This design comes from an exercise in tuning for small area, a short achievable clock period and few clock cycles per item on the open sky130 flow, not from production work. Only simulation tests tie the RTL to the original design; equivalence was not proved. Not every run is shown, and edits may drop behaviour that the tests do not exercise.

===== config.mk =====
export PLATFORM = sky130hd
export DESIGN_NAME = serial_multiplier
export DESIGN_NICKNAME = serial_multiplier
export VERILOG_FILES = /design/flow/design.v
export SDC_FILE = /design/flow/constraint.sdc
export NUM_CORES = 4
export LEC_CHECK = 0
export CAP_MARGIN = 20
export CORE_MARGIN = 2
export CORE_UTILIZATION = 40
export SETUP_SLACK_MARGIN = 0.2
export SLEW_MARGIN = 20

===== constraint.sdc =====
create_clock -name core_clock -period 5.5 [get_ports {clk}]
set_input_delay 1.1000 -clock core_clock [delete_from_list [all_inputs] [get_ports {clk}]]
set_output_delay 1.1000 -clock core_clock [all_outputs]
set_load 0.01 [all_outputs]

===== design.v =====
`timescale 1ns / 1ps
module serial_multiplier (
    input  logic        clk,
    input  logic        rst,
    input  logic        start,
    input  logic [2:0]  funct3,         
    input  logic [31:0] A,
    input  logic [31:0] B,
    output logic [63:0] result_64,      
    output logic [31:0] result,         
    output logic        ready,
    output logic        stall
);
    localparam int D  = 4;              
    localparam int NB = 2 * D;          
    localparam int N  = 16 / D;         
    localparam int CW = (N > 4) ? 3 : (N > 2) ? 2 : 1;
    localparam int SW = 32 + NB;        
    logic          busy;
    logic [CW-1:0] cnt;
    logic [32:0]   a;                   
    logic [31:0]   h;                   
    logic [31:0]   l;                   
    logic          bprev;               
    logic          d16;                 
    logic          hi_sel;              
    wire last = (cnt == CW'(N - 1));
    wire a_sgn = (funct3 != 3'b011);
    wire b_sgn = funct3[2] | ~funct3[1];
    logic [SW-1:0] sum;
    always_comb begin
        logic [SW-1:0] acc;
        logic [2:0]    t;
        logic          one, two, neg;
        logic [34:0]   pp;
        acc = {{NB{h[31]}}, h};
        for (int i = 0; i < D; i++) begin
            t   = {l[2*i+1], l[2*i], (i == 0) ? bprev : l[2*i-1]};
            one = t[1] ^ t[0];
            two = (t[2] & ~t[1] & ~t[0]) | (~t[2] & t[1] & t[0]);
            neg = t[2];
            pp  = ({35{one}} & {{2{a[32]}}, a}) | ({35{two}} & {a[32], a, 1'b0});
            pp  = pp ^ {35{neg}};
            acc = acc + ({{(SW-35){pp[34]}}, pp} << (2 * i)) + (SW'(neg) << (2 * i));
        end
        if (d16 && last)
            acc = acc + ({{(SW-33){a[32]}}, a} << NB);
        sum = acc;
    end
    always_ff @(posedge clk or posedge rst) begin
        if (rst) begin
            busy  <= 1'b0;
            ready <= 1'b0;
        end else begin
            busy  <= busy ? !last : start;
            ready <= busy & last;
        end
    end
    always_ff @(posedge clk) begin
        if (busy) begin
            cnt   <= cnt + 1'b1;
            h     <= sum[SW-1:NB];
            l     <= {sum[NB-1:0], l[31:NB]};
            bprev <= l[NB-1];
        end else begin
            cnt    <= '0;
            h      <= '0;
            l      <= B;
            bprev  <= 1'b0;
            a      <= {a_sgn & A[31], A};
            d16    <= ~b_sgn & B[31];
            hi_sel <= ~funct3[2] & (funct3[1] | funct3[0]);
        end
    end
    assign stall     = busy;
    assign result_64 = {h, l};
    assign result    = hi_sel ? h : l;
endmodule

===== run.sh =====
#!/bin/bash
# synth_recipe.tcl (not shown) runs the flow's synth.tcl, then flattens the netlist and writes it again
# the make line also repeats each setting of config.mk as NAME=value (left out here)
make -C /OpenROAD-flow-scripts/flow DESIGN_CONFIG=/design/flow/config.mk WORK_HOME=/design/flow/orfs CLKGATE_MAP_FILE= SYNTH_SCRIPT=/design/flow/synth_recipe.tcl finish

==> run_1/congestion_map.png <==
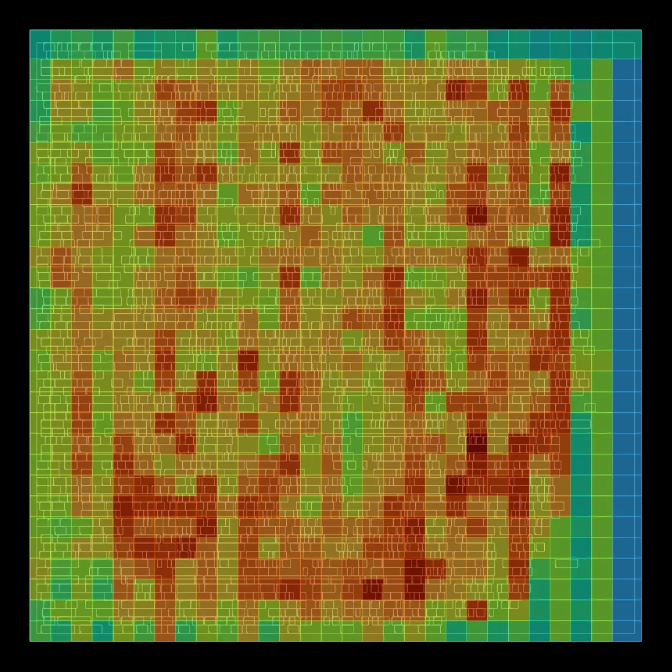
met3 Use GR: 0.05538
grt met2 use: 0.4494
GRT Overall Usage: 0.2970
Util after Layout: 0.6204

==> run_1/m2.png <==
Scale bar: 50 µm. Cells faint in the background.
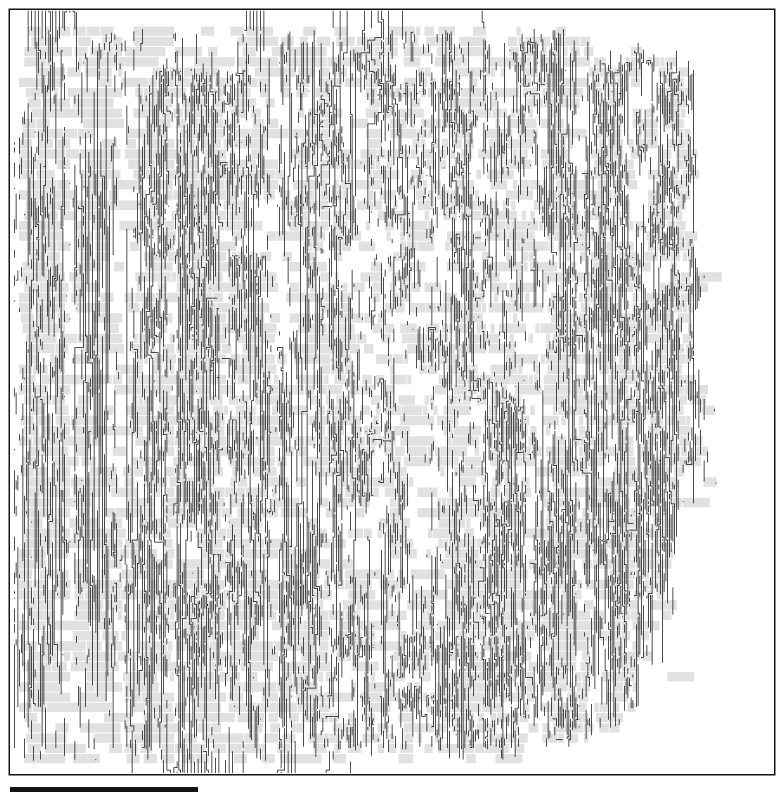
wire length on this layer: 28.1 mm
longest straight run: 114 µm
nets with wire on the layer: 2359

==> run_1/layers.png <==
Scale bar: 50 µm.
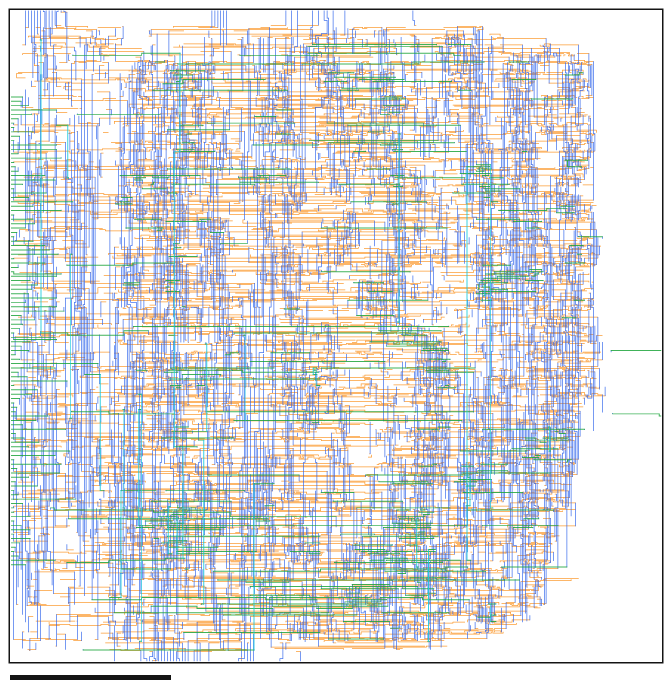
| layer | color | wire length |
|---|---|---|
| M1 | orange | 29.2 mm |
| M3 | green | 5430 µm |
| M4 | cyan | 1080 µm |
| M2 | blue | 28.1 mm |

==> run_1/pinout.png <==
Scale bar: 50 µm. Pins as bars across the die edge, other pins in gray.
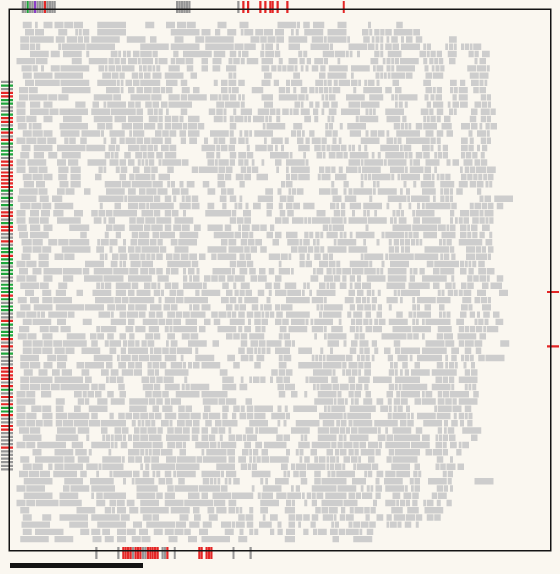
| port | color | pins | direction | edge |
|---|---|---|---|---|
| `clk` | purple | 1 | input | top |
| `result_64` | red | 64 | output | 34 left, 18 bottom, 10 top, 2 right |
| `B` | green | 32 | input | 31 left, 1 top |
all pins by edge: 108 left, 30 top, 28 bottom, 2 right
die height: 202.8 µm
input/output buffers: 167
Die W: 202.8 µm

[run 1: critical path: cells and delay by family, from the launching register on]
family / cells / cell delay [ns]
adder cells (fa/ha/maj): 5 / 2.18
AO/OA/AOI/OAI: 14 / 2.77
XOR/XNOR: 1 / 0.07
buffers and inverters: 5 / 0.79
AND/OR/NAND/NOR: 5 / 0.65
flip-flops: 1 / 0.45
[run 1: cell families after synthesis]
kind of cell               Yosys count
AOI/OAI and AO/OA                  648
and+or+nand+nor                    482
buffers and inverters              390
adders and majority gates          280
DFF                                104
muxes                               70
xor gates and xnor gates            66
[run 1: worst paths after layout]
check / start / endpoint / slack, ns
min in group asynchronous: rst / ready / 0.87
worst min register to register: cnt[0] / cnt[0] / 0.43
max in group asynchronous: rst / busy / 4.50
worst max register to register: l[1] / h[30] / -1.53
worst max-delay path: l[1] / h[30] / -1.53
worst min-delay path: cnt[0] / cnt[0] / 0.43
[run 1: routing by layer]
| layer | routed length (µm) | part of all wire |
|---|---|---|
| met4 | 1076 | 0.017 |
| met1 | 29200 | 0.46 |
| met3 | 5431 | 0.085 |
| met5 | 0 | 0 |
| met2 | 28080 | 0.44 |
[run 1: synthesized netlist by cell type, drive strengths merged (4+ instances only)]
master	count	area, µm²
inv	185	694.4
or3	10	62.56
o2111ai	4	35.03
ha	112	1401
a22oi	14	105.1
xor2	25	219.0
nand4	6	37.54
mux2i	5	50.05
buf	31	116.4
and3	11	68.82
mux2	65	732.0
nor2b	60	375.4
o21ai	52	260.3
a21oi	244	1221
a21boi	4	30.03
fa	107	2142
maj3	61	610.6
nor2	163	611.8
nand2	153	574.3
o221ai	6	52.55
a211oi	12	90.09
nand2b	9	56.30
or2	7	43.79
o31ai	51	382.9
and2	14	87.58
nor3	17	85.08
o21bai	8	60.06
a31oi	11	90.08
o22ai	106	663.1
o21a	10	82.57
edfxtp	35	1051
nand3	20	100.1
a221oi	67	593.1
a21o	27	202.7
dfxtp	67	1341
xnor2	41	359.1
clkbuf	174	653.1
a22o	5	43.79
[run 1: repair_timing]
action                                  4_1_cts  5_1_grt
endpoints found under the setup margin       29       29
buffers inserted                             25       22
pin swaps                                    43       62
gates resized for setup                      92      156
cloned                                        1        7
==> results.yml, run 1 <==
sta:
  clock_skew_ns: 0.01015
  holdWs_ns: 0.4257
  max_freq_mhz: 142.2
  fin_crit_ns: 7.032
  hold_viol: 0
  fin_crit_sh: 1.278
  relSlewSlack: 0.2650
  finalSetupTns_ns: -29.60
  worstMarginPinSlew_ns: 1.102
  rsz0062_at_grt: "true"
  setup_ws_ns: -1.532
  finalMaxSlewViolations: 0
  finalSetupViolCount: 27
placed_design:
  dp_cells: 2988
  placed_area_mm2: 0.02191
  post-place-ws_ns: -1.564
  routabilityCongestion: 0.9659
  post-dp-hpwl_mm: 49.04
worst_setup_path:
  cpMaxStageDelayCell: "fa_1"
  arrival_ns: 7.30
  setup.worst_path.end_class: "register"
  r2r_cells: 30
  critPathKind: "register to register"
  cp_max_fo: 12
  cp_slowest_stage_delay_ns: 0.55
  worstSetupStartpointType: "register"
  path_common_cell: "fa_1"
  required_ns: 5.77
logic_synthesis:
  ys_warn_count: 1
  synth_cell_types: 71
  synthMuxAreaShare: 0.04946
  synthAdderAreaFrac: 0.2627
  async_flop_share: 0.01923
  synth_compound_area_frac: 0.2649
  postSynthCellCount: 2040
  synth_xor_area_frac: 0.03656
  synth_top_family_by_area: "compound AO/OA/AOI/OAI gates"
  ys.flop_type: "dfxtp_1"
  synth_edf_count: 35
  yosysSeqAreaShare: 0.1545
  postSynthNetCount: 2329
  synth.avg_cell_area_um2: 7.750
  synthSimpleGateAreaFrac: 0.1393
  ys_ff_latch: 104
  synth_area_mm2: 0.01581
cells_and_area:
  final_common_cell: "buf_4"
  signal_buffers: 690
  comb.multi_input.count: 1546
  clock_area_frac: 0.01226
  design.seq.count: 104
  multi_input_area_share: 0.5625
  clockBufferCount: 9
  num-fill-cells: 3235
  nets: 2825
  seq_area_mm2: 0.002470
  multi_input_area_mm2: 0.01355
  final_cell_area_mm2: 0.02409
  fin_cells: 3060
  layout-drive-gt1-share: 0.3365
  max_flop_register: "a"
  seq-cell-share: 0.1025
  buffer_area_frac: 0.2669
  nonClockInverterCount: 185
  n_antenna_cell: 1
  syn_to_final_growth_pct: 52.37
  largestRegisters: "a (33), h (32), l (32)"
  largest_reg_flops: 33
  largest_cell_class: "multi-input gates"
  final_cell_mix: "442 x buf_4, 209 x a21oi_1, 180 x inv_1"
clocking:
  clkTransAtPathRegs_ns: 0.08
  ctsHtreeMaxLevel: 3
  clk_path_buf_depth: 2
  cts_buffers: 9
  clk_latency_ns: 0.38
  ctsHoldBuffers: 0
  cts_root_buf: "clkbuf_16"
  clkSinkCount: 104
  tritoncts: "done"
detailed_routing:
  wl_per_cell_um: 20.84
  drcViolationCount: 0
  dr_total_vias: 17619
  dr.first_iter.drc_count: 1616
  routed_wl_mm: 63.79
  ant_nets: 0
  drtPass1Iterations: 6
  avgViaCountPerCell: 5.758
die:
  ios: 168
  core_mm2: 0.03883
  initial_utilization: 0.4072
  rows: 72
  taps: 518
  dieArea_mm2: 0.04113
grt:
  grt_max_degree: 68
  met1_usage: 0.4421
  grt_pass1_vias: 16804
  grt_pass1_wl_mm: 95.72
  overflow: 0
  top_usage_layer: "met2"
  antenna_found_initial: 0
run_status:
  so_faults: "negative setup slack"
  outcome: "complete, but fails checks"
job:
  cap_viol_max_count: 0
hold_path:
  whs_path_depth: 1
  hold_class: "register to register"
Testbench counts for the RTL of run 1, summed over its fixed seeds: cycles 16,008, items 3,200.
==> run_1/ff_map.png <==
Scale bar: 50 µm. Other sequential cells in the stronger gray, the rest of the logic in the fainter gray.
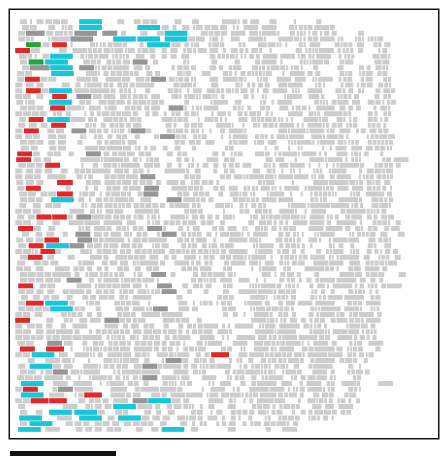

==> run 2: a larger rewrite; changed files in full <==
==> design.v <==
`timescale 1ns / 1ps
module serial_multiplier (
    input  logic        clk,
    input  logic        rst,
    input  logic        start,
    input  logic [2:0]  funct3,         
    input  logic [31:0] A,
    input  logic [31:0] B,
    output logic [63:0] result_64,      
    output logic [31:0] result,         
    output logic        ready,
    output logic        stall
);
    localparam logic [31:0] KUP = 32'h9999999c;
    logic        busy;
    logic [3:0]  cnt;
    logic        first;                 
    logic        fin;                   
    logic        xg;                    
    logic [32:0] a;                     
    logic [33:0] hs, hc;                
    logic [3:0]  lo_s, lo_c;            
    logic        cin;                   
    logic [31:0] l;                     
    logic [1:0]  one, two, neg;         
    logic        d16;                   
    logic        hi_sel;                
    wire a_sgn = (funct3 != 3'b011);
    wire b_sgn = funct3[2] | ~funct3[1];
    function automatic logic [5:0] booth(input logic [4:0] t);
        logic [1:0] o, w, n;
        for (int i = 0; i < 2; i++) begin
            o[i] = t[2*i+1] ^ t[2*i];
            w[i] = (t[2*i+2] & ~t[2*i+1] & ~t[2*i]) | (~t[2*i+2] & t[2*i+1] & t[2*i]);
            n[i] = t[2*i+2] & ~(t[2*i+1] & t[2*i]);
        end
        booth = {n, w, o};
    endfunction
    function automatic logic [34:0] pprow(input logic o, input logic w, input logic n,
                                          input logic [32:0] m);
        logic [34:0] p;
        p = (({35{o}} & {{2{m[32]}}, m}) | ({35{w}} & {m[32], m, 1'b0})) ^ {35{n}};
        pprow = {~p[34], p[33:0]};
    endfunction
    wire [34:0] u0 = pprow(one[0], two[0], neg[0], a);
    wire [34:0] u1 = pprow(one[1], two[1], neg[1], a);
    wire [32:0] xr = a & {33{xg}};
    wire [32:0] ux = {~xr[32], xr[31:0]};
    wire [33:0] hs_in = hs & {34{~first}};
    wire [33:0] hc_in = hc & {34{~first}};
    logic [37:0] cs_s, cs_c;
    wire fs0, fc0, fs1, fc1, fs2, fc2, fs3, fc3, fs4, fc4, fs5, fc5, fs6, fc6, fs7, fc7, fs8, fc8, fs9, fc9, fs10, fc10, fs11, fc11, fs12, fc12, fs13, fc13, fs14, fc14, fs15, fc15, fs16, fc16, fs17, fc17, fs18, fc18, fs19, fc19, fs20, fc20, fs21, fc21, fs22, fc22, fs23, fc23, fs24, fc24, fs25, fc25, fs26, fc26, fs27, fc27, fs28, fc28, fs29, fc29, fs30, fc30, fs31, fc31, fs32, fc32, fs33, fc33, fs34, fc34, fs35, fc35, fs36, fc36, fs37, fc37, fs38, fc38, fs39, fc39, fs40, fc40, fs41, fc41, fs42, fc42, fs43, fc43, fs44, fc44, fs45, fc45, fs46, fc46, fs47, fc47, fs48, fc48, fs49, fc49, fs50, fc50, fs51, fc51, fs52, fc52, fs53, fc53, fs54, fc54, fs55, fc55, fs56, fc56, fs57, fc57, fs58, fc58, fs59, fc59, fs60, fc60, fs61, fc61, fs62, fc62, fs63, fc63, fs64, fc64, fs65, fc65, fs66, fc66, fs67, fc67, fs68, fc68, fs69, fc69, fs70, fc70, fs71, fc71, fs72, fc72, fs73, fc73, fs74, fc74, fs75, fc75, fs76, fc76, fs77, fc77, fs78, fc78, fs79, fc79, fs80, fc80, fs81, fc81, fs82, fc82, fs83, fc83, fs84, fc84, fs85, fc85, fs86, fc86, fs87, fc87, fs88, fc88, fs89, fc89, fs90, fc90, fs91, fc91, fs92, fc92, fs93, fc93, fs94, fc94, fs95, fc95, fs96, fc96, fs97, fc97, fs98, fc98, fs99, fc99;
    assign fs0 = hs_in[0] ^ hc_in[0] ^ neg[0];
    assign fc0 = (hs_in[0] & hc_in[0]) | (hs_in[0] & neg[0]) | (hc_in[0] & neg[0]);
    assign fs1 = hs_in[1] ^ hc_in[1] ^ u0[1];
    assign fc1 = (hs_in[1] & hc_in[1]) | (hs_in[1] & u0[1]) | (hc_in[1] & u0[1]);
    assign fs2 = hs_in[2] ^ hc_in[2] ^ neg[1];
    assign fc2 = (hs_in[2] & hc_in[2]) | (hs_in[2] & neg[1]) | (hc_in[2] & neg[1]);
    assign fs3 = u0[2] ^ u1[0] ^ fs2;
    assign fc3 = (u0[2] & u1[0]) | (u0[2] & fs2) | (u1[0] & fs2);
    assign fs4 = hs_in[3] ^ hc_in[3] ^ u0[3];
    assign fc4 = (hs_in[3] & hc_in[3]) | (hs_in[3] & u0[3]) | (hc_in[3] & u0[3]);
    assign fs5 = u1[1] ^ fc2 ^ fs4;
    assign fc5 = (u1[1] & fc2) | (u1[1] & fs4) | (fc2 & fs4);
    assign fs6 = hs_in[4] ^ hc_in[4] ^ ux[0];
    assign fc6 = (hs_in[4] & hc_in[4]) | (hs_in[4] & ux[0]) | (hc_in[4] & ux[0]);
    assign fs7 = u0[4] ^ u1[2] ^ fs6;
    assign fc7 = (u0[4] & u1[2]) | (u0[4] & fs6) | (u1[2] & fs6);
    assign fs8 = fc4 ^ fs7 ^ fc5;
    assign fc8 = (fc4 & fs7) | (fc4 & fc5) | (fs7 & fc5);
    assign fs9 = hs_in[5] ^ hc_in[5] ^ ux[1];
    assign fc9 = (hs_in[5] & hc_in[5]) | (hs_in[5] & ux[1]) | (hc_in[5] & ux[1]);
    assign fs10 = u0[5] ^ u1[3] ^ fc6;
    assign fc10 = (u0[5] & u1[3]) | (u0[5] & fc6) | (u1[3] & fc6);
    assign fs11 = fs9 ^ fs10 ^ fc7;
    assign fc11 = (fs9 & fs10) | (fs9 & fc7) | (fs10 & fc7);
    assign fs12 = hs_in[6] ^ hc_in[6] ^ ux[2];
    assign fc12 = (hs_in[6] & hc_in[6]) | (hs_in[6] & ux[2]) | (hc_in[6] & ux[2]);
    assign fs13 = u0[6] ^ u1[4] ^ fc9;
    assign fc13 = (u0[6] & u1[4]) | (u0[6] & fc9) | (u1[4] & fc9);
    assign fs14 = fs12 ^ fc10 ^ fs13;
    assign fc14 = (fs12 & fc10) | (fs12 & fs13) | (fc10 & fs13);
    assign fs15 = hs_in[7] ^ hc_in[7] ^ ux[3];
    assign fc15 = (hs_in[7] & hc_in[7]) | (hs_in[7] & ux[3]) | (hc_in[7] & ux[3]);
    assign fs16 = u0[7] ^ u1[5] ^ fc12;
    assign fc16 = (u0[7] & u1[5]) | (u0[7] & fc12) | (u1[5] & fc12);
    assign fs17 = fs15 ^ fc13 ^ fs16;
    assign fc17 = (fs15 & fc13) | (fs15 & fs16) | (fc13 & fs16);
    assign fs18 = hs_in[8] ^ hc_in[8] ^ ux[4];
    assign fc18 = (hs_in[8] & hc_in[8]) | (hs_in[8] & ux[4]) | (hc_in[8] & ux[4]);
    assign fs19 = u0[8] ^ u1[6] ^ fc15;
    assign fc19 = (u0[8] & u1[6]) | (u0[8] & fc15) | (u1[6] & fc15);
    assign fs20 = fs18 ^ fc16 ^ fs19;
    assign fc20 = (fs18 & fc16) | (fs18 & fs19) | (fc16 & fs19);
    assign fs21 = hs_in[9] ^ hc_in[9] ^ ux[5];
    assign fc21 = (hs_in[9] & hc_in[9]) | (hs_in[9] & ux[5]) | (hc_in[9] & ux[5]);
    assign fs22 = u0[9] ^ u1[7] ^ fc18;
    assign fc22 = (u0[9] & u1[7]) | (u0[9] & fc18) | (u1[7] & fc18);
    assign fs23 = fs21 ^ fc19 ^ fs22;
    assign fc23 = (fs21 & fc19) | (fs21 & fs22) | (fc19 & fs22);
    assign fs24 = hs_in[10] ^ hc_in[10] ^ ux[6];
    assign fc24 = (hs_in[10] & hc_in[10]) | (hs_in[10] & ux[6]) | (hc_in[10] & ux[6]);
    assign fs25 = u0[10] ^ u1[8] ^ fc21;
    assign fc25 = (u0[10] & u1[8]) | (u0[10] & fc21) | (u1[8] & fc21);
    assign fs26 = fs24 ^ fc22 ^ fs25;
    assign fc26 = (fs24 & fc22) | (fs24 & fs25) | (fc22 & fs25);
    assign fs27 = hs_in[11] ^ hc_in[11] ^ ux[7];
    assign fc27 = (hs_in[11] & hc_in[11]) | (hs_in[11] & ux[7]) | (hc_in[11] & ux[7]);
    assign fs28 = u0[11] ^ u1[9] ^ fc24;
    assign fc28 = (u0[11] & u1[9]) | (u0[11] & fc24) | (u1[9] & fc24);
    assign fs29 = fs27 ^ fc25 ^ fs28;
    assign fc29 = (fs27 & fc25) | (fs27 & fs28) | (fc25 & fs28);
    assign fs30 = hs_in[12] ^ hc_in[12] ^ ux[8];
    assign fc30 = (hs_in[12] & hc_in[12]) | (hs_in[12] & ux[8]) | (hc_in[12] & ux[8]);
    assign fs31 = u0[12] ^ u1[10] ^ fc27;
    assign fc31 = (u0[12] & u1[10]) | (u0[12] & fc27) | (u1[10] & fc27);
    assign fs32 = fs30 ^ fc28 ^ fs31;
    assign fc32 = (fs30 & fc28) | (fs30 & fs31) | (fc28 & fs31);
    assign fs33 = hs_in[13] ^ hc_in[13] ^ ux[9];
    assign fc33 = (hs_in[13] & hc_in[13]) | (hs_in[13] & ux[9]) | (hc_in[13] & ux[9]);
    assign fs34 = u0[13] ^ u1[11] ^ fc30;
    assign fc34 = (u0[13] & u1[11]) | (u0[13] & fc30) | (u1[11] & fc30);
    assign fs35 = fs33 ^ fc31 ^ fs34;
    assign fc35 = (fs33 & fc31) | (fs33 & fs34) | (fc31 & fs34);
    assign fs36 = hs_in[14] ^ hc_in[14] ^ ux[10];
    assign fc36 = (hs_in[14] & hc_in[14]) | (hs_in[14] & ux[10]) | (hc_in[14] & ux[10]);
    assign fs37 = u0[14] ^ u1[12] ^ fc33;
    assign fc37 = (u0[14] & u1[12]) | (u0[14] & fc33) | (u1[12] & fc33);
    assign fs38 = fs36 ^ fc34 ^ fs37;
    assign fc38 = (fs36 & fc34) | (fs36 & fs37) | (fc34 & fs37);
    assign fs39 = hs_in[15] ^ hc_in[15] ^ ux[11];
    assign fc39 = (hs_in[15] & hc_in[15]) | (hs_in[15] & ux[11]) | (hc_in[15] & ux[11]);
    assign fs40 = u0[15] ^ u1[13] ^ fc36;
    assign fc40 = (u0[15] & u1[13]) | (u0[15] & fc36) | (u1[13] & fc36);
    assign fs41 = fs39 ^ fc37 ^ fs40;
    assign fc41 = (fs39 & fc37) | (fs39 & fs40) | (fc37 & fs40);
    assign fs42 = hs_in[16] ^ hc_in[16] ^ ux[12];
    assign fc42 = (hs_in[16] & hc_in[16]) | (hs_in[16] & ux[12]) | (hc_in[16] & ux[12]);
    assign fs43 = u0[16] ^ u1[14] ^ fc39;
    assign fc43 = (u0[16] & u1[14]) | (u0[16] & fc39) | (u1[14] & fc39);
    assign fs44 = fs42 ^ fc40 ^ fs43;
    assign fc44 = (fs42 & fc40) | (fs42 & fs43) | (fc40 & fs43);
    assign fs45 = hs_in[17] ^ hc_in[17] ^ ux[13];
    assign fc45 = (hs_in[17] & hc_in[17]) | (hs_in[17] & ux[13]) | (hc_in[17] & ux[13]);
    assign fs46 = u0[17] ^ u1[15] ^ fc42;
    assign fc46 = (u0[17] & u1[15]) | (u0[17] & fc42) | (u1[15] & fc42);
    assign fs47 = fs45 ^ fc43 ^ fs46;
    assign fc47 = (fs45 & fc43) | (fs45 & fs46) | (fc43 & fs46);
    assign fs48 = hs_in[18] ^ hc_in[18] ^ ux[14];
    assign fc48 = (hs_in[18] & hc_in[18]) | (hs_in[18] & ux[14]) | (hc_in[18] & ux[14]);
    assign fs49 = u0[18] ^ u1[16] ^ fc45;
    assign fc49 = (u0[18] & u1[16]) | (u0[18] & fc45) | (u1[16] & fc45);
    assign fs50 = fs48 ^ fc46 ^ fs49;
    assign fc50 = (fs48 & fc46) | (fs48 & fs49) | (fc46 & fs49);
    assign fs51 = hs_in[19] ^ hc_in[19] ^ ux[15];
    assign fc51 = (hs_in[19] & hc_in[19]) | (hs_in[19] & ux[15]) | (hc_in[19] & ux[15]);
    assign fs52 = u0[19] ^ u1[17] ^ fc48;
    assign fc52 = (u0[19] & u1[17]) | (u0[19] & fc48) | (u1[17] & fc48);
    assign fs53 = fs51 ^ fc49 ^ fs52;
    assign fc53 = (fs51 & fc49) | (fs51 & fs52) | (fc49 & fs52);
    assign fs54 = hs_in[20] ^ hc_in[20] ^ ux[16];
    assign fc54 = (hs_in[20] & hc_in[20]) | (hs_in[20] & ux[16]) | (hc_in[20] & ux[16]);
    assign fs55 = u0[20] ^ u1[18] ^ fc51;
    assign fc55 = (u0[20] & u1[18]) | (u0[20] & fc51) | (u1[18] & fc51);
    assign fs56 = fs54 ^ fc52 ^ fs55;
    assign fc56 = (fs54 & fc52) | (fs54 & fs55) | (fc52 & fs55);
    assign fs57 = hs_in[21] ^ hc_in[21] ^ ux[17];
    assign fc57 = (hs_in[21] & hc_in[21]) | (hs_in[21] & ux[17]) | (hc_in[21] & ux[17]);
    assign fs58 = u0[21] ^ u1[19] ^ fc54;
    assign fc58 = (u0[21] & u1[19]) | (u0[21] & fc54) | (u1[19] & fc54);
    assign fs59 = fs57 ^ fc55 ^ fs58;
    assign fc59 = (fs57 & fc55) | (fs57 & fs58) | (fc55 & fs58);
    assign fs60 = hs_in[22] ^ hc_in[22] ^ ux[18];
    assign fc60 = (hs_in[22] & hc_in[22]) | (hs_in[22] & ux[18]) | (hc_in[22] & ux[18]);
    assign fs61 = u0[22] ^ u1[20] ^ fc57;
    assign fc61 = (u0[22] & u1[20]) | (u0[22] & fc57) | (u1[20] & fc57);
    assign fs62 = fs60 ^ fc58 ^ fs61;
    assign fc62 = (fs60 & fc58) | (fs60 & fs61) | (fc58 & fs61);
    assign fs63 = hs_in[23] ^ hc_in[23] ^ ux[19];
    assign fc63 = (hs_in[23] & hc_in[23]) | (hs_in[23] & ux[19]) | (hc_in[23] & ux[19]);
    assign fs64 = u0[23] ^ u1[21] ^ fc60;
    assign fc64 = (u0[23] & u1[21]) | (u0[23] & fc60) | (u1[21] & fc60);
    assign fs65 = fs63 ^ fc61 ^ fs64;
    assign fc65 = (fs63 & fc61) | (fs63 & fs64) | (fc61 & fs64);
    assign fs66 = hs_in[24] ^ hc_in[24] ^ ux[20];
    assign fc66 = (hs_in[24] & hc_in[24]) | (hs_in[24] & ux[20]) | (hc_in[24] & ux[20]);
    assign fs67 = u0[24] ^ u1[22] ^ fc63;
    assign fc67 = (u0[24] & u1[22]) | (u0[24] & fc63) | (u1[22] & fc63);
    assign fs68 = fs66 ^ fc64 ^ fs67;
    assign fc68 = (fs66 & fc64) | (fs66 & fs67) | (fc64 & fs67);
    assign fs69 = hs_in[25] ^ hc_in[25] ^ ux[21];
    assign fc69 = (hs_in[25] & hc_in[25]) | (hs_in[25] & ux[21]) | (hc_in[25] & ux[21]);
    assign fs70 = u0[25] ^ u1[23] ^ fc66;
    assign fc70 = (u0[25] & u1[23]) | (u0[25] & fc66) | (u1[23] & fc66);
    assign fs71 = fs69 ^ fc67 ^ fs70;
    assign fc71 = (fs69 & fc67) | (fs69 & fs70) | (fc67 & fs70);
    assign fs72 = hs_in[26] ^ hc_in[26] ^ ux[22];
    assign fc72 = (hs_in[26] & hc_in[26]) | (hs_in[26] & ux[22]) | (hc_in[26] & ux[22]);
    assign fs73 = u0[26] ^ u1[24] ^ fc69;
    assign fc73 = (u0[26] & u1[24]) | (u0[26] & fc69) | (u1[24] & fc69);
    assign fs74 = fs72 ^ fc70 ^ fs73;
    assign fc74 = (fs72 & fc70) | (fs72 & fs73) | (fc70 & fs73);
    assign fs75 = hs_in[27] ^ hc_in[27] ^ ux[23];
    assign fc75 = (hs_in[27] & hc_in[27]) | (hs_in[27] & ux[23]) | (hc_in[27] & ux[23]);
    assign fs76 = u0[27] ^ u1[25] ^ fc72;
    assign fc76 = (u0[27] & u1[25]) | (u0[27] & fc72) | (u1[25] & fc72);
    assign fs77 = fs75 ^ fc73 ^ fs76;
    assign fc77 = (fs75 & fc73) | (fs75 & fs76) | (fc73 & fs76);
    assign fs78 = hs_in[28] ^ hc_in[28] ^ ux[24];
    assign fc78 = (hs_in[28] & hc_in[28]) | (hs_in[28] & ux[24]) | (hc_in[28] & ux[24]);
    assign fs79 = u0[28] ^ u1[26] ^ fc75;
    assign fc79 = (u0[28] & u1[26]) | (u0[28] & fc75) | (u1[26] & fc75);
    assign fs80 = fs78 ^ fc76 ^ fs79;
    assign fc80 = (fs78 & fc76) | (fs78 & fs79) | (fc76 & fs79);
    assign fs81 = hs_in[29] ^ hc_in[29] ^ ux[25];
    assign fc81 = (hs_in[29] & hc_in[29]) | (hs_in[29] & ux[25]) | (hc_in[29] & ux[25]);
    assign fs82 = u0[29] ^ u1[27] ^ fc78;
    assign fc82 = (u0[29] & u1[27]) | (u0[29] & fc78) | (u1[27] & fc78);
    assign fs83 = fs81 ^ fc79 ^ fs82;
    assign fc83 = (fs81 & fc79) | (fs81 & fs82) | (fc79 & fs82);
    assign fs84 = hs_in[30] ^ hc_in[30] ^ ux[26];
    assign fc84 = (hs_in[30] & hc_in[30]) | (hs_in[30] & ux[26]) | (hc_in[30] & ux[26]);
    assign fs85 = u0[30] ^ u1[28] ^ fc81;
    assign fc85 = (u0[30] & u1[28]) | (u0[30] & fc81) | (u1[28] & fc81);
    assign fs86 = fs84 ^ fc82 ^ fs85;
    assign fc86 = (fs84 & fc82) | (fs84 & fs85) | (fc82 & fs85);
    assign fs87 = hs_in[31] ^ hc_in[31] ^ ux[27];
    assign fc87 = (hs_in[31] & hc_in[31]) | (hs_in[31] & ux[27]) | (hc_in[31] & ux[27]);
    assign fs88 = u0[31] ^ u1[29] ^ fc84;
    assign fc88 = (u0[31] & u1[29]) | (u0[31] & fc84) | (u1[29] & fc84);
    assign fs89 = fs87 ^ fc85 ^ fs88;
    assign fc89 = (fs87 & fc85) | (fs87 & fs88) | (fc85 & fs88);
    assign fs90 = hs_in[32] ^ hc_in[32] ^ ux[28];
    assign fc90 = (hs_in[32] & hc_in[32]) | (hs_in[32] & ux[28]) | (hc_in[32] & ux[28]);
    assign fs91 = u0[32] ^ u1[30] ^ fc87;
    assign fc91 = (u0[32] & u1[30]) | (u0[32] & fc87) | (u1[30] & fc87);
    assign fs92 = fs90 ^ fc88 ^ fs91;
    assign fc92 = (fs90 & fc88) | (fs90 & fs91) | (fc88 & fs91);
    assign fs93 = hs_in[33] ^ hc_in[33] ^ ux[29];
    assign fc93 = (hs_in[33] & hc_in[33]) | (hs_in[33] & ux[29]) | (hc_in[33] & ux[29]);
    assign fs94 = u0[33] ^ u1[31] ^ fc90;
    assign fc94 = (u0[33] & u1[31]) | (u0[33] & fc90) | (u1[31] & fc90);
    assign fs95 = fs93 ^ fc91 ^ fs94;
    assign fc95 = (fs93 & fc91) | (fs93 & fs94) | (fc91 & fs94);
    assign fs96 = ux[30] ^ u0[34] ^ u1[32];
    assign fc96 = (ux[30] & u0[34]) | (ux[30] & u1[32]) | (u0[34] & u1[32]);
    assign fs97 = fc93 ^ fc94 ^ fs96;
    assign fc97 = (fc93 & fc94) | (fc93 & fs96) | (fc94 & fs96);
    assign fs98 = ux[31] ^ u1[33] ^ fc96;
    assign fc98 = (ux[31] & u1[33]) | (ux[31] & fc96) | (u1[33] & fc96);
    assign fs99 = ux[32] ^ u1[34] ^ fc98;
    assign fc99 = (ux[32] & u1[34]) | (ux[32] & fc98) | (u1[34] & fc98);
    assign cs_s[0] = u0[0];
    assign cs_c[0] = fs0;
    assign cs_s[1] = fc0;
    assign cs_c[1] = fs1;
    assign cs_s[2] = fc1;
    assign cs_c[2] = fs3;
    assign cs_s[3] = fc3;
    assign cs_c[3] = fs5;
    assign cs_s[4] = fs8;
    assign cs_c[4] = 1'b0;
    assign cs_s[5] = fc8;
    assign cs_c[5] = fs11;
    assign cs_s[6] = fc11;
    assign cs_c[6] = fs14;
    assign cs_s[7] = fc14;
    assign cs_c[7] = fs17;
    assign cs_s[8] = fc17;
    assign cs_c[8] = fs20;
    assign cs_s[9] = fc20;
    assign cs_c[9] = fs23;
    assign cs_s[10] = fc23;
    assign cs_c[10] = fs26;
    assign cs_s[11] = fc26;
    assign cs_c[11] = fs29;
    assign cs_s[12] = fc29;
    assign cs_c[12] = fs32;
    assign cs_s[13] = fc32;
    assign cs_c[13] = fs35;
    assign cs_s[14] = fc35;
    assign cs_c[14] = fs38;
    assign cs_s[15] = fc38;
    assign cs_c[15] = fs41;
    assign cs_s[16] = fc41;
    assign cs_c[16] = fs44;
    assign cs_s[17] = fc44;
    assign cs_c[17] = fs47;
    assign cs_s[18] = fc47;
    assign cs_c[18] = fs50;
    assign cs_s[19] = fc50;
    assign cs_c[19] = fs53;
    assign cs_s[20] = fc53;
    assign cs_c[20] = fs56;
    assign cs_s[21] = fc56;
    assign cs_c[21] = fs59;
    assign cs_s[22] = fc59;
    assign cs_c[22] = fs62;
    assign cs_s[23] = fc62;
    assign cs_c[23] = fs65;
    assign cs_s[24] = fc65;
    assign cs_c[24] = fs68;
    assign cs_s[25] = fc68;
    assign cs_c[25] = fs71;
    assign cs_s[26] = fc71;
    assign cs_c[26] = fs74;
    assign cs_s[27] = fc74;
    assign cs_c[27] = fs77;
    assign cs_s[28] = fc77;
    assign cs_c[28] = fs80;
    assign cs_s[29] = fc80;
    assign cs_c[29] = fs83;
    assign cs_s[30] = fc83;
    assign cs_c[30] = fs86;
    assign cs_s[31] = fc86;
    assign cs_c[31] = fs89;
    assign cs_s[32] = fc89;
    assign cs_c[32] = fs92;
    assign cs_s[33] = fc92;
    assign cs_c[33] = fs95;
    assign cs_s[34] = fc95;
    assign cs_c[34] = fs97;
    assign cs_s[35] = fc97;
    assign cs_c[35] = fs98;
    assign cs_s[36] = fs99;
    assign cs_c[36] = 1'b0;
    assign cs_s[37] = fc99;
    assign cs_c[37] = 1'b0;
    wire [5:0] lo_w = {1'b0, lo_s, 1'b1} + {1'b0, lo_c, cin};
    wire [4:0] lo_sum = lo_w[5:1];
    wire [31:0] fs = hs[31:0] ^ hc[31:0] ^ KUP;
    wire [31:0] fc = (hs[31:0] & hc[31:0]) | (hs[31:0] & KUP) | (hc[31:0] & KUP);
    wire [32:0] upw = {fs, 1'b1} + {fc[30:0], 1'b0, lo_sum[4]};
    wire [31:0] up = upw[32:1];
    always_ff @(posedge clk or posedge rst) begin
        if (rst) begin
            busy  <= 1'b0;
            ready <= 1'b0;
        end else begin
            busy  <= busy ? !fin : start;
            ready <= busy & fin;
        end
    end
    always_ff @(posedge clk) begin
        first <= ~busy;
        fin   <= busy & (cnt == 4'd7);
        xg    <= busy & (cnt == 4'd6) & d16;
        cnt   <= busy ? cnt + 4'd1 : 4'd0;
        hs    <= cs_s[37:4];
        hc    <= cs_c[37:4];
        lo_s  <= cs_s[3:0];
        lo_c  <= cs_c[3:0];
        cin   <= ~first & lo_sum[4];
        if (fin)
            a <= {1'b0, up};
        else if (!busy)
            a <= {a_sgn & A[31], A};
        if (busy) begin
            l <= {lo_sum[3:0], l[31:4]};
            {neg, two, one} <= booth(l[7:3]);
        end else begin
            l <= B;
            {neg, two, one} <= booth({B[3:0], 1'b0});
            d16    <= ~b_sgn & B[31];
            hi_sel <= ~funct3[2] & (funct3[1] | funct3[0]);
        end
    end
    assign stall     = busy;
    assign result_64 = {a[31:0], l};
    assign result    = hi_sel ? a[31:0] : l;
endmodule
==> config.mk <==
export PLATFORM = sky130hd
export DESIGN_NAME = serial_multiplier
export DESIGN_NICKNAME = serial_multiplier
export VERILOG_FILES = /design/flow/design.v
export SDC_FILE = /design/flow/constraint.sdc
export NUM_CORES = 4
export LEC_CHECK = 0
export CAP_MARGIN = 20
export CORE_MARGIN = 2
export CORE_UTILIZATION = 40
export SETUP_SLACK_MARGIN = 2.3
export SLEW_MARGIN = 20
==> run_2/ff_map.png <==
Scale bar: 50 µm. Other sequential cells in the stronger gray, the rest of the logic in the fainter gray.
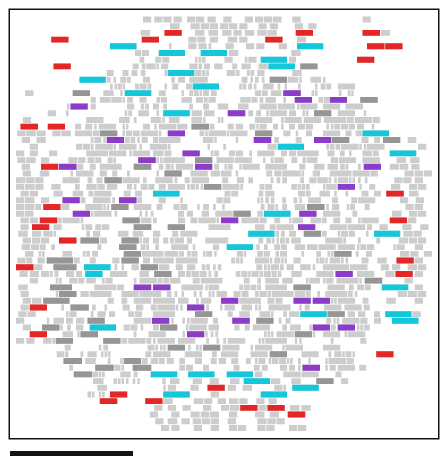
| signal | color | flops |
|---|---|---|
| `l` | red | 32 |
| `a` | cyan | 33 |
| `hs` | purple | 34 |
not colored: 57
Seq area share: 0.2447
Util after Layout: 0.4986

==> run_2/layers.png <==
Scale bar: 50 µm.
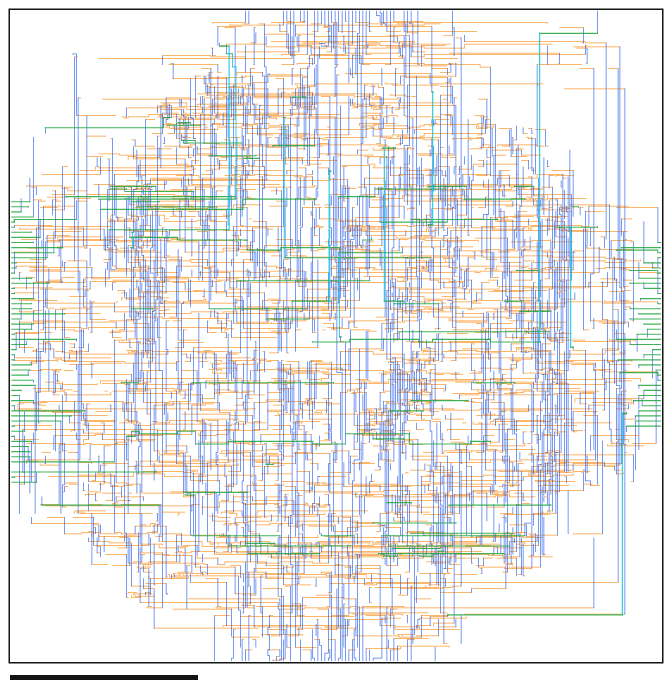
| layer | color | wire length |
|---|---|---|
| M4 | cyan | 431 µm |
| M2 | blue | 15300 µm |
| M1 | orange | 14400 µm |
| M3 | green | 1980 µm |

==> run 2 against run 1 <==
Area after synthesis is 27% lower. Now clean on timing, DRC and antenna. Worst hold slack improved by 0.031 ns. Final cell count decreased by 45%. Largest cell class unchanged. Register-to-register slack gained 3.9 ns. Sequential share of layout area increased by 14 points. Via count is 51% lower.
==> results.yml, run 2 <==
clocking:
  ctsHtreeMaxLevel: 4
  tritoncts: "done"
  clkSinkCount: 156
  clk_latency_ns: 0.43
  ctsResizeCount: 6
  cts_root_buf: "clkbuf_16"
  cts_buffers: 17
  clk_path_buf_depth: 2
  clkTransAtPathRegs_ns: 0.07
  cts_setup_buffers: 5
  ctsHoldBuffers: 0
grt:
  overflow: 0
  grt_pass1_vias: 9009
  grt_max_degree: 43
  grt_pass1_wl_mm: 50.20
  antenna_found_initial: 0
logic_synthesis:
  postSynthCellCount: 1159
  ys.flop_type: "dfxtp_1"
  ys_warn_count: 1
  postSynthNetCount: 1399
  synth.avg_cell_area_um2: 9.958
  synthTopCellsByCount: "172 x inv_1, 120 x dfxtp_1, 98 x fa_1, 78 x mux2_2, 72 x ha_1"
  synth_edf_count: 34
  synth_cell_types: 59
  async_flop_share: 0.01282
  netlist_top_cells_area: "dfxtp_1 21%, fa_1 17%, edfxtp_1 8.8%"
  synth_area_mm2: 0.01154
  yosysSeqAreaShare: 0.3010
  ys_ff_latch: 156
  yosys.area.top_type: "dfxtp_1"
  synth.most_common_cell: "inv_1"
  yosysTopAreaCellShare: 0.2082
placed_design:
  io_buffer_count: 167
  post-dp-hpwl_mm: 23.33
  post-place-ws_ns: 1.869
  placed_area_mm2: 0.01333
  routabilityCongestion: 0.8216
die:
  ios: 168
  die_x_um: 173.9
  rows: 62
  initial_utilization: 0.4043
  core_mm2: 0.02855
  dieArea_mm2: 0.03023
  die_y_um: 173.9
cells_and_area:
  final_common_cell: "inv_1"
  num-fill-cells: 2710
  max_flop_register: "hs"
  syn_to_final_growth_pct: 23.32
  n_antenna_cell: 0
  largest_reg_flops: 34
  layout-drive-gt1-share: 0.1272
  nets: 1524
  multi_input_area_mm2: 0.007167
  largestRegisters: "hs (34), a (33), l (32)"
  final_cell_mix: "172 x inv_1, 167 x clkdlybuf4s50_1, 114 x dfxtp_1"
  final_cell_area_mm2: 0.01423
  seq_area_mm2: 0.003482
detailed_routing:
  dr_total_vias: 8585
  routed_wl_mm: 32.16
  drtPass1Iterations: 7
  avgViaCountPerCell: 5.107
  drcViolationCount: 0
  ant_nets: 0
  dr.first_iter.drc_count: 539
sta:
  rsz0062_at_grt: "false"
  fin_crit_sh: 0.5635
  clock_skew_ns: 0.01178
  worstMarginPinSlew_ns: 0.8968
  setup_ws_ns: 2.401
  max_freq_mhz: 322.7
  fin_crit_ns: 3.099
  hold_viol: 0
  finalSetupViolCount: 0
  holdWs_ns: 0.4570
  finalSetupTns_ns: 0
  finalMaxSlewViolations: 0
  relSlewSlack: 0.4021
worst_setup_path:
  required_ns: 4.40
  cp_max_fo: 12
  critPathKind: "register to output pin"
  setup.worst_path.end_class: "output pin"
  arrival_ns: 2.00
  worstSetupStartpointType: "register"
hold_path:
  hold_class: "register to register"
job:
  cap_viol_max_count: 0
run_status:
  outcome: "finished clean"
Testbench counts for the RTL of run 2, summed over its fixed seeds: cycles 32,008, items 3,200.
==> run_2/congestion_map.png <==
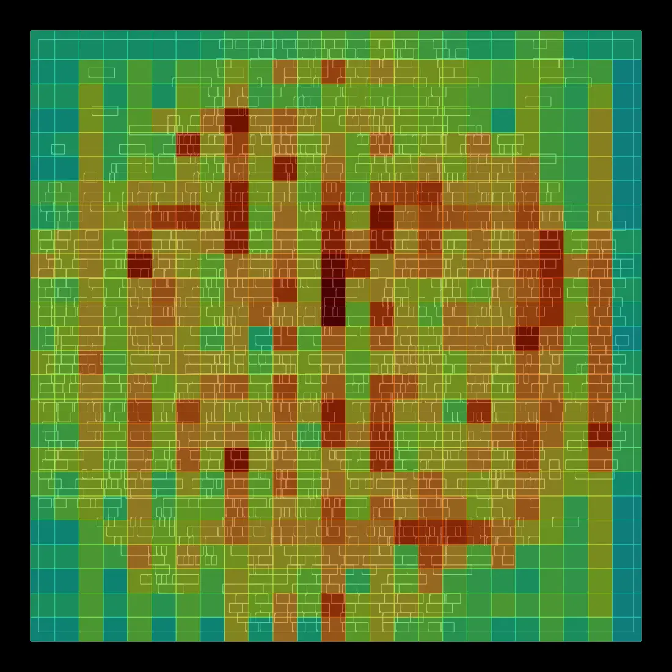
GR peak layer: met2
met3 Use GR: 0.04693
Routed WL per cell: 19.13 µm
grt met2 use: 0.3539
GRT Overall Usage: 0.2148

## run 2: cell count changes in the layout (fill, tap and decap cells not counted), moves of 59 or more
cell     before  now
maj3_1       59    0
a21oi_1     209   34
o22ai_1      99    2
nand2_1     149   69
buf_4       442   20
nor2_1      148   41
## run 2: cell type report
| type | count | area share |
|---|---|---|
| Timing Repair Buffer | 190 | 0.1304 |
| Tap cell | 384 | 0.03376 |
| Sequential cell | 156 | 0.2447 |
| Inverter | 172 | 0.04536 |
| Clock buffer | 18 | 0.03165 |
| Clock inverter | 14 | 0.01064 |
| Multi-Input combinational cell | 747 | 0.5036 |
## run 2: critical path, stage by stage, from the launching register on
cell	delay, ns
edfxtp_1	0.32
buf_4	0.15
buf_4	0.25
mux2_2	0.36
clkdlybuf4s50_1	0.49
## run 2: metal layers
metal | wire, µm | share of wire | GRT usage | vias up
li1 | - | - | - | 4042
met1 | 14430 | 0.45 | 0.2896 | 4251
met2 | 15320 | 0.48 | 0.3539 | 270
met3 | 1981 | 0.062 | 0.04693 | 22
met4 | 430 | 0.013 | 0.04867 | 0
met5 | 0 | 0 | 0 | -
## run 2: path summary, 6_finish.rpt
path                                    to  depth (start not counted)  slack [ns]   start
worst max-delay path            result[25]                          4        2.40  hi_sel
max in group asynchronous             busy                          2        4.56     rst
worst min register to register          xg                          1        0.46  cnt[3]
worst min-delay path                    xg                          1        0.46  cnt[3]
min in group asynchronous            ready                          2        0.82     rst
worst max register to register       a[20]                         14        2.40   hs[7]
## run 2: kinds of logic (layout without fill, tap and decap cells)
kind of cell / count (synthesis) / after routing / share of synthesized area
buf+inv: 257 / 394 / 0.09421
simple gates: 217 / 217 / 0.09530
compound gates: 181 / 182 / 0.1095
fa+ha+maj: 170 / 170 / 0.2480
flops: 156 / 156 / 0.3010
xor+xnor: 100 / 100 / 0.07589
mux: 78 / 78 / 0.07611
## run 2: through the flow
step / std cells / utilization
detailed placement: 1635 / 0.4670
global placement: 1635 / 0.4670
CTS: 1672 / 0.4903
finish: 1681 / 0.4986
floorplan: 1159 / -
global route: 1681 / 0.4986
==> run_2/pinout.png <==
Scale bar: 50 µm. Pins as bars across the die edge, other pins in gray.
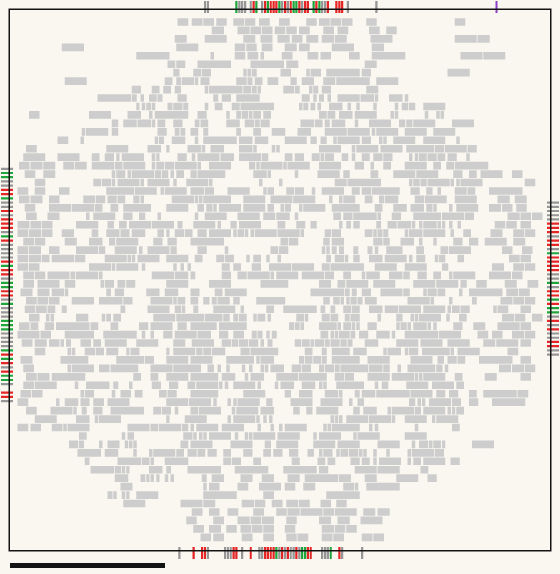

==> run 3: a larger rewrite; changed files in full <==
==> design.v <==
`timescale 1ns / 1ps
module serial_multiplier (
    input  logic        clk,
    input  logic        rst,
    input  logic        start,
    input  logic [2:0]  funct3,         
    input  logic [31:0] A,
    input  logic [31:0] B,
    output logic [63:0] result_64,      
    output logic [31:0] result,         
    output logic        ready,
    output logic        stall
);
    localparam logic [31:0] KUP = 32'ha9a9a9ac;
    logic        busy;
    logic [2:0]  cnt;
    logic        first;                 
    logic        fin;                   
    logic        xg;                    
    logic [32:0] a;                     
    logic [33:0] hs, hc;                
    logic [7:0]  lo_s, lo_c;            
    logic        cin;                   
    logic [31:0] l;                     
    logic [3:0]  one, two, neg;         
    logic        d16;                   
    logic        hi_sel;                
    wire a_sgn = (funct3 != 3'b011);
    wire b_sgn = funct3[2] | ~funct3[1];
    function automatic logic [11:0] booth(input logic [8:0] t);
        logic [3:0] o, w, n;
        for (int i = 0; i < 4; i++) begin
            o[i] = t[2*i+1] ^ t[2*i];
            w[i] = (t[2*i+2] & ~t[2*i+1] & ~t[2*i]) | (~t[2*i+2] & t[2*i+1] & t[2*i]);
            n[i] = t[2*i+2] & ~(t[2*i+1] & t[2*i]);
        end
        booth = {n, w, o};
    endfunction
    function automatic logic [34:0] pprow(input logic o, input logic w, input logic n,
                                          input logic [32:0] m);
        logic [34:0] p;
        p = (({35{o}} & {{2{m[32]}}, m}) | ({35{w}} & {m[32], m, 1'b0})) ^ {35{n}};
        pprow = {~p[34], p[33:0]};
    endfunction
    wire [34:0] u0 = pprow(one[0], two[0], neg[0], a);
    wire [34:0] u1 = pprow(one[1], two[1], neg[1], a);
    wire [34:0] u2 = pprow(one[2], two[2], neg[2], a);
    wire [34:0] u3 = pprow(one[3], two[3], neg[3], a);
    wire [32:0] xr = a & {33{xg}};
    wire [32:0] ux = {~xr[32], xr[31:0]};
    wire [33:0] hs_in = hs & {34{~first}};
    wire [33:0] hc_in = hc & {34{~first}};
    logic [41:0] cs_s, cs_c;
    wire fs0, fc0, fs1, fc1, fs2, fc2, fs3, fc3, fs4, fc4, fs5, fc5, fs6, fc6, fs7, fc7, fs8, fc8, fs9, fc9, fs10, fc10, fs11, fc11, fs12, fc12, fs13, fc13, fs14, fc14, fs15, fc15, fs16, fc16, fs17, fc17, fs18, fc18, fs19, fc19, fs20, fc20, fs21, fc21, fs22, fc22, fs23, fc23, fs24, fc24, fs25, fc25, fs26, fc26, fs27, fc27, fs28, fc28, fs29, fc29, fs30, fc30, fs31, fc31, fs32, fc32, fs33, fc33, fs34, fc34, fs35, fc35, fs36, fc36, fs37, fc37, fs38, fc38, fs39, fc39, fs40, fc40, fs41, fc41, fs42, fc42, fs43, fc43, fs44, fc44, fs45, fc45, fs46, fc46, fs47, fc47, fs48, fc48, fs49, fc49, fs50, fc50, fs51, fc51, fs52, fc52, fs53, fc53, fs54, fc54, fs55, fc55, fs56, fc56, fs57, fc57, fs58, fc58, fs59, fc59, fs60, fc60, fs61, fc61, fs62, fc62, fs63, fc63, fs64, fc64, fs65, fc65, fs66, fc66, fs67, fc67, fs68, fc68, fs69, fc69, fs70, fc70, fs71, fc71, fs72, fc72, fs73, fc73, fs74, fc74, fs75, fc75, fs76, fc76, fs77, fc77, fs78, fc78, fs79, fc79, fs80, fc80, fs81, fc81, fs82, fc82, fs83, fc83, fs84, fc84, fs85, fc85, fs86, fc86, fs87, fc87, fs88, fc88, fs89, fc89, fs90, fc90, fs91, fc91, fs92, fc92, fs93, fc93, fs94, fc94, fs95, fc95, fs96, fc96, fs97, fc97, fs98, fc98, fs99, fc99, fs100, fc100, fs101, fc101, fs102, fc102, fs103, fc103, fs104, fc104, fs105, fc105, fs106, fc106, fs107, fc107, fs108, fc108, fs109, fc109, fs110, fc110, fs111, fc111, fs112, fc112, fs113, fc113, fs114, fc114, fs115, fc115, fs116, fc116, fs117, fc117, fs118, fc118, fs119, fc119, fs120, fc120, fs121, fc121, fs122, fc122, fs123, fc123, fs124, fc124, fs125, fc125, fs126, fc126, fs127, fc127, fs128, fc128, fs129, fc129, fs130, fc130, fs131, fc131, fs132, fc132, fs133, fc133, fs134, fc134, fs135, fc135, fs136, fc136, fs137, fc137, fs138, fc138, fs139, fc139, fs140, fc140, fs141, fc141, fs142, fc142, fs143, fc143, fs144, fc144, fs145, fc145, fs146, fc146, fs147, fc147, fs148, fc148, fs149, fc149, fs150, fc150, fs151, fc151, fs152, fc152, fs153, fc153, fs154, fc154, fs155, fc155, fs156, fc156, fs157, fc157, fs158, fc158, fs159, fc159, fs160, fc160, fs161, fc161, fs162, fc162, fs163, fc163, fs164, fc164, fs165, fc165;
    assign fs0 = hs_in[0] ^ hc_in[0] ^ neg[0];
    assign fc0 = (hs_in[0] & hc_in[0]) | (hs_in[0] & neg[0]) | (hc_in[0] & neg[0]);
    assign fs1 = hs_in[1] ^ hc_in[1] ^ u0[1];
    assign fc1 = (hs_in[1] & hc_in[1]) | (hs_in[1] & u0[1]) | (hc_in[1] & u0[1]);
    assign fs2 = hs_in[2] ^ hc_in[2] ^ neg[1];
    assign fc2 = (hs_in[2] & hc_in[2]) | (hs_in[2] & neg[1]) | (hc_in[2] & neg[1]);
    assign fs3 = u0[2] ^ u1[0] ^ fs2;
    assign fc3 = (u0[2] & u1[0]) | (u0[2] & fs2) | (u1[0] & fs2);
    assign fs4 = hs_in[3] ^ hc_in[3] ^ u0[3];
    assign fc4 = (hs_in[3] & hc_in[3]) | (hs_in[3] & u0[3]) | (hc_in[3] & u0[3]);
    assign fs5 = u1[1] ^ fc2 ^ fs4;
    assign fc5 = (u1[1] & fc2) | (u1[1] & fs4) | (fc2 & fs4);
    assign fs6 = hs_in[4] ^ hc_in[4] ^ neg[2];
    assign fc6 = (hs_in[4] & hc_in[4]) | (hs_in[4] & neg[2]) | (hc_in[4] & neg[2]);
    assign fs7 = u0[4] ^ u1[2] ^ u2[0];
    assign fc7 = (u0[4] & u1[2]) | (u0[4] & u2[0]) | (u1[2] & u2[0]);
    assign fs8 = fs6 ^ fc4 ^ fs7;
    assign fc8 = (fs6 & fc4) | (fs6 & fs7) | (fc4 & fs7);
    assign fs9 = hs_in[5] ^ hc_in[5] ^ u0[5];
    assign fc9 = (hs_in[5] & hc_in[5]) | (hs_in[5] & u0[5]) | (hc_in[5] & u0[5]);
    assign fs10 = u1[3] ^ u2[1] ^ fc6;
    assign fc10 = (u1[3] & u2[1]) | (u1[3] & fc6) | (u2[1] & fc6);
    assign fs11 = fc7 ^ fs9 ^ fs10;
    assign fc11 = (fc7 & fs9) | (fc7 & fs10) | (fs9 & fs10);
    assign fs12 = hs_in[6] ^ hc_in[6] ^ neg[3];
    assign fc12 = (hs_in[6] & hc_in[6]) | (hs_in[6] & neg[3]) | (hc_in[6] & neg[3]);
    assign fs13 = u0[6] ^ u1[4] ^ u2[2];
    assign fc13 = (u0[6] & u1[4]) | (u0[6] & u2[2]) | (u1[4] & u2[2]);
    assign fs14 = u3[0] ^ fs12 ^ fc9;
    assign fc14 = (u3[0] & fs12) | (u3[0] & fc9) | (fs12 & fc9);
    assign fs15 = fc10 ^ fs13 ^ fs14;
    assign fc15 = (fc10 & fs13) | (fc10 & fs14) | (fs13 & fs14);
    assign fs16 = hs_in[7] ^ hc_in[7] ^ u0[7];
    assign fc16 = (hs_in[7] & hc_in[7]) | (hs_in[7] & u0[7]) | (hc_in[7] & u0[7]);
    assign fs17 = u1[5] ^ u2[3] ^ u3[1];
    assign fc17 = (u1[5] & u2[3]) | (u1[5] & u3[1]) | (u2[3] & u3[1]);
    assign fs18 = fc12 ^ fc13 ^ fs16;
    assign fc18 = (fc12 & fc13) | (fc12 & fs16) | (fc13 & fs16);
    assign fs19 = fs17 ^ fc14 ^ fs18;
    assign fc19 = (fs17 & fc14) | (fs17 & fs18) | (fc14 & fs18);
    assign fs20 = hs_in[8] ^ hc_in[8] ^ ux[0];
    assign fc20 = (hs_in[8] & hc_in[8]) | (hs_in[8] & ux[0]) | (hc_in[8] & ux[0]);
    assign fs21 = u0[8] ^ u1[6] ^ u2[4];
    assign fc21 = (u0[8] & u1[6]) | (u0[8] & u2[4]) | (u1[6] & u2[4]);
    assign fs22 = u3[2] ^ fs20 ^ fc16;
    assign fc22 = (u3[2] & fs20) | (u3[2] & fc16) | (fs20 & fc16);
    assign fs23 = fc17 ^ fs21 ^ fs22;
    assign fc23 = (fc17 & fs21) | (fc17 & fs22) | (fs21 & fs22);
    assign fs24 = fc18 ^ fc19 ^ fs23;
    assign fc24 = (fc18 & fc19) | (fc18 & fs23) | (fc19 & fs23);
    assign fs25 = hs_in[9] ^ hc_in[9] ^ ux[1];
    assign fc25 = (hs_in[9] & hc_in[9]) | (hs_in[9] & ux[1]) | (hc_in[9] & ux[1]);
    assign fs26 = u0[9] ^ u1[7] ^ u2[5];
    assign fc26 = (u0[9] & u1[7]) | (u0[9] & u2[5]) | (u1[7] & u2[5]);
    assign fs27 = u3[3] ^ fc20 ^ fs25;
    assign fc27 = (u3[3] & fc20) | (u3[3] & fs25) | (fc20 & fs25);
    assign fs28 = fc21 ^ fs26 ^ fs27;
    assign fc28 = (fc21 & fs26) | (fc21 & fs27) | (fs26 & fs27);
    assign fs29 = fc22 ^ fs28 ^ fc23;
    assign fc29 = (fc22 & fs28) | (fc22 & fc23) | (fs28 & fc23);
    assign fs30 = hs_in[10] ^ hc_in[10] ^ ux[2];
    assign fc30 = (hs_in[10] & hc_in[10]) | (hs_in[10] & ux[2]) | (hc_in[10] & ux[2]);
    assign fs31 = u0[10] ^ u1[8] ^ u2[6];
    assign fc31 = (u0[10] & u1[8]) | (u0[10] & u2[6]) | (u1[8] & u2[6]);
    assign fs32 = u3[4] ^ fc25 ^ fs30;
    assign fc32 = (u3[4] & fc25) | (u3[4] & fs30) | (fc25 & fs30);
    assign fs33 = fc26 ^ fs31 ^ fc27;
    assign fc33 = (fc26 & fs31) | (fc26 & fc27) | (fs31 & fc27);
    assign fs34 = fs32 ^ fc28 ^ fs33;
    assign fc34 = (fs32 & fc28) | (fs32 & fs33) | (fc28 & fs33);
    assign fs35 = hs_in[11] ^ hc_in[11] ^ ux[3];
    assign fc35 = (hs_in[11] & hc_in[11]) | (hs_in[11] & ux[3]) | (hc_in[11] & ux[3]);
    assign fs36 = u0[11] ^ u1[9] ^ u2[7];
    assign fc36 = (u0[11] & u1[9]) | (u0[11] & u2[7]) | (u1[9] & u2[7]);
    assign fs37 = u3[5] ^ fc30 ^ fs35;
    assign fc37 = (u3[5] & fc30) | (u3[5] & fs35) | (fc30 & fs35);
    assign fs38 = fc31 ^ fs36 ^ fc32;
    assign fc38 = (fc31 & fs36) | (fc31 & fc32) | (fs36 & fc32);
    assign fs39 = fs37 ^ fc33 ^ fs38;
    assign fc39 = (fs37 & fc33) | (fs37 & fs38) | (fc33 & fs38);
    assign fs40 = hs_in[12] ^ hc_in[12] ^ ux[4];
    assign fc40 = (hs_in[12] & hc_in[12]) | (hs_in[12] & ux[4]) | (hc_in[12] & ux[4]);
    assign fs41 = u0[12] ^ u1[10] ^ u2[8];
    assign fc41 = (u0[12] & u1[10]) | (u0[12] & u2[8]) | (u1[10] & u2[8]);
    assign fs42 = u3[6] ^ fc35 ^ fs40;
    assign fc42 = (u3[6] & fc35) | (u3[6] & fs40) | (fc35 & fs40);
    assign fs43 = fc36 ^ fs41 ^ fc37;
    assign fc43 = (fc36 & fs41) | (fc36 & fc37) | (fs41 & fc37);
    assign fs44 = fs42 ^ fc38 ^ fs43;
    assign fc44 = (fs42 & fc38) | (fs42 & fs43) | (fc38 & fs43);
    assign fs45 = hs_in[13] ^ hc_in[13] ^ ux[5];
    assign fc45 = (hs_in[13] & hc_in[13]) | (hs_in[13] & ux[5]) | (hc_in[13] & ux[5]);
    assign fs46 = u0[13] ^ u1[11] ^ u2[9];
    assign fc46 = (u0[13] & u1[11]) | (u0[13] & u2[9]) | (u1[11] & u2[9]);
    assign fs47 = u3[7] ^ fc40 ^ fs45;
    assign fc47 = (u3[7] & fc40) | (u3[7] & fs45) | (fc40 & fs45);
    assign fs48 = fc41 ^ fs46 ^ fc42;
    assign fc48 = (fc41 & fs46) | (fc41 & fc42) | (fs46 & fc42);
    assign fs49 = fs47 ^ fc43 ^ fs48;
    assign fc49 = (fs47 & fc43) | (fs47 & fs48) | (fc43 & fs48);
    assign fs50 = hs_in[14] ^ hc_in[14] ^ ux[6];
    assign fc50 = (hs_in[14] & hc_in[14]) | (hs_in[14] & ux[6]) | (hc_in[14] & ux[6]);
    assign fs51 = u0[14] ^ u1[12] ^ u2[10];
    assign fc51 = (u0[14] & u1[12]) | (u0[14] & u2[10]) | (u1[12] & u2[10]);
    assign fs52 = u3[8] ^ fc45 ^ fs50;
    assign fc52 = (u3[8] & fc45) | (u3[8] & fs50) | (fc45 & fs50);
    assign fs53 = fc46 ^ fs51 ^ fc47;
    assign fc53 = (fc46 & fs51) | (fc46 & fc47) | (fs51 & fc47);
    assign fs54 = fs52 ^ fc48 ^ fs53;
    assign fc54 = (fs52 & fc48) | (fs52 & fs53) | (fc48 & fs53);
    assign fs55 = hs_in[15] ^ hc_in[15] ^ ux[7];
    assign fc55 = (hs_in[15] & hc_in[15]) | (hs_in[15] & ux[7]) | (hc_in[15] & ux[7]);
    assign fs56 = u0[15] ^ u1[13] ^ u2[11];
    assign fc56 = (u0[15] & u1[13]) | (u0[15] & u2[11]) | (u1[13] & u2[11]);
    assign fs57 = u3[9] ^ fc50 ^ fs55;
    assign fc57 = (u3[9] & fc50) | (u3[9] & fs55) | (fc50 & fs55);
    assign fs58 = fc51 ^ fs56 ^ fc52;
    assign fc58 = (fc51 & fs56) | (fc51 & fc52) | (fs56 & fc52);
    assign fs59 = fs57 ^ fc53 ^ fs58;
    assign fc59 = (fs57 & fc53) | (fs57 & fs58) | (fc53 & fs58);
    assign fs60 = hs_in[16] ^ hc_in[16] ^ ux[8];
    assign fc60 = (hs_in[16] & hc_in[16]) | (hs_in[16] & ux[8]) | (hc_in[16] & ux[8]);
    assign fs61 = u0[16] ^ u1[14] ^ u2[12];
    assign fc61 = (u0[16] & u1[14]) | (u0[16] & u2[12]) | (u1[14] & u2[12]);
    assign fs62 = u3[10] ^ fc55 ^ fs60;
    assign fc62 = (u3[10] & fc55) | (u3[10] & fs60) | (fc55 & fs60);
    assign fs63 = fc56 ^ fs61 ^ fc57;
    assign fc63 = (fc56 & fs61) | (fc56 & fc57) | (fs61 & fc57);
    assign fs64 = fs62 ^ fc58 ^ fs63;
    assign fc64 = (fs62 & fc58) | (fs62 & fs63) | (fc58 & fs63);
    assign fs65 = hs_in[17] ^ hc_in[17] ^ ux[9];
    assign fc65 = (hs_in[17] & hc_in[17]) | (hs_in[17] & ux[9]) | (hc_in[17] & ux[9]);
    assign fs66 = u0[17] ^ u1[15] ^ u2[13];
    assign fc66 = (u0[17] & u1[15]) | (u0[17] & u2[13]) | (u1[15] & u2[13]);
    assign fs67 = u3[11] ^ fc60 ^ fs65;
    assign fc67 = (u3[11] & fc60) | (u3[11] & fs65) | (fc60 & fs65);
    assign fs68 = fc61 ^ fs66 ^ fc62;
    assign fc68 = (fc61 & fs66) | (fc61 & fc62) | (fs66 & fc62);
    assign fs69 = fs67 ^ fc63 ^ fs68;
    assign fc69 = (fs67 & fc63) | (fs67 & fs68) | (fc63 & fs68);
    assign fs70 = hs_in[18] ^ hc_in[18] ^ ux[10];
    assign fc70 = (hs_in[18] & hc_in[18]) | (hs_in[18] & ux[10]) | (hc_in[18] & ux[10]);
    assign fs71 = u0[18] ^ u1[16] ^ u2[14];
    assign fc71 = (u0[18] & u1[16]) | (u0[18] & u2[14]) | (u1[16] & u2[14]);
    assign fs72 = u3[12] ^ fc65 ^ fs70;
    assign fc72 = (u3[12] & fc65) | (u3[12] & fs70) | (fc65 & fs70);
    assign fs73 = fc66 ^ fs71 ^ fc67;
    assign fc73 = (fc66 & fs71) | (fc66 & fc67) | (fs71 & fc67);
    assign fs74 = fs72 ^ fc68 ^ fs73;
    assign fc74 = (fs72 & fc68) | (fs72 & fs73) | (fc68 & fs73);
    assign fs75 = hs_in[19] ^ hc_in[19] ^ ux[11];
    assign fc75 = (hs_in[19] & hc_in[19]) | (hs_in[19] & ux[11]) | (hc_in[19] & ux[11]);
    assign fs76 = u0[19] ^ u1[17] ^ u2[15];
    assign fc76 = (u0[19] & u1[17]) | (u0[19] & u2[15]) | (u1[17] & u2[15]);
    assign fs77 = u3[13] ^ fc70 ^ fs75;
    assign fc77 = (u3[13] & fc70) | (u3[13] & fs75) | (fc70 & fs75);
    assign fs78 = fc71 ^ fs76 ^ fc72;
    assign fc78 = (fc71 & fs76) | (fc71 & fc72) | (fs76 & fc72);
    assign fs79 = fs77 ^ fc73 ^ fs78;
    assign fc79 = (fs77 & fc73) | (fs77 & fs78) | (fc73 & fs78);
    assign fs80 = hs_in[20] ^ hc_in[20] ^ ux[12];
    assign fc80 = (hs_in[20] & hc_in[20]) | (hs_in[20] & ux[12]) | (hc_in[20] & ux[12]);
    assign fs81 = u0[20] ^ u1[18] ^ u2[16];
    assign fc81 = (u0[20] & u1[18]) | (u0[20] & u2[16]) | (u1[18] & u2[16]);
    assign fs82 = u3[14] ^ fc75 ^ fs80;
    assign fc82 = (u3[14] & fc75) | (u3[14] & fs80) | (fc75 & fs80);
    assign fs83 = fc76 ^ fs81 ^ fc77;
    assign fc83 = (fc76 & fs81) | (fc76 & fc77) | (fs81 & fc77);
    assign fs84 = fs82 ^ fc78 ^ fs83;
    assign fc84 = (fs82 & fc78) | (fs82 & fs83) | (fc78 & fs83);
    assign fs85 = hs_in[21] ^ hc_in[21] ^ ux[13];
    assign fc85 = (hs_in[21] & hc_in[21]) | (hs_in[21] & ux[13]) | (hc_in[21] & ux[13]);
    assign fs86 = u0[21] ^ u1[19] ^ u2[17];
    assign fc86 = (u0[21] & u1[19]) | (u0[21] & u2[17]) | (u1[19] & u2[17]);
    assign fs87 = u3[15] ^ fc80 ^ fs85;
    assign fc87 = (u3[15] & fc80) | (u3[15] & fs85) | (fc80 & fs85);
    assign fs88 = fc81 ^ fs86 ^ fc82;
    assign fc88 = (fc81 & fs86) | (fc81 & fc82) | (fs86 & fc82);
    assign fs89 = fs87 ^ fc83 ^ fs88;
    assign fc89 = (fs87 & fc83) | (fs87 & fs88) | (fc83 & fs88);
    assign fs90 = hs_in[22] ^ hc_in[22] ^ ux[14];
    assign fc90 = (hs_in[22] & hc_in[22]) | (hs_in[22] & ux[14]) | (hc_in[22] & ux[14]);
    assign fs91 = u0[22] ^ u1[20] ^ u2[18];
    assign fc91 = (u0[22] & u1[20]) | (u0[22] & u2[18]) | (u1[20] & u2[18]);
    assign fs92 = u3[16] ^ fc85 ^ fs90;
    assign fc92 = (u3[16] & fc85) | (u3[16] & fs90) | (fc85 & fs90);
    assign fs93 = fc86 ^ fs91 ^ fc87;
    assign fc93 = (fc86 & fs91) | (fc86 & fc87) | (fs91 & fc87);
    assign fs94 = fs92 ^ fc88 ^ fs93;
    assign fc94 = (fs92 & fc88) | (fs92 & fs93) | (fc88 & fs93);
    assign fs95 = hs_in[23] ^ hc_in[23] ^ ux[15];
    assign fc95 = (hs_in[23] & hc_in[23]) | (hs_in[23] & ux[15]) | (hc_in[23] & ux[15]);
    assign fs96 = u0[23] ^ u1[21] ^ u2[19];
    assign fc96 = (u0[23] & u1[21]) | (u0[23] & u2[19]) | (u1[21] & u2[19]);
    assign fs97 = u3[17] ^ fc90 ^ fs95;
    assign fc97 = (u3[17] & fc90) | (u3[17] & fs95) | (fc90 & fs95);
    assign fs98 = fc91 ^ fs96 ^ fc92;
    assign fc98 = (fc91 & fs96) | (fc91 & fc92) | (fs96 & fc92);
    assign fs99 = fs97 ^ fc93 ^ fs98;
    assign fc99 = (fs97 & fc93) | (fs97 & fs98) | (fc93 & fs98);
    assign fs100 = hs_in[24] ^ hc_in[24] ^ ux[16];
    assign fc100 = (hs_in[24] & hc_in[24]) | (hs_in[24] & ux[16]) | (hc_in[24] & ux[16]);
    assign fs101 = u0[24] ^ u1[22] ^ u2[20];
    assign fc101 = (u0[24] & u1[22]) | (u0[24] & u2[20]) | (u1[22] & u2[20]);
    assign fs102 = u3[18] ^ fc95 ^ fs100;
    assign fc102 = (u3[18] & fc95) | (u3[18] & fs100) | (fc95 & fs100);
    assign fs103 = fc96 ^ fs101 ^ fc97;
    assign fc103 = (fc96 & fs101) | (fc96 & fc97) | (fs101 & fc97);
    assign fs104 = fs102 ^ fc98 ^ fs103;
    assign fc104 = (fs102 & fc98) | (fs102 & fs103) | (fc98 & fs103);
    assign fs105 = hs_in[25] ^ hc_in[25] ^ ux[17];
    assign fc105 = (hs_in[25] & hc_in[25]) | (hs_in[25] & ux[17]) | (hc_in[25] & ux[17]);
    assign fs106 = u0[25] ^ u1[23] ^ u2[21];
    assign fc106 = (u0[25] & u1[23]) | (u0[25] & u2[21]) | (u1[23] & u2[21]);
    assign fs107 = u3[19] ^ fc100 ^ fs105;
    assign fc107 = (u3[19] & fc100) | (u3[19] & fs105) | (fc100 & fs105);
    assign fs108 = fc101 ^ fs106 ^ fc102;
    assign fc108 = (fc101 & fs106) | (fc101 & fc102) | (fs106 & fc102);
    assign fs109 = fs107 ^ fc103 ^ fs108;
    assign fc109 = (fs107 & fc103) | (fs107 & fs108) | (fc103 & fs108);
    assign fs110 = hs_in[26] ^ hc_in[26] ^ ux[18];
    assign fc110 = (hs_in[26] & hc_in[26]) | (hs_in[26] & ux[18]) | (hc_in[26] & ux[18]);
    assign fs111 = u0[26] ^ u1[24] ^ u2[22];
    assign fc111 = (u0[26] & u1[24]) | (u0[26] & u2[22]) | (u1[24] & u2[22]);
    assign fs112 = u3[20] ^ fc105 ^ fs110;
    assign fc112 = (u3[20] & fc105) | (u3[20] & fs110) | (fc105 & fs110);
    assign fs113 = fc106 ^ fs111 ^ fc107;
    assign fc113 = (fc106 & fs111) | (fc106 & fc107) | (fs111 & fc107);
    assign fs114 = fs112 ^ fc108 ^ fs113;
    assign fc114 = (fs112 & fc108) | (fs112 & fs113) | (fc108 & fs113);
    assign fs115 = hs_in[27] ^ hc_in[27] ^ ux[19];
    assign fc115 = (hs_in[27] & hc_in[27]) | (hs_in[27] & ux[19]) | (hc_in[27] & ux[19]);
    assign fs116 = u0[27] ^ u1[25] ^ u2[23];
    assign fc116 = (u0[27] & u1[25]) | (u0[27] & u2[23]) | (u1[25] & u2[23]);
    assign fs117 = u3[21] ^ fc110 ^ fs115;
    assign fc117 = (u3[21] & fc110) | (u3[21] & fs115) | (fc110 & fs115);
    assign fs118 = fc111 ^ fs116 ^ fc112;
    assign fc118 = (fc111 & fs116) | (fc111 & fc112) | (fs116 & fc112);
    assign fs119 = fs117 ^ fc113 ^ fs118;
    assign fc119 = (fs117 & fc113) | (fs117 & fs118) | (fc113 & fs118);
    assign fs120 = hs_in[28] ^ hc_in[28] ^ ux[20];
    assign fc120 = (hs_in[28] & hc_in[28]) | (hs_in[28] & ux[20]) | (hc_in[28] & ux[20]);
    assign fs121 = u0[28] ^ u1[26] ^ u2[24];
    assign fc121 = (u0[28] & u1[26]) | (u0[28] & u2[24]) | (u1[26] & u2[24]);
    assign fs122 = u3[22] ^ fc115 ^ fs120;
    assign fc122 = (u3[22] & fc115) | (u3[22] & fs120) | (fc115 & fs120);
    assign fs123 = fc116 ^ fs121 ^ fc117;
    assign fc123 = (fc116 & fs121) | (fc116 & fc117) | (fs121 & fc117);
    assign fs124 = fs122 ^ fc118 ^ fs123;
    assign fc124 = (fs122 & fc118) | (fs122 & fs123) | (fc118 & fs123);
    assign fs125 = hs_in[29] ^ hc_in[29] ^ ux[21];
    assign fc125 = (hs_in[29] & hc_in[29]) | (hs_in[29] & ux[21]) | (hc_in[29] & ux[21]);
    assign fs126 = u0[29] ^ u1[27] ^ u2[25];
    assign fc126 = (u0[29] & u1[27]) | (u0[29] & u2[25]) | (u1[27] & u2[25]);
    assign fs127 = u3[23] ^ fc120 ^ fs125;
    assign fc127 = (u3[23] & fc120) | (u3[23] & fs125) | (fc120 & fs125);
    assign fs128 = fc121 ^ fs126 ^ fc122;
    assign fc128 = (fc121 & fs126) | (fc121 & fc122) | (fs126 & fc122);
    assign fs129 = fs127 ^ fc123 ^ fs128;
    assign fc129 = (fs127 & fc123) | (fs127 & fs128) | (fc123 & fs128);
    assign fs130 = hs_in[30] ^ hc_in[30] ^ ux[22];
    assign fc130 = (hs_in[30] & hc_in[30]) | (hs_in[30] & ux[22]) | (hc_in[30] & ux[22]);
    assign fs131 = u0[30] ^ u1[28] ^ u2[26];
    assign fc131 = (u0[30] & u1[28]) | (u0[30] & u2[26]) | (u1[28] & u2[26]);
    assign fs132 = u3[24] ^ fc125 ^ fs130;
    assign fc132 = (u3[24] & fc125) | (u3[24] & fs130) | (fc125 & fs130);
    assign fs133 = fc126 ^ fs131 ^ fc127;
    assign fc133 = (fc126 & fs131) | (fc126 & fc127) | (fs131 & fc127);
    assign fs134 = fs132 ^ fc128 ^ fs133;
    assign fc134 = (fs132 & fc128) | (fs132 & fs133) | (fc128 & fs133);
    assign fs135 = hs_in[31] ^ hc_in[31] ^ ux[23];
    assign fc135 = (hs_in[31] & hc_in[31]) | (hs_in[31] & ux[23]) | (hc_in[31] & ux[23]);
    assign fs136 = u0[31] ^ u1[29] ^ u2[27];
    assign fc136 = (u0[31] & u1[29]) | (u0[31] & u2[27]) | (u1[29] & u2[27]);
    assign fs137 = u3[25] ^ fc130 ^ fs135;
    assign fc137 = (u3[25] & fc130) | (u3[25] & fs135) | (fc130 & fs135);
    assign fs138 = fc131 ^ fs136 ^ fc132;
    assign fc138 = (fc131 & fs136) | (fc131 & fc132) | (fs136 & fc132);
    assign fs139 = fs137 ^ fc133 ^ fs138;
    assign fc139 = (fs137 & fc133) | (fs137 & fs138) | (fc133 & fs138);
    assign fs140 = hs_in[32] ^ hc_in[32] ^ ux[24];
    assign fc140 = (hs_in[32] & hc_in[32]) | (hs_in[32] & ux[24]) | (hc_in[32] & ux[24]);
    assign fs141 = u0[32] ^ u1[30] ^ u2[28];
    assign fc141 = (u0[32] & u1[30]) | (u0[32] & u2[28]) | (u1[30] & u2[28]);
    assign fs142 = u3[26] ^ fc135 ^ fs140;
    assign fc142 = (u3[26] & fc135) | (u3[26] & fs140) | (fc135 & fs140);
    assign fs143 = fc136 ^ fs141 ^ fc137;
    assign fc143 = (fc136 & fs141) | (fc136 & fc137) | (fs141 & fc137);
    assign fs144 = fs142 ^ fc138 ^ fs143;
    assign fc144 = (fs142 & fc138) | (fs142 & fs143) | (fc138 & fs143);
    assign fs145 = hs_in[33] ^ hc_in[33] ^ ux[25];
    assign fc145 = (hs_in[33] & hc_in[33]) | (hs_in[33] & ux[25]) | (hc_in[33] & ux[25]);
    assign fs146 = u0[33] ^ u1[31] ^ u2[29];
    assign fc146 = (u0[33] & u1[31]) | (u0[33] & u2[29]) | (u1[31] & u2[29]);
    assign fs147 = u3[27] ^ fc140 ^ fs145;
    assign fc147 = (u3[27] & fc140) | (u3[27] & fs145) | (fc140 & fs145);
    assign fs148 = fc141 ^ fs146 ^ fc142;
    assign fc148 = (fc141 & fs146) | (fc141 & fc142) | (fs146 & fc142);
    assign fs149 = fs147 ^ fc143 ^ fs148;
    assign fc149 = (fs147 & fc143) | (fs147 & fs148) | (fc143 & fs148);
    assign fs150 = ux[26] ^ u0[34] ^ u1[32];
    assign fc150 = (ux[26] & u0[34]) | (ux[26] & u1[32]) | (u0[34] & u1[32]);
    assign fs151 = u2[30] ^ u3[28] ^ fc145;
    assign fc151 = (u2[30] & u3[28]) | (u2[30] & fc145) | (u3[28] & fc145);
    assign fs152 = fc146 ^ fs150 ^ fs151;
    assign fc152 = (fc146 & fs150) | (fc146 & fs151) | (fs150 & fs151);
    assign fs153 = fc147 ^ fc148 ^ fs152;
    assign fc153 = (fc147 & fc148) | (fc147 & fs152) | (fc148 & fs152);
    assign fs154 = ux[27] ^ u1[33] ^ u2[31];
    assign fc154 = (ux[27] & u1[33]) | (ux[27] & u2[31]) | (u1[33] & u2[31]);
    assign fs155 = u3[29] ^ fc150 ^ fc151;
    assign fc155 = (u3[29] & fc150) | (u3[29] & fc151) | (fc150 & fc151);
    assign fs156 = fs154 ^ fs155 ^ fc152;
    assign fc156 = (fs154 & fs155) | (fs154 & fc152) | (fs155 & fc152);
    assign fs157 = ux[28] ^ u1[34] ^ u2[32];
    assign fc157 = (ux[28] & u1[34]) | (ux[28] & u2[32]) | (u1[34] & u2[32]);
    assign fs158 = u3[30] ^ fc154 ^ fs157;
    assign fc158 = (u3[30] & fc154) | (u3[30] & fs157) | (fc154 & fs157);
    assign fs159 = fc155 ^ fs158 ^ fc156;
    assign fc159 = (fc155 & fs158) | (fc155 & fc156) | (fs158 & fc156);
    assign fs160 = ux[29] ^ u2[33] ^ u3[31];
    assign fc160 = (ux[29] & u2[33]) | (ux[29] & u3[31]) | (u2[33] & u3[31]);
    assign fs161 = fc157 ^ fs160 ^ fc158;
    assign fc161 = (fc157 & fs160) | (fc157 & fc158) | (fs160 & fc158);
    assign fs162 = ux[30] ^ u2[34] ^ u3[32];
    assign fc162 = (ux[30] & u2[34]) | (ux[30] & u3[32]) | (u2[34] & u3[32]);
    assign fs163 = fc160 ^ fs162 ^ fc161;
    assign fc163 = (fc160 & fs162) | (fc160 & fc161) | (fs162 & fc161);
    assign fs164 = ux[31] ^ u3[33] ^ fc162;
    assign fc164 = (ux[31] & u3[33]) | (ux[31] & fc162) | (u3[33] & fc162);
    assign fs165 = ux[32] ^ u3[34] ^ fc164;
    assign fc165 = (ux[32] & u3[34]) | (ux[32] & fc164) | (u3[34] & fc164);
    assign cs_s[0] = u0[0];
    assign cs_c[0] = fs0;
    assign cs_s[1] = fc0;
    assign cs_c[1] = fs1;
    assign cs_s[2] = fc1;
    assign cs_c[2] = fs3;
    assign cs_s[3] = fc3;
    assign cs_c[3] = fs5;
    assign cs_s[4] = fc5;
    assign cs_c[4] = fs8;
    assign cs_s[5] = fc8;
    assign cs_c[5] = fs11;
    assign cs_s[6] = fc11;
    assign cs_c[6] = fs15;
    assign cs_s[7] = fc15;
    assign cs_c[7] = fs19;
    assign cs_s[8] = fs24;
    assign cs_c[8] = 1'b0;
    assign cs_s[9] = fc24;
    assign cs_c[9] = fs29;
    assign cs_s[10] = fc29;
    assign cs_c[10] = fs34;
    assign cs_s[11] = fc34;
    assign cs_c[11] = fs39;
    assign cs_s[12] = fc39;
    assign cs_c[12] = fs44;
    assign cs_s[13] = fc44;
    assign cs_c[13] = fs49;
    assign cs_s[14] = fc49;
    assign cs_c[14] = fs54;
    assign cs_s[15] = fc54;
    assign cs_c[15] = fs59;
    assign cs_s[16] = fc59;
    assign cs_c[16] = fs64;
    assign cs_s[17] = fc64;
    assign cs_c[17] = fs69;
    assign cs_s[18] = fc69;
    assign cs_c[18] = fs74;
    assign cs_s[19] = fc74;
    assign cs_c[19] = fs79;
    assign cs_s[20] = fc79;
    assign cs_c[20] = fs84;
    assign cs_s[21] = fc84;
    assign cs_c[21] = fs89;
    assign cs_s[22] = fc89;
    assign cs_c[22] = fs94;
    assign cs_s[23] = fc94;
    assign cs_c[23] = fs99;
    assign cs_s[24] = fc99;
    assign cs_c[24] = fs104;
    assign cs_s[25] = fc104;
    assign cs_c[25] = fs109;
    assign cs_s[26] = fc109;
    assign cs_c[26] = fs114;
    assign cs_s[27] = fc114;
    assign cs_c[27] = fs119;
    assign cs_s[28] = fc119;
    assign cs_c[28] = fs124;
    assign cs_s[29] = fc124;
    assign cs_c[29] = fs129;
    assign cs_s[30] = fc129;
    assign cs_c[30] = fs134;
    assign cs_s[31] = fc134;
    assign cs_c[31] = fs139;
    assign cs_s[32] = fc139;
    assign cs_c[32] = fs144;
    assign cs_s[33] = fc144;
    assign cs_c[33] = fs149;
    assign cs_s[34] = fc149;
    assign cs_c[34] = fs153;
    assign cs_s[35] = fc153;
    assign cs_c[35] = fs156;
    assign cs_s[36] = fs159;
    assign cs_c[36] = 1'b0;
    assign cs_s[37] = fc159;
    assign cs_c[37] = fs161;
    assign cs_s[38] = fs163;
    assign cs_c[38] = 1'b0;
    assign cs_s[39] = fc163;
    assign cs_c[39] = fs164;
    assign cs_s[40] = fs165;
    assign cs_c[40] = 1'b0;
    assign cs_s[41] = fc165;
    assign cs_c[41] = 1'b0;
    wire [9:0] lo_w = {1'b0, lo_s, 1'b1} + {1'b0, lo_c, cin};
    wire [8:0] lo_sum = lo_w[9:1];
    wire [31:0] fs = hs[31:0] ^ hc[31:0] ^ KUP;
    wire [31:0] fc = (hs[31:0] & hc[31:0]) | (hs[31:0] & KUP) | (hc[31:0] & KUP);
    wire [32:0] upw = {fs, 1'b1} + {fc[30:0], 1'b0, lo_sum[8]};
    wire [31:0] up = upw[32:1];
    always_ff @(posedge clk or posedge rst) begin
        if (rst) begin
            busy  <= 1'b0;
            ready <= 1'b0;
        end else begin
            busy  <= busy ? !fin : start;
            ready <= busy & fin;
        end
    end
    always_ff @(posedge clk) begin
        first <= ~busy;
        fin   <= busy & (cnt == 3'd3);
        xg    <= busy & (cnt == 3'd2) & d16;
        cnt   <= busy ? cnt + 3'd1 : 3'd0;
        hs    <= cs_s[41:8];
        hc    <= cs_c[41:8];
        lo_s  <= cs_s[7:0];
        lo_c  <= cs_c[7:0];
        cin   <= ~first & lo_sum[8];
        if (fin)
            a <= {1'b0, up};
        else if (!busy)
            a <= {a_sgn & A[31], A};
        if (busy) begin
            l <= {lo_sum[7:0], l[31:8]};
            {neg, two, one} <= booth(l[15:7]);
        end else begin
            l <= B;
            {neg, two, one} <= booth({B[7:0], 1'b0});
            d16    <= ~b_sgn & B[31];
            hi_sel <= ~funct3[2] & (funct3[1] | funct3[0]);
        end
    end
    assign stall     = busy;
    assign result_64 = {a[31:0], l};
    assign result    = hi_sel ? a[31:0] : l;
endmodule
==> config.mk <==
export PLATFORM = sky130hd
export DESIGN_NAME = serial_multiplier
export DESIGN_NICKNAME = serial_multiplier
export VERILOG_FILES = /design/flow/design.v
export SDC_FILE = /design/flow/constraint.sdc
export NUM_CORES = 4
export LEC_CHECK = 0
export CAP_MARGIN = 20
export CORE_MARGIN = 2
export CORE_UTILIZATION = 40
export SETUP_SLACK_MARGIN = 2.0
export SLEW_MARGIN = 20
==> run_3/pinout.png <==
Scale bar: 50 µm. Pins as bars across the die edge, other pins in gray.
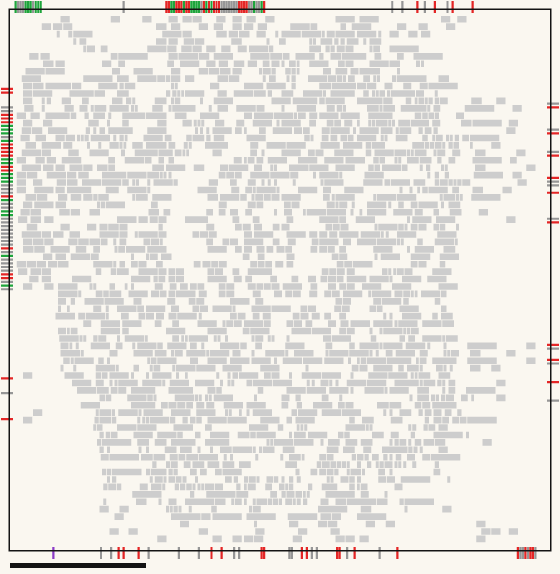
die height: 197.9 µm
Die W: 197.9 µm

==> run_3/m2.png <==
Scale bar: 50 µm. Cells faint in the background.
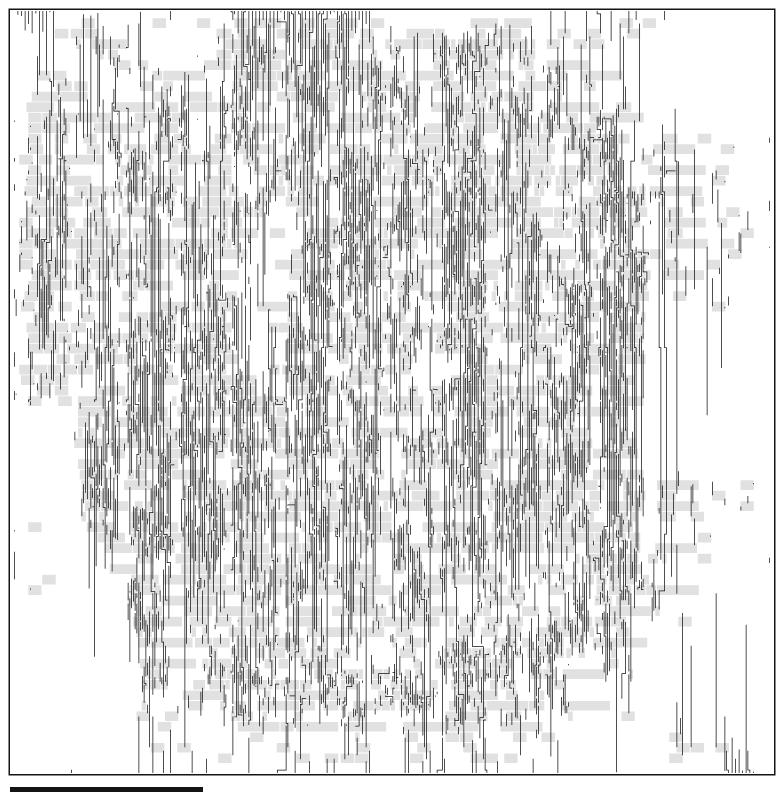
nets with wire on the layer: 1642
main direction: vertical
longest straight run: 88.2 µm
wire length on this layer: 22.3 mm
grt met2 use: 0.4010
final WL: 46.39 mm
Via Count: 11471

==> run 3 against run 2 <==
Fmax decreased by 7.8%. Via count increased by 34%. Non-clock buffer count increased by 7. Sequential share of layout area decreased by 3.3 points. Wire length increased by 44%. Worst setup slack got worse by 0.26 ns. Global-route usage increased by 2.9 points. First-iteration DRC count increased by 67%. Still clean on timing, DRC and antenna. Worst hold slack got worse by 0.032 ns. Largest cell class unchanged.
==> results.yml, run 3 <==
cells_and_area:
  layout-drive-gt1-share: 0.1007
  max_flop_register: "hs"
  syn_to_final_growth_pct: 16.93
  final_cell_area_mm2: 0.01758
  final_cell_mix: "192 x inv_1, 167 x clkdlybuf4s50_1, 162 x fa_1"
  nets: 1938
worst_setup_path:
  critPathKind: "register to register"
  cp_max_fo: 4
  setup.worst_path.end_class: "register"
  r2r_cells: 15
  worstSetupStartpointType: "register"
  arrival_ns: 3.57
job:
  cap_viol_max_count: 0
placed_design:
  post-dp-hpwl_mm: 34.19
  dp_cells: 2068
  placed_area_mm2: 0.01674
  routabilityCongestion: 0.8737
  post-place-ws_ns: 1.391
  io_buffer_count: 167
grt:
  overflow: 0
  grt_pass1_wl_mm: 71.44
  track_usage: 0.2438
  antenna_found_initial: 1
  grt_max_degree: 40
  grt_pass1_vias: 11939
logic_synthesis:
  ys_warn_count: 1
  postSynthNetCount: 1871
  postSynthCellCount: 1559
  synth.avg_cell_area_um2: 9.643
  synth.most_common_cell: "inv_1"
  yosys.area.top_type: "fa_1"
  netlist_top_cells_area: "fa_1 22%, dfxtp_1 17%, edfxtp_1 6.8%"
  synth_cell_types: 71
  async_flop_share: 0.01198
  yosysSeqAreaShare: 0.2457
  yosysTopAreaCellShare: 0.2157
  ys_ff_latch: 167
  ys.flop_type: "dfxtp_1"
clocking:
  clkTransAtPathRegs_ns: 0.07
  ctsHtreeMaxLevel: 4
  clk_latency_ns: 0.46
  clk_path_buf_depth: 2
  tritoncts: "done"
  cts_root_buf: "clkbuf_16"
  ctsHoldBuffers: 0
  cts_buffers: 17
die:
  initial_utilization: 0.4029
  ios: 168
  dieArea_mm2: 0.03915
  rows: 71
  core_mm2: 0.03731
detailed_routing:
  drtPass1Iterations: 5
  ant_nets: 0
  avgViaCountPerCell: 5.429
  dr.first_iter.drc_count: 901
hold_path:
  whs_path_depth: 1
  hold_class: "register to register"
sta:
  clock_skew_ns: 0.01385
  finalSetupTns_ns: 0
  max_freq_mhz: 297.4
  relSlewSlack: 0.3364
  fin_crit_ns: 3.362
  finalSetupViolCount: 0
  holdWs_ns: 0.4252
  rsz0062_at_grt: "false"
  fin_crit_sh: 0.6114
  setup_ws_ns: 2.138
  finalMaxSlewViolations: 0
run_status:
  outcome: "finished clean"
Testbench counts for the RTL of run 3, summed over its fixed seeds: cycles 19,208, items 3,200.
==> run_3/ff_map.png <==
Scale bar: 50 µm. Other sequential cells in the stronger gray, the rest of the logic in the fainter gray.
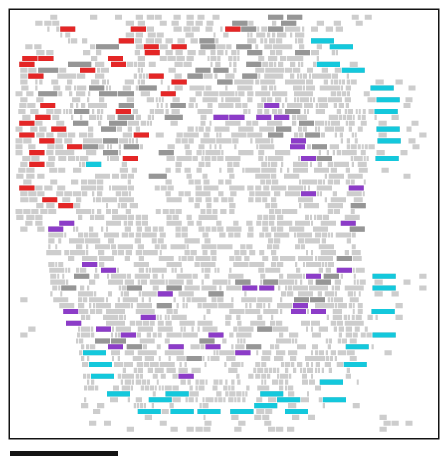
| signal | color | flops |
|---|---|---|
| `a` | cyan | 33 |
| `hs` | purple | 34 |
| `l` | red | 32 |
not colored: 68
Util after Layout: 0.4711
Seq area share: 0.2114
FF/Latch Area: 0.003716 mm²

-- run 3: changes by cell type after synthesis, sizes merged, moves of 26 or more --
cell    change
a22oi      +63
clkbuf     +61
fa         +64
nand2b     -44
nor2       +26
nor2b      +28
xnor2      +39
-- run 3: layer usage --
layer  track usage  up-vias  routed length [µm]
li1              -     5258                   -
met2        0.4010      401               22280
met3       0.04309       53                2995
met5             0        -                   0
met1        0.3225     5759               19850
met4       0.08744        0                1260
-- run 3: cell type report --
| type | instances | area [µm²] |
|---|---|---|
| multi-input cells | 1048 | 10020 |
| well taps | 474 | 593.1 |
| flip-flops and latches | 167 | 3716 |
| inverters | 195 | 732.0 |
| repair buffers | 197 | 1917 |
| fillers | 3513 | 19730 |
| clock buffers | 23 | 520.5 |
| clock inverters | 9 | 76.32 |
-- run 3: cell families (layout without fill, tap and decap cells) --
logic type	count (synthesis)	after routing	share of synthesized area
AO/OA/AOI/OAI	291	291	0.1352
AND/OR/NAND/NOR	281	281	0.09322
buffers and inverters	344	424	0.09505
XOR/XNOR	160	160	0.09322
adder cells (fa/ha/maj)	242	242	0.2823
flip-flops	167	167	0.2457
multiplexers	74	74	0.05535
-- run 3: timing repair --
action,in CTS,in global routing
pin swaps,7,7
setup endpoints to repair,18,14
gates resized for setup,20,5
buffers inserted,5,8
-- run 3: worst max-delay path, cell delays in order (launching register included) --
cell and delay (ns):
dfxtp_1 0.31, ha_1 0.28, a21o_1 0.17, and4_1 0.21, or2_4 0.27, a31oi_4 0.18, inv_2 0.06, ha_4 0.17
a311oi_4 0.24, o21bai_4 0.15, a211oi_2 0.21, buf_4 0.17, o221ai_4 0.17, a21boi_2 0.18, xnor2_1 0.07, mux2_2 0.25
-- run 3: path summary, 6_finish.rpt --
kind	from	end	slack (ns)
max	lo_s[0]	a[27]	2.14
min	cnt[2]	xg	0.43
max reg2reg	lo_s[0]	a[27]	2.14
min reg2reg	cnt[2]	xg	0.43
max in group asynchronous	rst	busy	4.58
min in group asynchronous	rst	busy	0.79
==> run_3/congestion_map.png <==
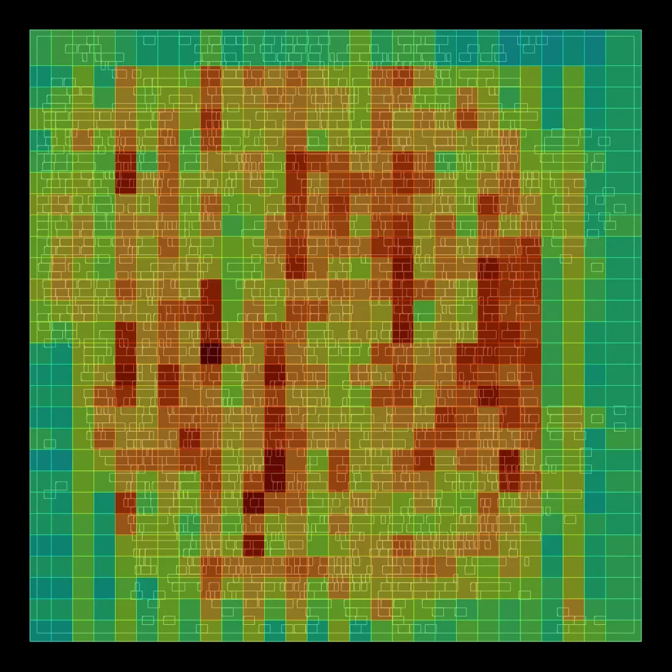

==> inputs of run 4 (changes only) <==
--- a/design.v
+++ b/design.v
@@ -15,14 +15,13 @@
     logic        busy;
+    logic [32:0] a;                     
+    logic [3:0]  one, two, neg;         
+    logic        d16;                   
+    logic        hi_sel;                
+    logic [33:0] hs, hc;                
+    logic [7:0] lo_s, lo_c;            
     logic [2:0]  cnt;
     logic        first;                 
-    logic        fin;                   
     logic        xg;                    
-    logic [32:0] a;                     
-    logic [33:0] hs, hc;                
-    logic [7:0]  lo_s, lo_c;            
     logic        cin;                   
     logic [31:0] l;                     
-    logic [3:0]  one, two, neg;         
-    logic        d16;                   
-    logic        hi_sel;                
     wire a_sgn = (funct3 != 3'b011);
@@ -53,3 +52,4 @@
     logic [41:0] cs_s, cs_c;
-    wire fs0, fc0, fs1, fc1, fs2, fc2, fs3, fc3, fs4, fc4, fs5, fc5, fs6, fc6, fs7, fc7, fs8, fc8, fs9, fc9, fs10, fc10, fs11, fc11, fs12, fc12, fs13, fc13, fs14, fc14, fs15, fc15, fs16, fc16, fs17, fc17, fs18, fc18, fs19, fc19, fs20, fc20, fs21, fc21, fs22, fc22, fs23, fc23, fs24, fc24, fs25, fc25, fs26, fc26, fs27, fc27, fs28, fc28, fs29, fc29, fs30, fc30, fs31, fc31, fs32, fc32, fs33, fc33, fs34, fc34, fs35, fc35, fs36, fc36, fs37, fc37, fs38, fc38, fs39, fc39, fs40, fc40, fs41, fc41, fs42, fc42, fs43, fc43, fs44, fc44, fs45, fc45, fs46, fc46, fs47, fc47, fs48, fc48, fs49, fc49, fs50, fc50, fs51, fc51, fs52, fc52, fs53, fc53, fs54, fc54, fs55, fc55, fs56, fc56, fs57, fc57, fs58, fc58, fs59, fc59, fs60, fc60, fs61, fc61, fs62, fc62, fs63, fc63, fs64, fc64, fs65, fc65, fs66, fc66, fs67, fc67, fs68, fc68, fs69, fc69, fs70, fc70, fs71, fc71, fs72, fc72, fs73, fc73, fs74, fc74, fs75, fc75, fs76, fc76, fs77, fc77, fs78, fc78, fs79, fc79, fs80, fc80, fs81, fc81, fs82, fc82, fs83, fc83, fs84, fc84, fs85, fc85, fs86, fc86, fs87, fc87, fs88, fc88, fs89, fc89, fs90, fc90, fs91, fc91, fs92, fc92, fs93, fc93, fs94, fc94, fs95, fc95, fs96, fc96, fs97, fc97, fs98, fc98, fs99, fc99, fs100, fc100, fs101, fc101, fs102, fc102, fs103, fc103, fs104, fc104, fs105, fc105, fs106, fc106, fs107, fc107, fs108, fc108, fs109, fc109, fs110, fc110, fs111, fc111, fs112, fc112, fs113, fc113, fs114, fc114, fs115, fc115, fs116, fc116, fs117, fc117, fs118, fc118, fs119, fc119, fs120, fc120, fs121, fc121, fs122, fc122, fs123, fc123, fs124, fc124, fs125, fc125, fs126, fc126, fs127, fc127, fs128, fc128, fs129, fc129, fs130, fc130, fs131, fc131, fs132, fc132, fs133, fc133, fs134, fc134, fs135, fc135, fs136, fc136, fs137, fc137, fs138, fc138, fs139, fc139, fs140, fc140, fs141, fc141, fs142, fc142, fs143, fc143, fs144, fc144, fs145, fc145, fs146, fc146, fs147, fc147, fs148, fc148, fs149, fc149, fs150, fc150, fs151, fc151, fs152, fc152, fs153, fc153, fs154, fc154, fs155, fc155, fs156, fc156, fs157, fc157, fs158, fc158, fs159, fc159, fs160, fc160, fs161, fc161, fs162, fc162, fs163, fc163, fs164, fc164, fs165, fc165;
+    wire fs0, fc0, fs1, fc1, fs2, fc2, fs3, fc3, fs4, fc4, fs5, fc5, fs6, fc6, fs7, fc7, fs8, fc8, fs9, fc9, fs10, fc10, fs11, fc11, fs12, fc12, fs13, fc13, fs14, fc14, fs15, fc15, fs16, fc16, fs17, fc17, fs18, fc18, fs19, fc19, fs20, fc20, fs21, fc21, fs22, fc22, fs23, fc23, fs24, fc24, fs25, fc25, fs26, fc26, fs27, fc27, fs28, fc28, fs29, fc29, fs30, fc30, fs31, fc31, fs32, fc32, fs33, fc33, fs34, fc34, fs35, fc35, fs36, fc36, fs37, fc37, fs38, fc38, fs39, fc39, fs40, fc40, fs41, fc41, fs42, fc42, fs43, fc43, fs44, fc44, fs45, fc45, fs46, fc46, fs47, fc47, fs48, fc48, fs49, fc49, fs50, fc50, fs51, fc51, fs52, fc52, fs53, fc53, fs54, fc54, fs55, fc55, fs56, fc56, fs57, fc57, fs58, fc58, fs59, fc59, fs60, fc60, fs61, fc61, fs62, fc62, fs63, fc63, fs64, fc64, fs65, fc65, fs66, fc66, fs67, fc67, fs68, fc68, fs69, fc69, fs70, fc70, fs71, fc71, fs72, fc72, fs73, fc73, fs74, fc74, fs75, fc75, fs76, fc76, fs77, fc77, fs78, fc78, fs79, fc79, fs80, fc80, fs81, fc81, fs82, fc82, fs83, fc83, fs84, fc84, fs85, fc85, fs86, fc86, fs87, fc87, fs88, fc88, fs89, fc89, fs90, fc90, fs91, fc91, fs92, fc92, fs93, fc93, fs94, fc94, fs95, fc95, fs96, fc96, fs97, fc97, fs98, fc98, fs99, fc99, fs100, fc100, fs101, fc101, fs102, fc102, fs103, fc103, fs104, fc104, fs105, fc105, fs106, fc106, fs107, fc107, fs108, fc108, fs109, fc109, fs110, fc110, fs111, fc111, fs112, fc112, fs113, fc113, fs114, fc114, fs115, fc115, fs116, fc116, fs117, fc117, fs118, fc118, fs119, fc119, fs120, fc120, fs121, fc121, fs122, fc122, fs123, fc123, fs124, fc124, fs125, fc125, fs126, fc126, fs127, fc127, fs128, fc128, fs129, fc129, fs130, fc130, fs131, fc131, fs132, fc132, fs133, fc133, fs134, fc134, fs135, fc135, fs136, fc136, fs137, fc137, fs138, fc138, fs139, fc139, fs140, fc140, fs141, fc141, fs142, fc142, fs143, fc143, fs144, fc144, fs145, fc145, fs146, fc146, fs147, fc147, fs148, fc148, fs149, fc149, fs150, fc150, fs151, fc151, fs152, fc152, fs153, fc153, fs154, fc154, fs155, fc155, fs156, fc156, fs157, fc157, fs158, fc158, fs159, fc159, fs160, fc160, fs161, fc161, fs162, fc162;
+    wire has0, hac0, has1, hac1, has2, hac2;
     assign fs0 = hs_in[0] ^ hc_in[0] ^ neg[0];
@@ -372,16 +372,16 @@
     assign fc158 = (u3[30] & fc154) | (u3[30] & fs157) | (fc154 & fs157);
-    assign fs159 = fc155 ^ fs158 ^ fc156;
-    assign fc159 = (fc155 & fs158) | (fc155 & fc156) | (fs158 & fc156);
-    assign fs160 = ux[29] ^ u2[33] ^ u3[31];
-    assign fc160 = (ux[29] & u2[33]) | (ux[29] & u3[31]) | (u2[33] & u3[31]);
-    assign fs161 = fc157 ^ fs160 ^ fc158;
-    assign fc161 = (fc157 & fs160) | (fc157 & fc158) | (fs160 & fc158);
-    assign fs162 = ux[30] ^ u2[34] ^ u3[32];
-    assign fc162 = (ux[30] & u2[34]) | (ux[30] & u3[32]) | (u2[34] & u3[32]);
-    assign fs163 = fc160 ^ fs162 ^ fc161;
-    assign fc163 = (fc160 & fs162) | (fc160 & fc161) | (fs162 & fc161);
-    assign fs164 = ux[31] ^ u3[33] ^ fc162;
-    assign fc164 = (ux[31] & u3[33]) | (ux[31] & fc162) | (u3[33] & fc162);
-    assign fs165 = ux[32] ^ u3[34] ^ fc164;
-    assign fc165 = (ux[32] & u3[34]) | (ux[32] & fc164) | (u3[34] & fc164);
+    assign has0 = fc155 ^ fs158;
+    assign hac0 = fc155 & fs158;
+    assign fs159 = ux[29] ^ u2[33] ^ u3[31];
+    assign fc159 = (ux[29] & u2[33]) | (ux[29] & u3[31]) | (u2[33] & u3[31]);
+    assign fs160 = fc157 ^ fs159 ^ fc158;
+    assign fc160 = (fc157 & fs159) | (fc157 & fc158) | (fs159 & fc158);
+    assign fs161 = ux[30] ^ u2[34] ^ u3[32];
+    assign fc161 = (ux[30] & u2[34]) | (ux[30] & u3[32]) | (u2[34] & u3[32]);
+    assign has1 = fc159 ^ fs161;
+    assign hac1 = fc159 & fs161;
+    assign fs162 = ux[31] ^ u3[33] ^ fc161;
+    assign fc162 = (ux[31] & u3[33]) | (ux[31] & fc161) | (u3[33] & fc161);
+    assign has2 = ux[32] ^ u3[34];
+    assign hac2 = ux[32] & u3[34];
     assign cs_s[0] = u0[0];
@@ -458,13 +458,13 @@
     assign cs_c[35] = fs156;
-    assign cs_s[36] = fs159;
-    assign cs_c[36] = 1'b0;
-    assign cs_s[37] = fc159;
-    assign cs_c[37] = fs161;
-    assign cs_s[38] = fs163;
-    assign cs_c[38] = 1'b0;
-    assign cs_s[39] = fc163;
-    assign cs_c[39] = fs164;
-    assign cs_s[40] = fs165;
-    assign cs_c[40] = 1'b0;
-    assign cs_s[41] = fc165;
+    assign cs_s[36] = fc156;
+    assign cs_c[36] = has0;
+    assign cs_s[37] = hac0;
+    assign cs_c[37] = fs160;
+    assign cs_s[38] = fc160;
+    assign cs_c[38] = has1;
+    assign cs_s[39] = hac1;
+    assign cs_c[39] = fs162;
+    assign cs_s[40] = fc162;
+    assign cs_c[40] = has2;
+    assign cs_s[41] = hac2;
     assign cs_c[41] = 1'b0;
@@ -474,4 +474,6 @@
     wire [31:0] fc = (hs[31:0] & hc[31:0]) | (hs[31:0] & KUP) | (hc[31:0] & KUP);
-    wire [32:0] upw = {fs, 1'b1} + {fc[30:0], 1'b0, lo_sum[8]};
-    wire [31:0] up = upw[32:1];
+    wire [40:0] pw = {fs, lo_s, 1'b1} + {fc[30:0], 1'b0, lo_c, cin};
+    assign result_64 = {pw[40:1], l[31:8]};
+    assign result    = hi_sel ? result_64[63:32] : result_64[31:0];
+    assign stall     = busy;
     always_ff @(posedge clk or posedge rst) begin
@@ -481,4 +483,4 @@
         end else begin
-            busy  <= busy ? !fin : start;
-            ready <= busy & fin;
+            busy  <= busy ? (cnt != 3'd3) : start;
+            ready <= busy & (cnt == 3'd3);
         end
@@ -487,3 +489,2 @@
         first <= ~busy;
-        fin   <= busy & (cnt == 3'd3);
         xg    <= busy & (cnt == 3'd2) & d16;
@@ -495,6 +496,2 @@
         cin   <= ~first & lo_sum[8];
-        if (fin)
-            a <= {1'b0, up};
-        else if (!busy)
-            a <= {a_sgn & A[31], A};
         if (busy) begin
@@ -505,2 +502,3 @@
             {neg, two, one} <= booth({B[7:0], 1'b0});
+            a      <= {a_sgn & A[31], A};
             d16    <= ~b_sgn & B[31];
@@ -509,5 +507,2 @@
     end
-    assign stall     = busy;
-    assign result_64 = {a[31:0], l};
-    assign result    = hi_sel ? a[31:0] : l;
 endmodule
==> run_4/congestion_map.png <==
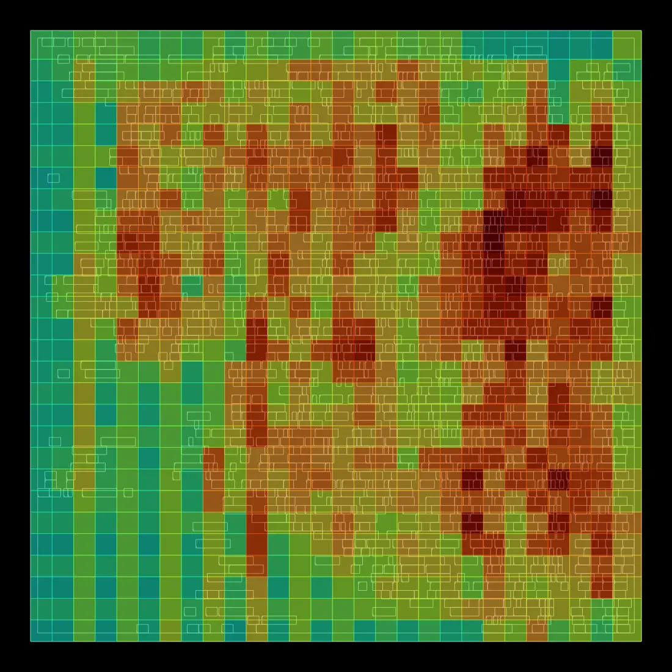
met3 Use GR: 0.03437
Util after Layout: 0.5336
Routed WL per cell: 22.21 µm

==> run_4/layers.png <==
Scale bar: 50 µm.
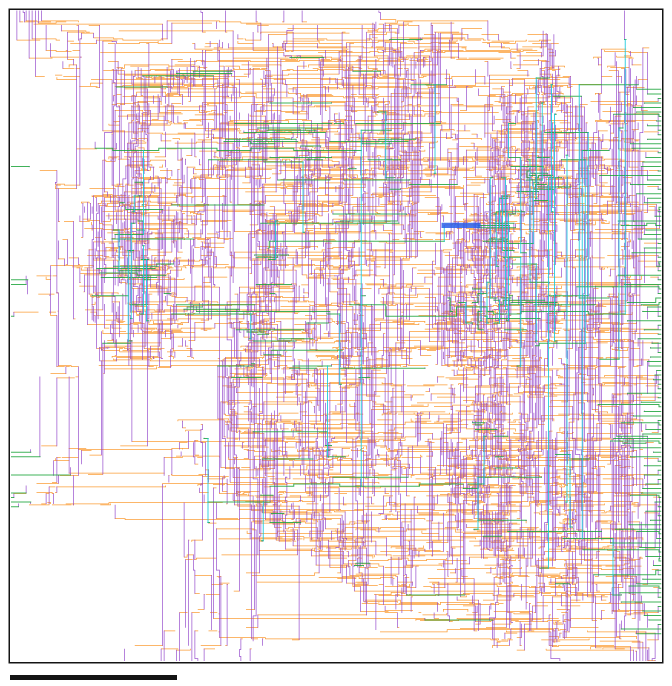
| layer | color | wire length |
|---|---|---|
| M3 | green | 2780 µm |
| M1 | orange | 20.9 mm |
| M5 | blue | 10.1 µm |
| M2 | purple | 22.9 mm |
| M4 | cyan | 1640 µm |

==> run 4 against run 3 <==
Fmax decreased by 25%. Sequential cell count decreased by 5. Worst hold slack lost 0.013 ns.
==> results.yml, run 4 <==
run_status:
  outcome: "finished clean"
worst_setup_path:
  worstSetupStartpointType: "register"
  rrSetupSlack_ns: 2.08
  cp_max_fo: 4
  arrival_ns: 3.35
  r2r_cells: 7
  r2r-start: "one[2]"
  r2r_end: "hc[24]"
  setup.worst_path.end_class: "output pin"
  critPathKind: "register to output pin"
  required_ns: 4.40
cells_and_area:
  n_antenna_cell: 0
  layout-drive-gt1-share: 0.2947
  largestRegisters: "hs (34), a (33), hc (32)"
  final_common_cell: "inv_1"
  syn_to_final_growth_pct: 32.22
  num-fill-cells: 3148
  max_flop_register: "hs"
  nets: 2001
  largest_reg_flops: 34
  final_cell_mix: "165 x inv_1, 161 x fa_1, 128 x a22oi_1"
job:
  cap_viol_max_count: 0
logic_synthesis:
  postSynthCellCount: 1508
  synthSimpleGateAreaFrac: 0.09058
  yosys.area.top_type: "fa_1"
  netlist_top_cells_area: "fa_1 22%, dfxtp_1 17%, edfxtp_1 7.2%"
  synth_cell_types: 63
  synth.most_common_cell: "inv_1"
  synth_xor_area_frac: 0.1027
  ys.flop_type: "dfxtp_1"
  synth_edf_count: 35
  synthMuxAreaShare: 0.03685
  yosysTopAreaCellShare: 0.2211
  synthTopCellsByCount: "180 x inv_1, 162 x fa_1, 128 x a22oi_1, 125 x dfxtp_1, 103 x xor2_1"
  synth_area_mm2: 0.01467
  synthAdderAreaFrac: 0.2910
  synth_top_family_by_area: "adder cells"
  synth.avg_cell_area_um2: 9.727
  postSynthNetCount: 1822
  ys_warn_count: 1
  yosysSeqAreaShare: 0.2456
  ys_ff_latch: 162
  synth_compound_area_frac: 0.1439
  async_flop_share: 0.01235
grt:
  antenna_found_initial: 2
  grt_pass1_wl_mm: 72.77
  grt_max_degree: 47
  grt_pass1_vias: 12260
  overflow: 0
sta:
  rsz0062_at_grt: "true"
  finalMaxSlewViolations: 0
  hold_viol: 0
  finalSetupTns_ns: 0
  clock_skew_ns: 0.01272
  fin_crit_sh: 0.8098
  finalSetupViolCount: 0
  worstMarginPinSlew_ns: 0.9515
  relSlewSlack: 0.3611
  fin_crit_ns: 4.454
  setup_ws_ns: 1.046
die:
  dieArea_mm2: 0.03822
  die_x_um: 195.5
  rows: 70
  core_mm2: 0.03635
  ios: 168
  die_y_um: 195.5
  initial_utilization: 0.4036
clocking:
  clk_latency_ns: 0.47
  cts_root_buf: "clkbuf_16"
  clkTransAtPathRegs_ns: 0.07
  cts_buffers: 17
  clkSinkCount: 162
  tritoncts: "done"
  ctsHtreeMaxLevel: 4
  clk_path_buf_depth: 2
hold_path:
  holdPathEnd: "xg"
  whs_path_depth: 1
  hold_start: "cnt[2]"
  hold_class: "register to register"
detailed_routing:
  drtPass1Iterations: 5
  dr.first_iter.drc_count: 1092
  avgViaCountPerCell: 5.448
  ant_nets: 0
  drcViolationCount: 0
placed_design:
  routabilityCongestion: 0.8712
  post-dp-hpwl_mm: 35.01
  post-place-ws_ns: 0.8911
  io_buffer_count: 167
Testbench counts for the RTL of run 4, summed over its fixed seeds: cycles 16,008, items 3,200.
==> run_4/m2.png <==
Scale bar: 50 µm. Cells faint in the background.
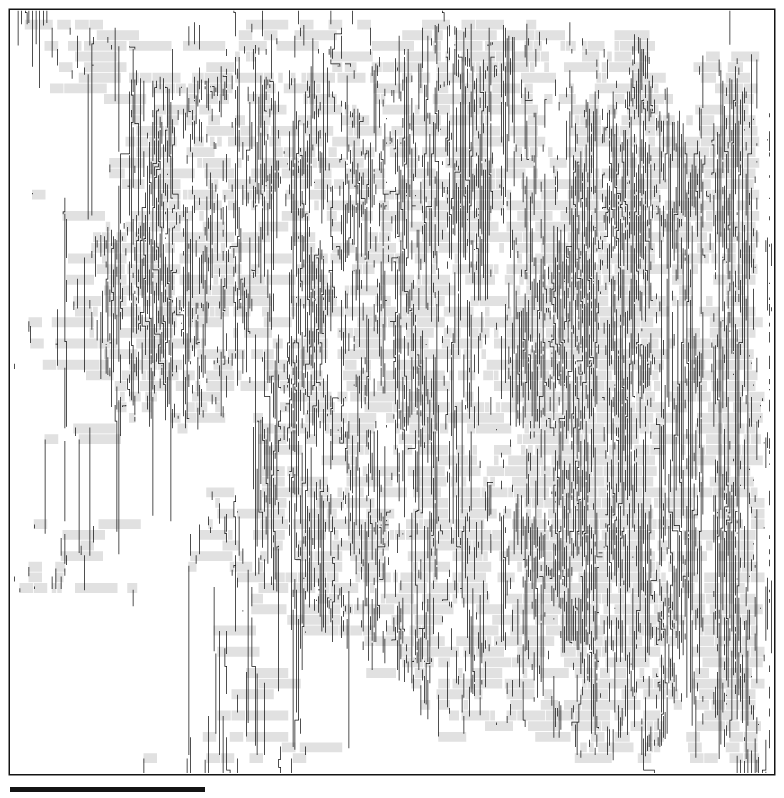
wire length on this layer: 22.9 mm
main direction: vertical
nets with wire on the layer: 1711
share of all routed wire: 47%
grt met2 use: 0.4204
final WL: 48.16 mm
Via Count: 11812

==> run 4: worst max-delay path, cell delays in order, from the launching register on <==
cell and delay [ns]:
dfxtp_2 0.33, inv_2 0.05, ha_4 0.27, inv_4 0.03, ha_4 0.25, and3_4 0.22
and4_4 0.29, nand2_2 0.10, a41oi_4 0.41, buf_6 0.16, a31oi_4 0.09, xnor2_2 0.17
buf_4 0.14, mux2_4 0.25, buf_6 0.12
==> run 4: how the worst max path moves through the flow <==
stage	slack, ns	to	cells past startpoint	startpoint
2_1_floorplan	1.76	result[28]	12	hs[19]
3_3_place_gp	0.85	result_64[63]	10	hs[22]
3_5_place_dp	0.89	result_64[63]	10	hs[22]
4_1_cts	1.14	result[30]	12	hs[2]
5_1_grt	0.98	result[22]	14	hc[2]
6_report	1.05	result[22]	14	hs[2]
==> run 4: what timing repair did <==
item	in CTS	in global routing
gates resized for setup	477	150
pin swaps	84	79
endpoints found under the setup margin	102	74
endpoints found under the hold margin	0	0
cloned	0	0
setup buffers	80	38
hold buffers	0	0
==> run 4: per-stage QoR <==
step / cell area, µm² / hold WS [ns] / utilization / instances
3_5_place_dp: 16500 / 0.4120 / 0.4540 / 2018
4_1_cts: 18570 / 0.4231 / 0.5109 / 2130
2_1_floorplan: 14780 / 0.3951 / - / 1508
5_1_grt: 19400 / 0.4348 / 0.5336 / 2168
6_report: 19400 / 0.4124 / 0.5336 / 2168
3_3_place_gp: 16500 / 0.4042 / 0.4539 / 2018
==> run 4: routing by layer <==
layer	track usage	wire length (µm)	share of wire
met3	0.03437	2775	0.058
met2	0.4204	22870	0.47
met5	0	10	0.00021
met1	0.3325	20860	0.43
met4	0.07860	1642	0.034
==> run 4: area by class of cell <==
| cell class | count | area [µm²] | share of cell area |
|---|---|---|---|
| tap | 468 | 585.6 | 0.03019 |
| clock inverter | 15 | 158.9 | 0.008192 |
| inverter | 181 | 686.9 | 0.03541 |
| multi-input combinational | 1024 | 11160 | 0.5752 |
| clock buffer | 17 | 425.4 | 0.02193 |
| sequential | 162 | 3654 | 0.1884 |
| timing repair buffer | 301 | 2729 | 0.1407 |

[re-timing with driven ports]
No port has a modelled driver above. Below, the same layouts with a new extraction and two added sets of constraints. Step 1 (the two cells are an assumption about what drives the block):
set clk [get_ports {clk}]
set_driving_cell -lib_cell sky130_fd_sc_hd__clkbuf_16 $clk
set_driving_cell -lib_cell sky130_fd_sc_hd__buf_2 [delete_from_list [all_inputs] $clk]
Step 2 adds t to the input delays and takes it off the output delays; t is the mean of the earliest and latest rising clock arrival at the registers after step 1. Input paths then give back, and output paths get back, about the clock's delay inside the block. Three values: ideal, step 1, step 2; two values: the first two.
run | shift t [ns] | setup slack, ns | worst setup path after step 2 | worst data-port slew with drivers (ns)
run 1 | 0.422 | -1.532 / -1.532 / -1.532 | register to register | 0.05
run 2 | 0.475 | 2.401 / 2.349 / 2.403 | register to register | 0.05
run 3 | 0.502 | 2.138 / 2.138 / 2.138 | register to register | 0.06
run 4 | 0.520 | 1.046 / 0.987 / 1.507 | register to output | 0.06
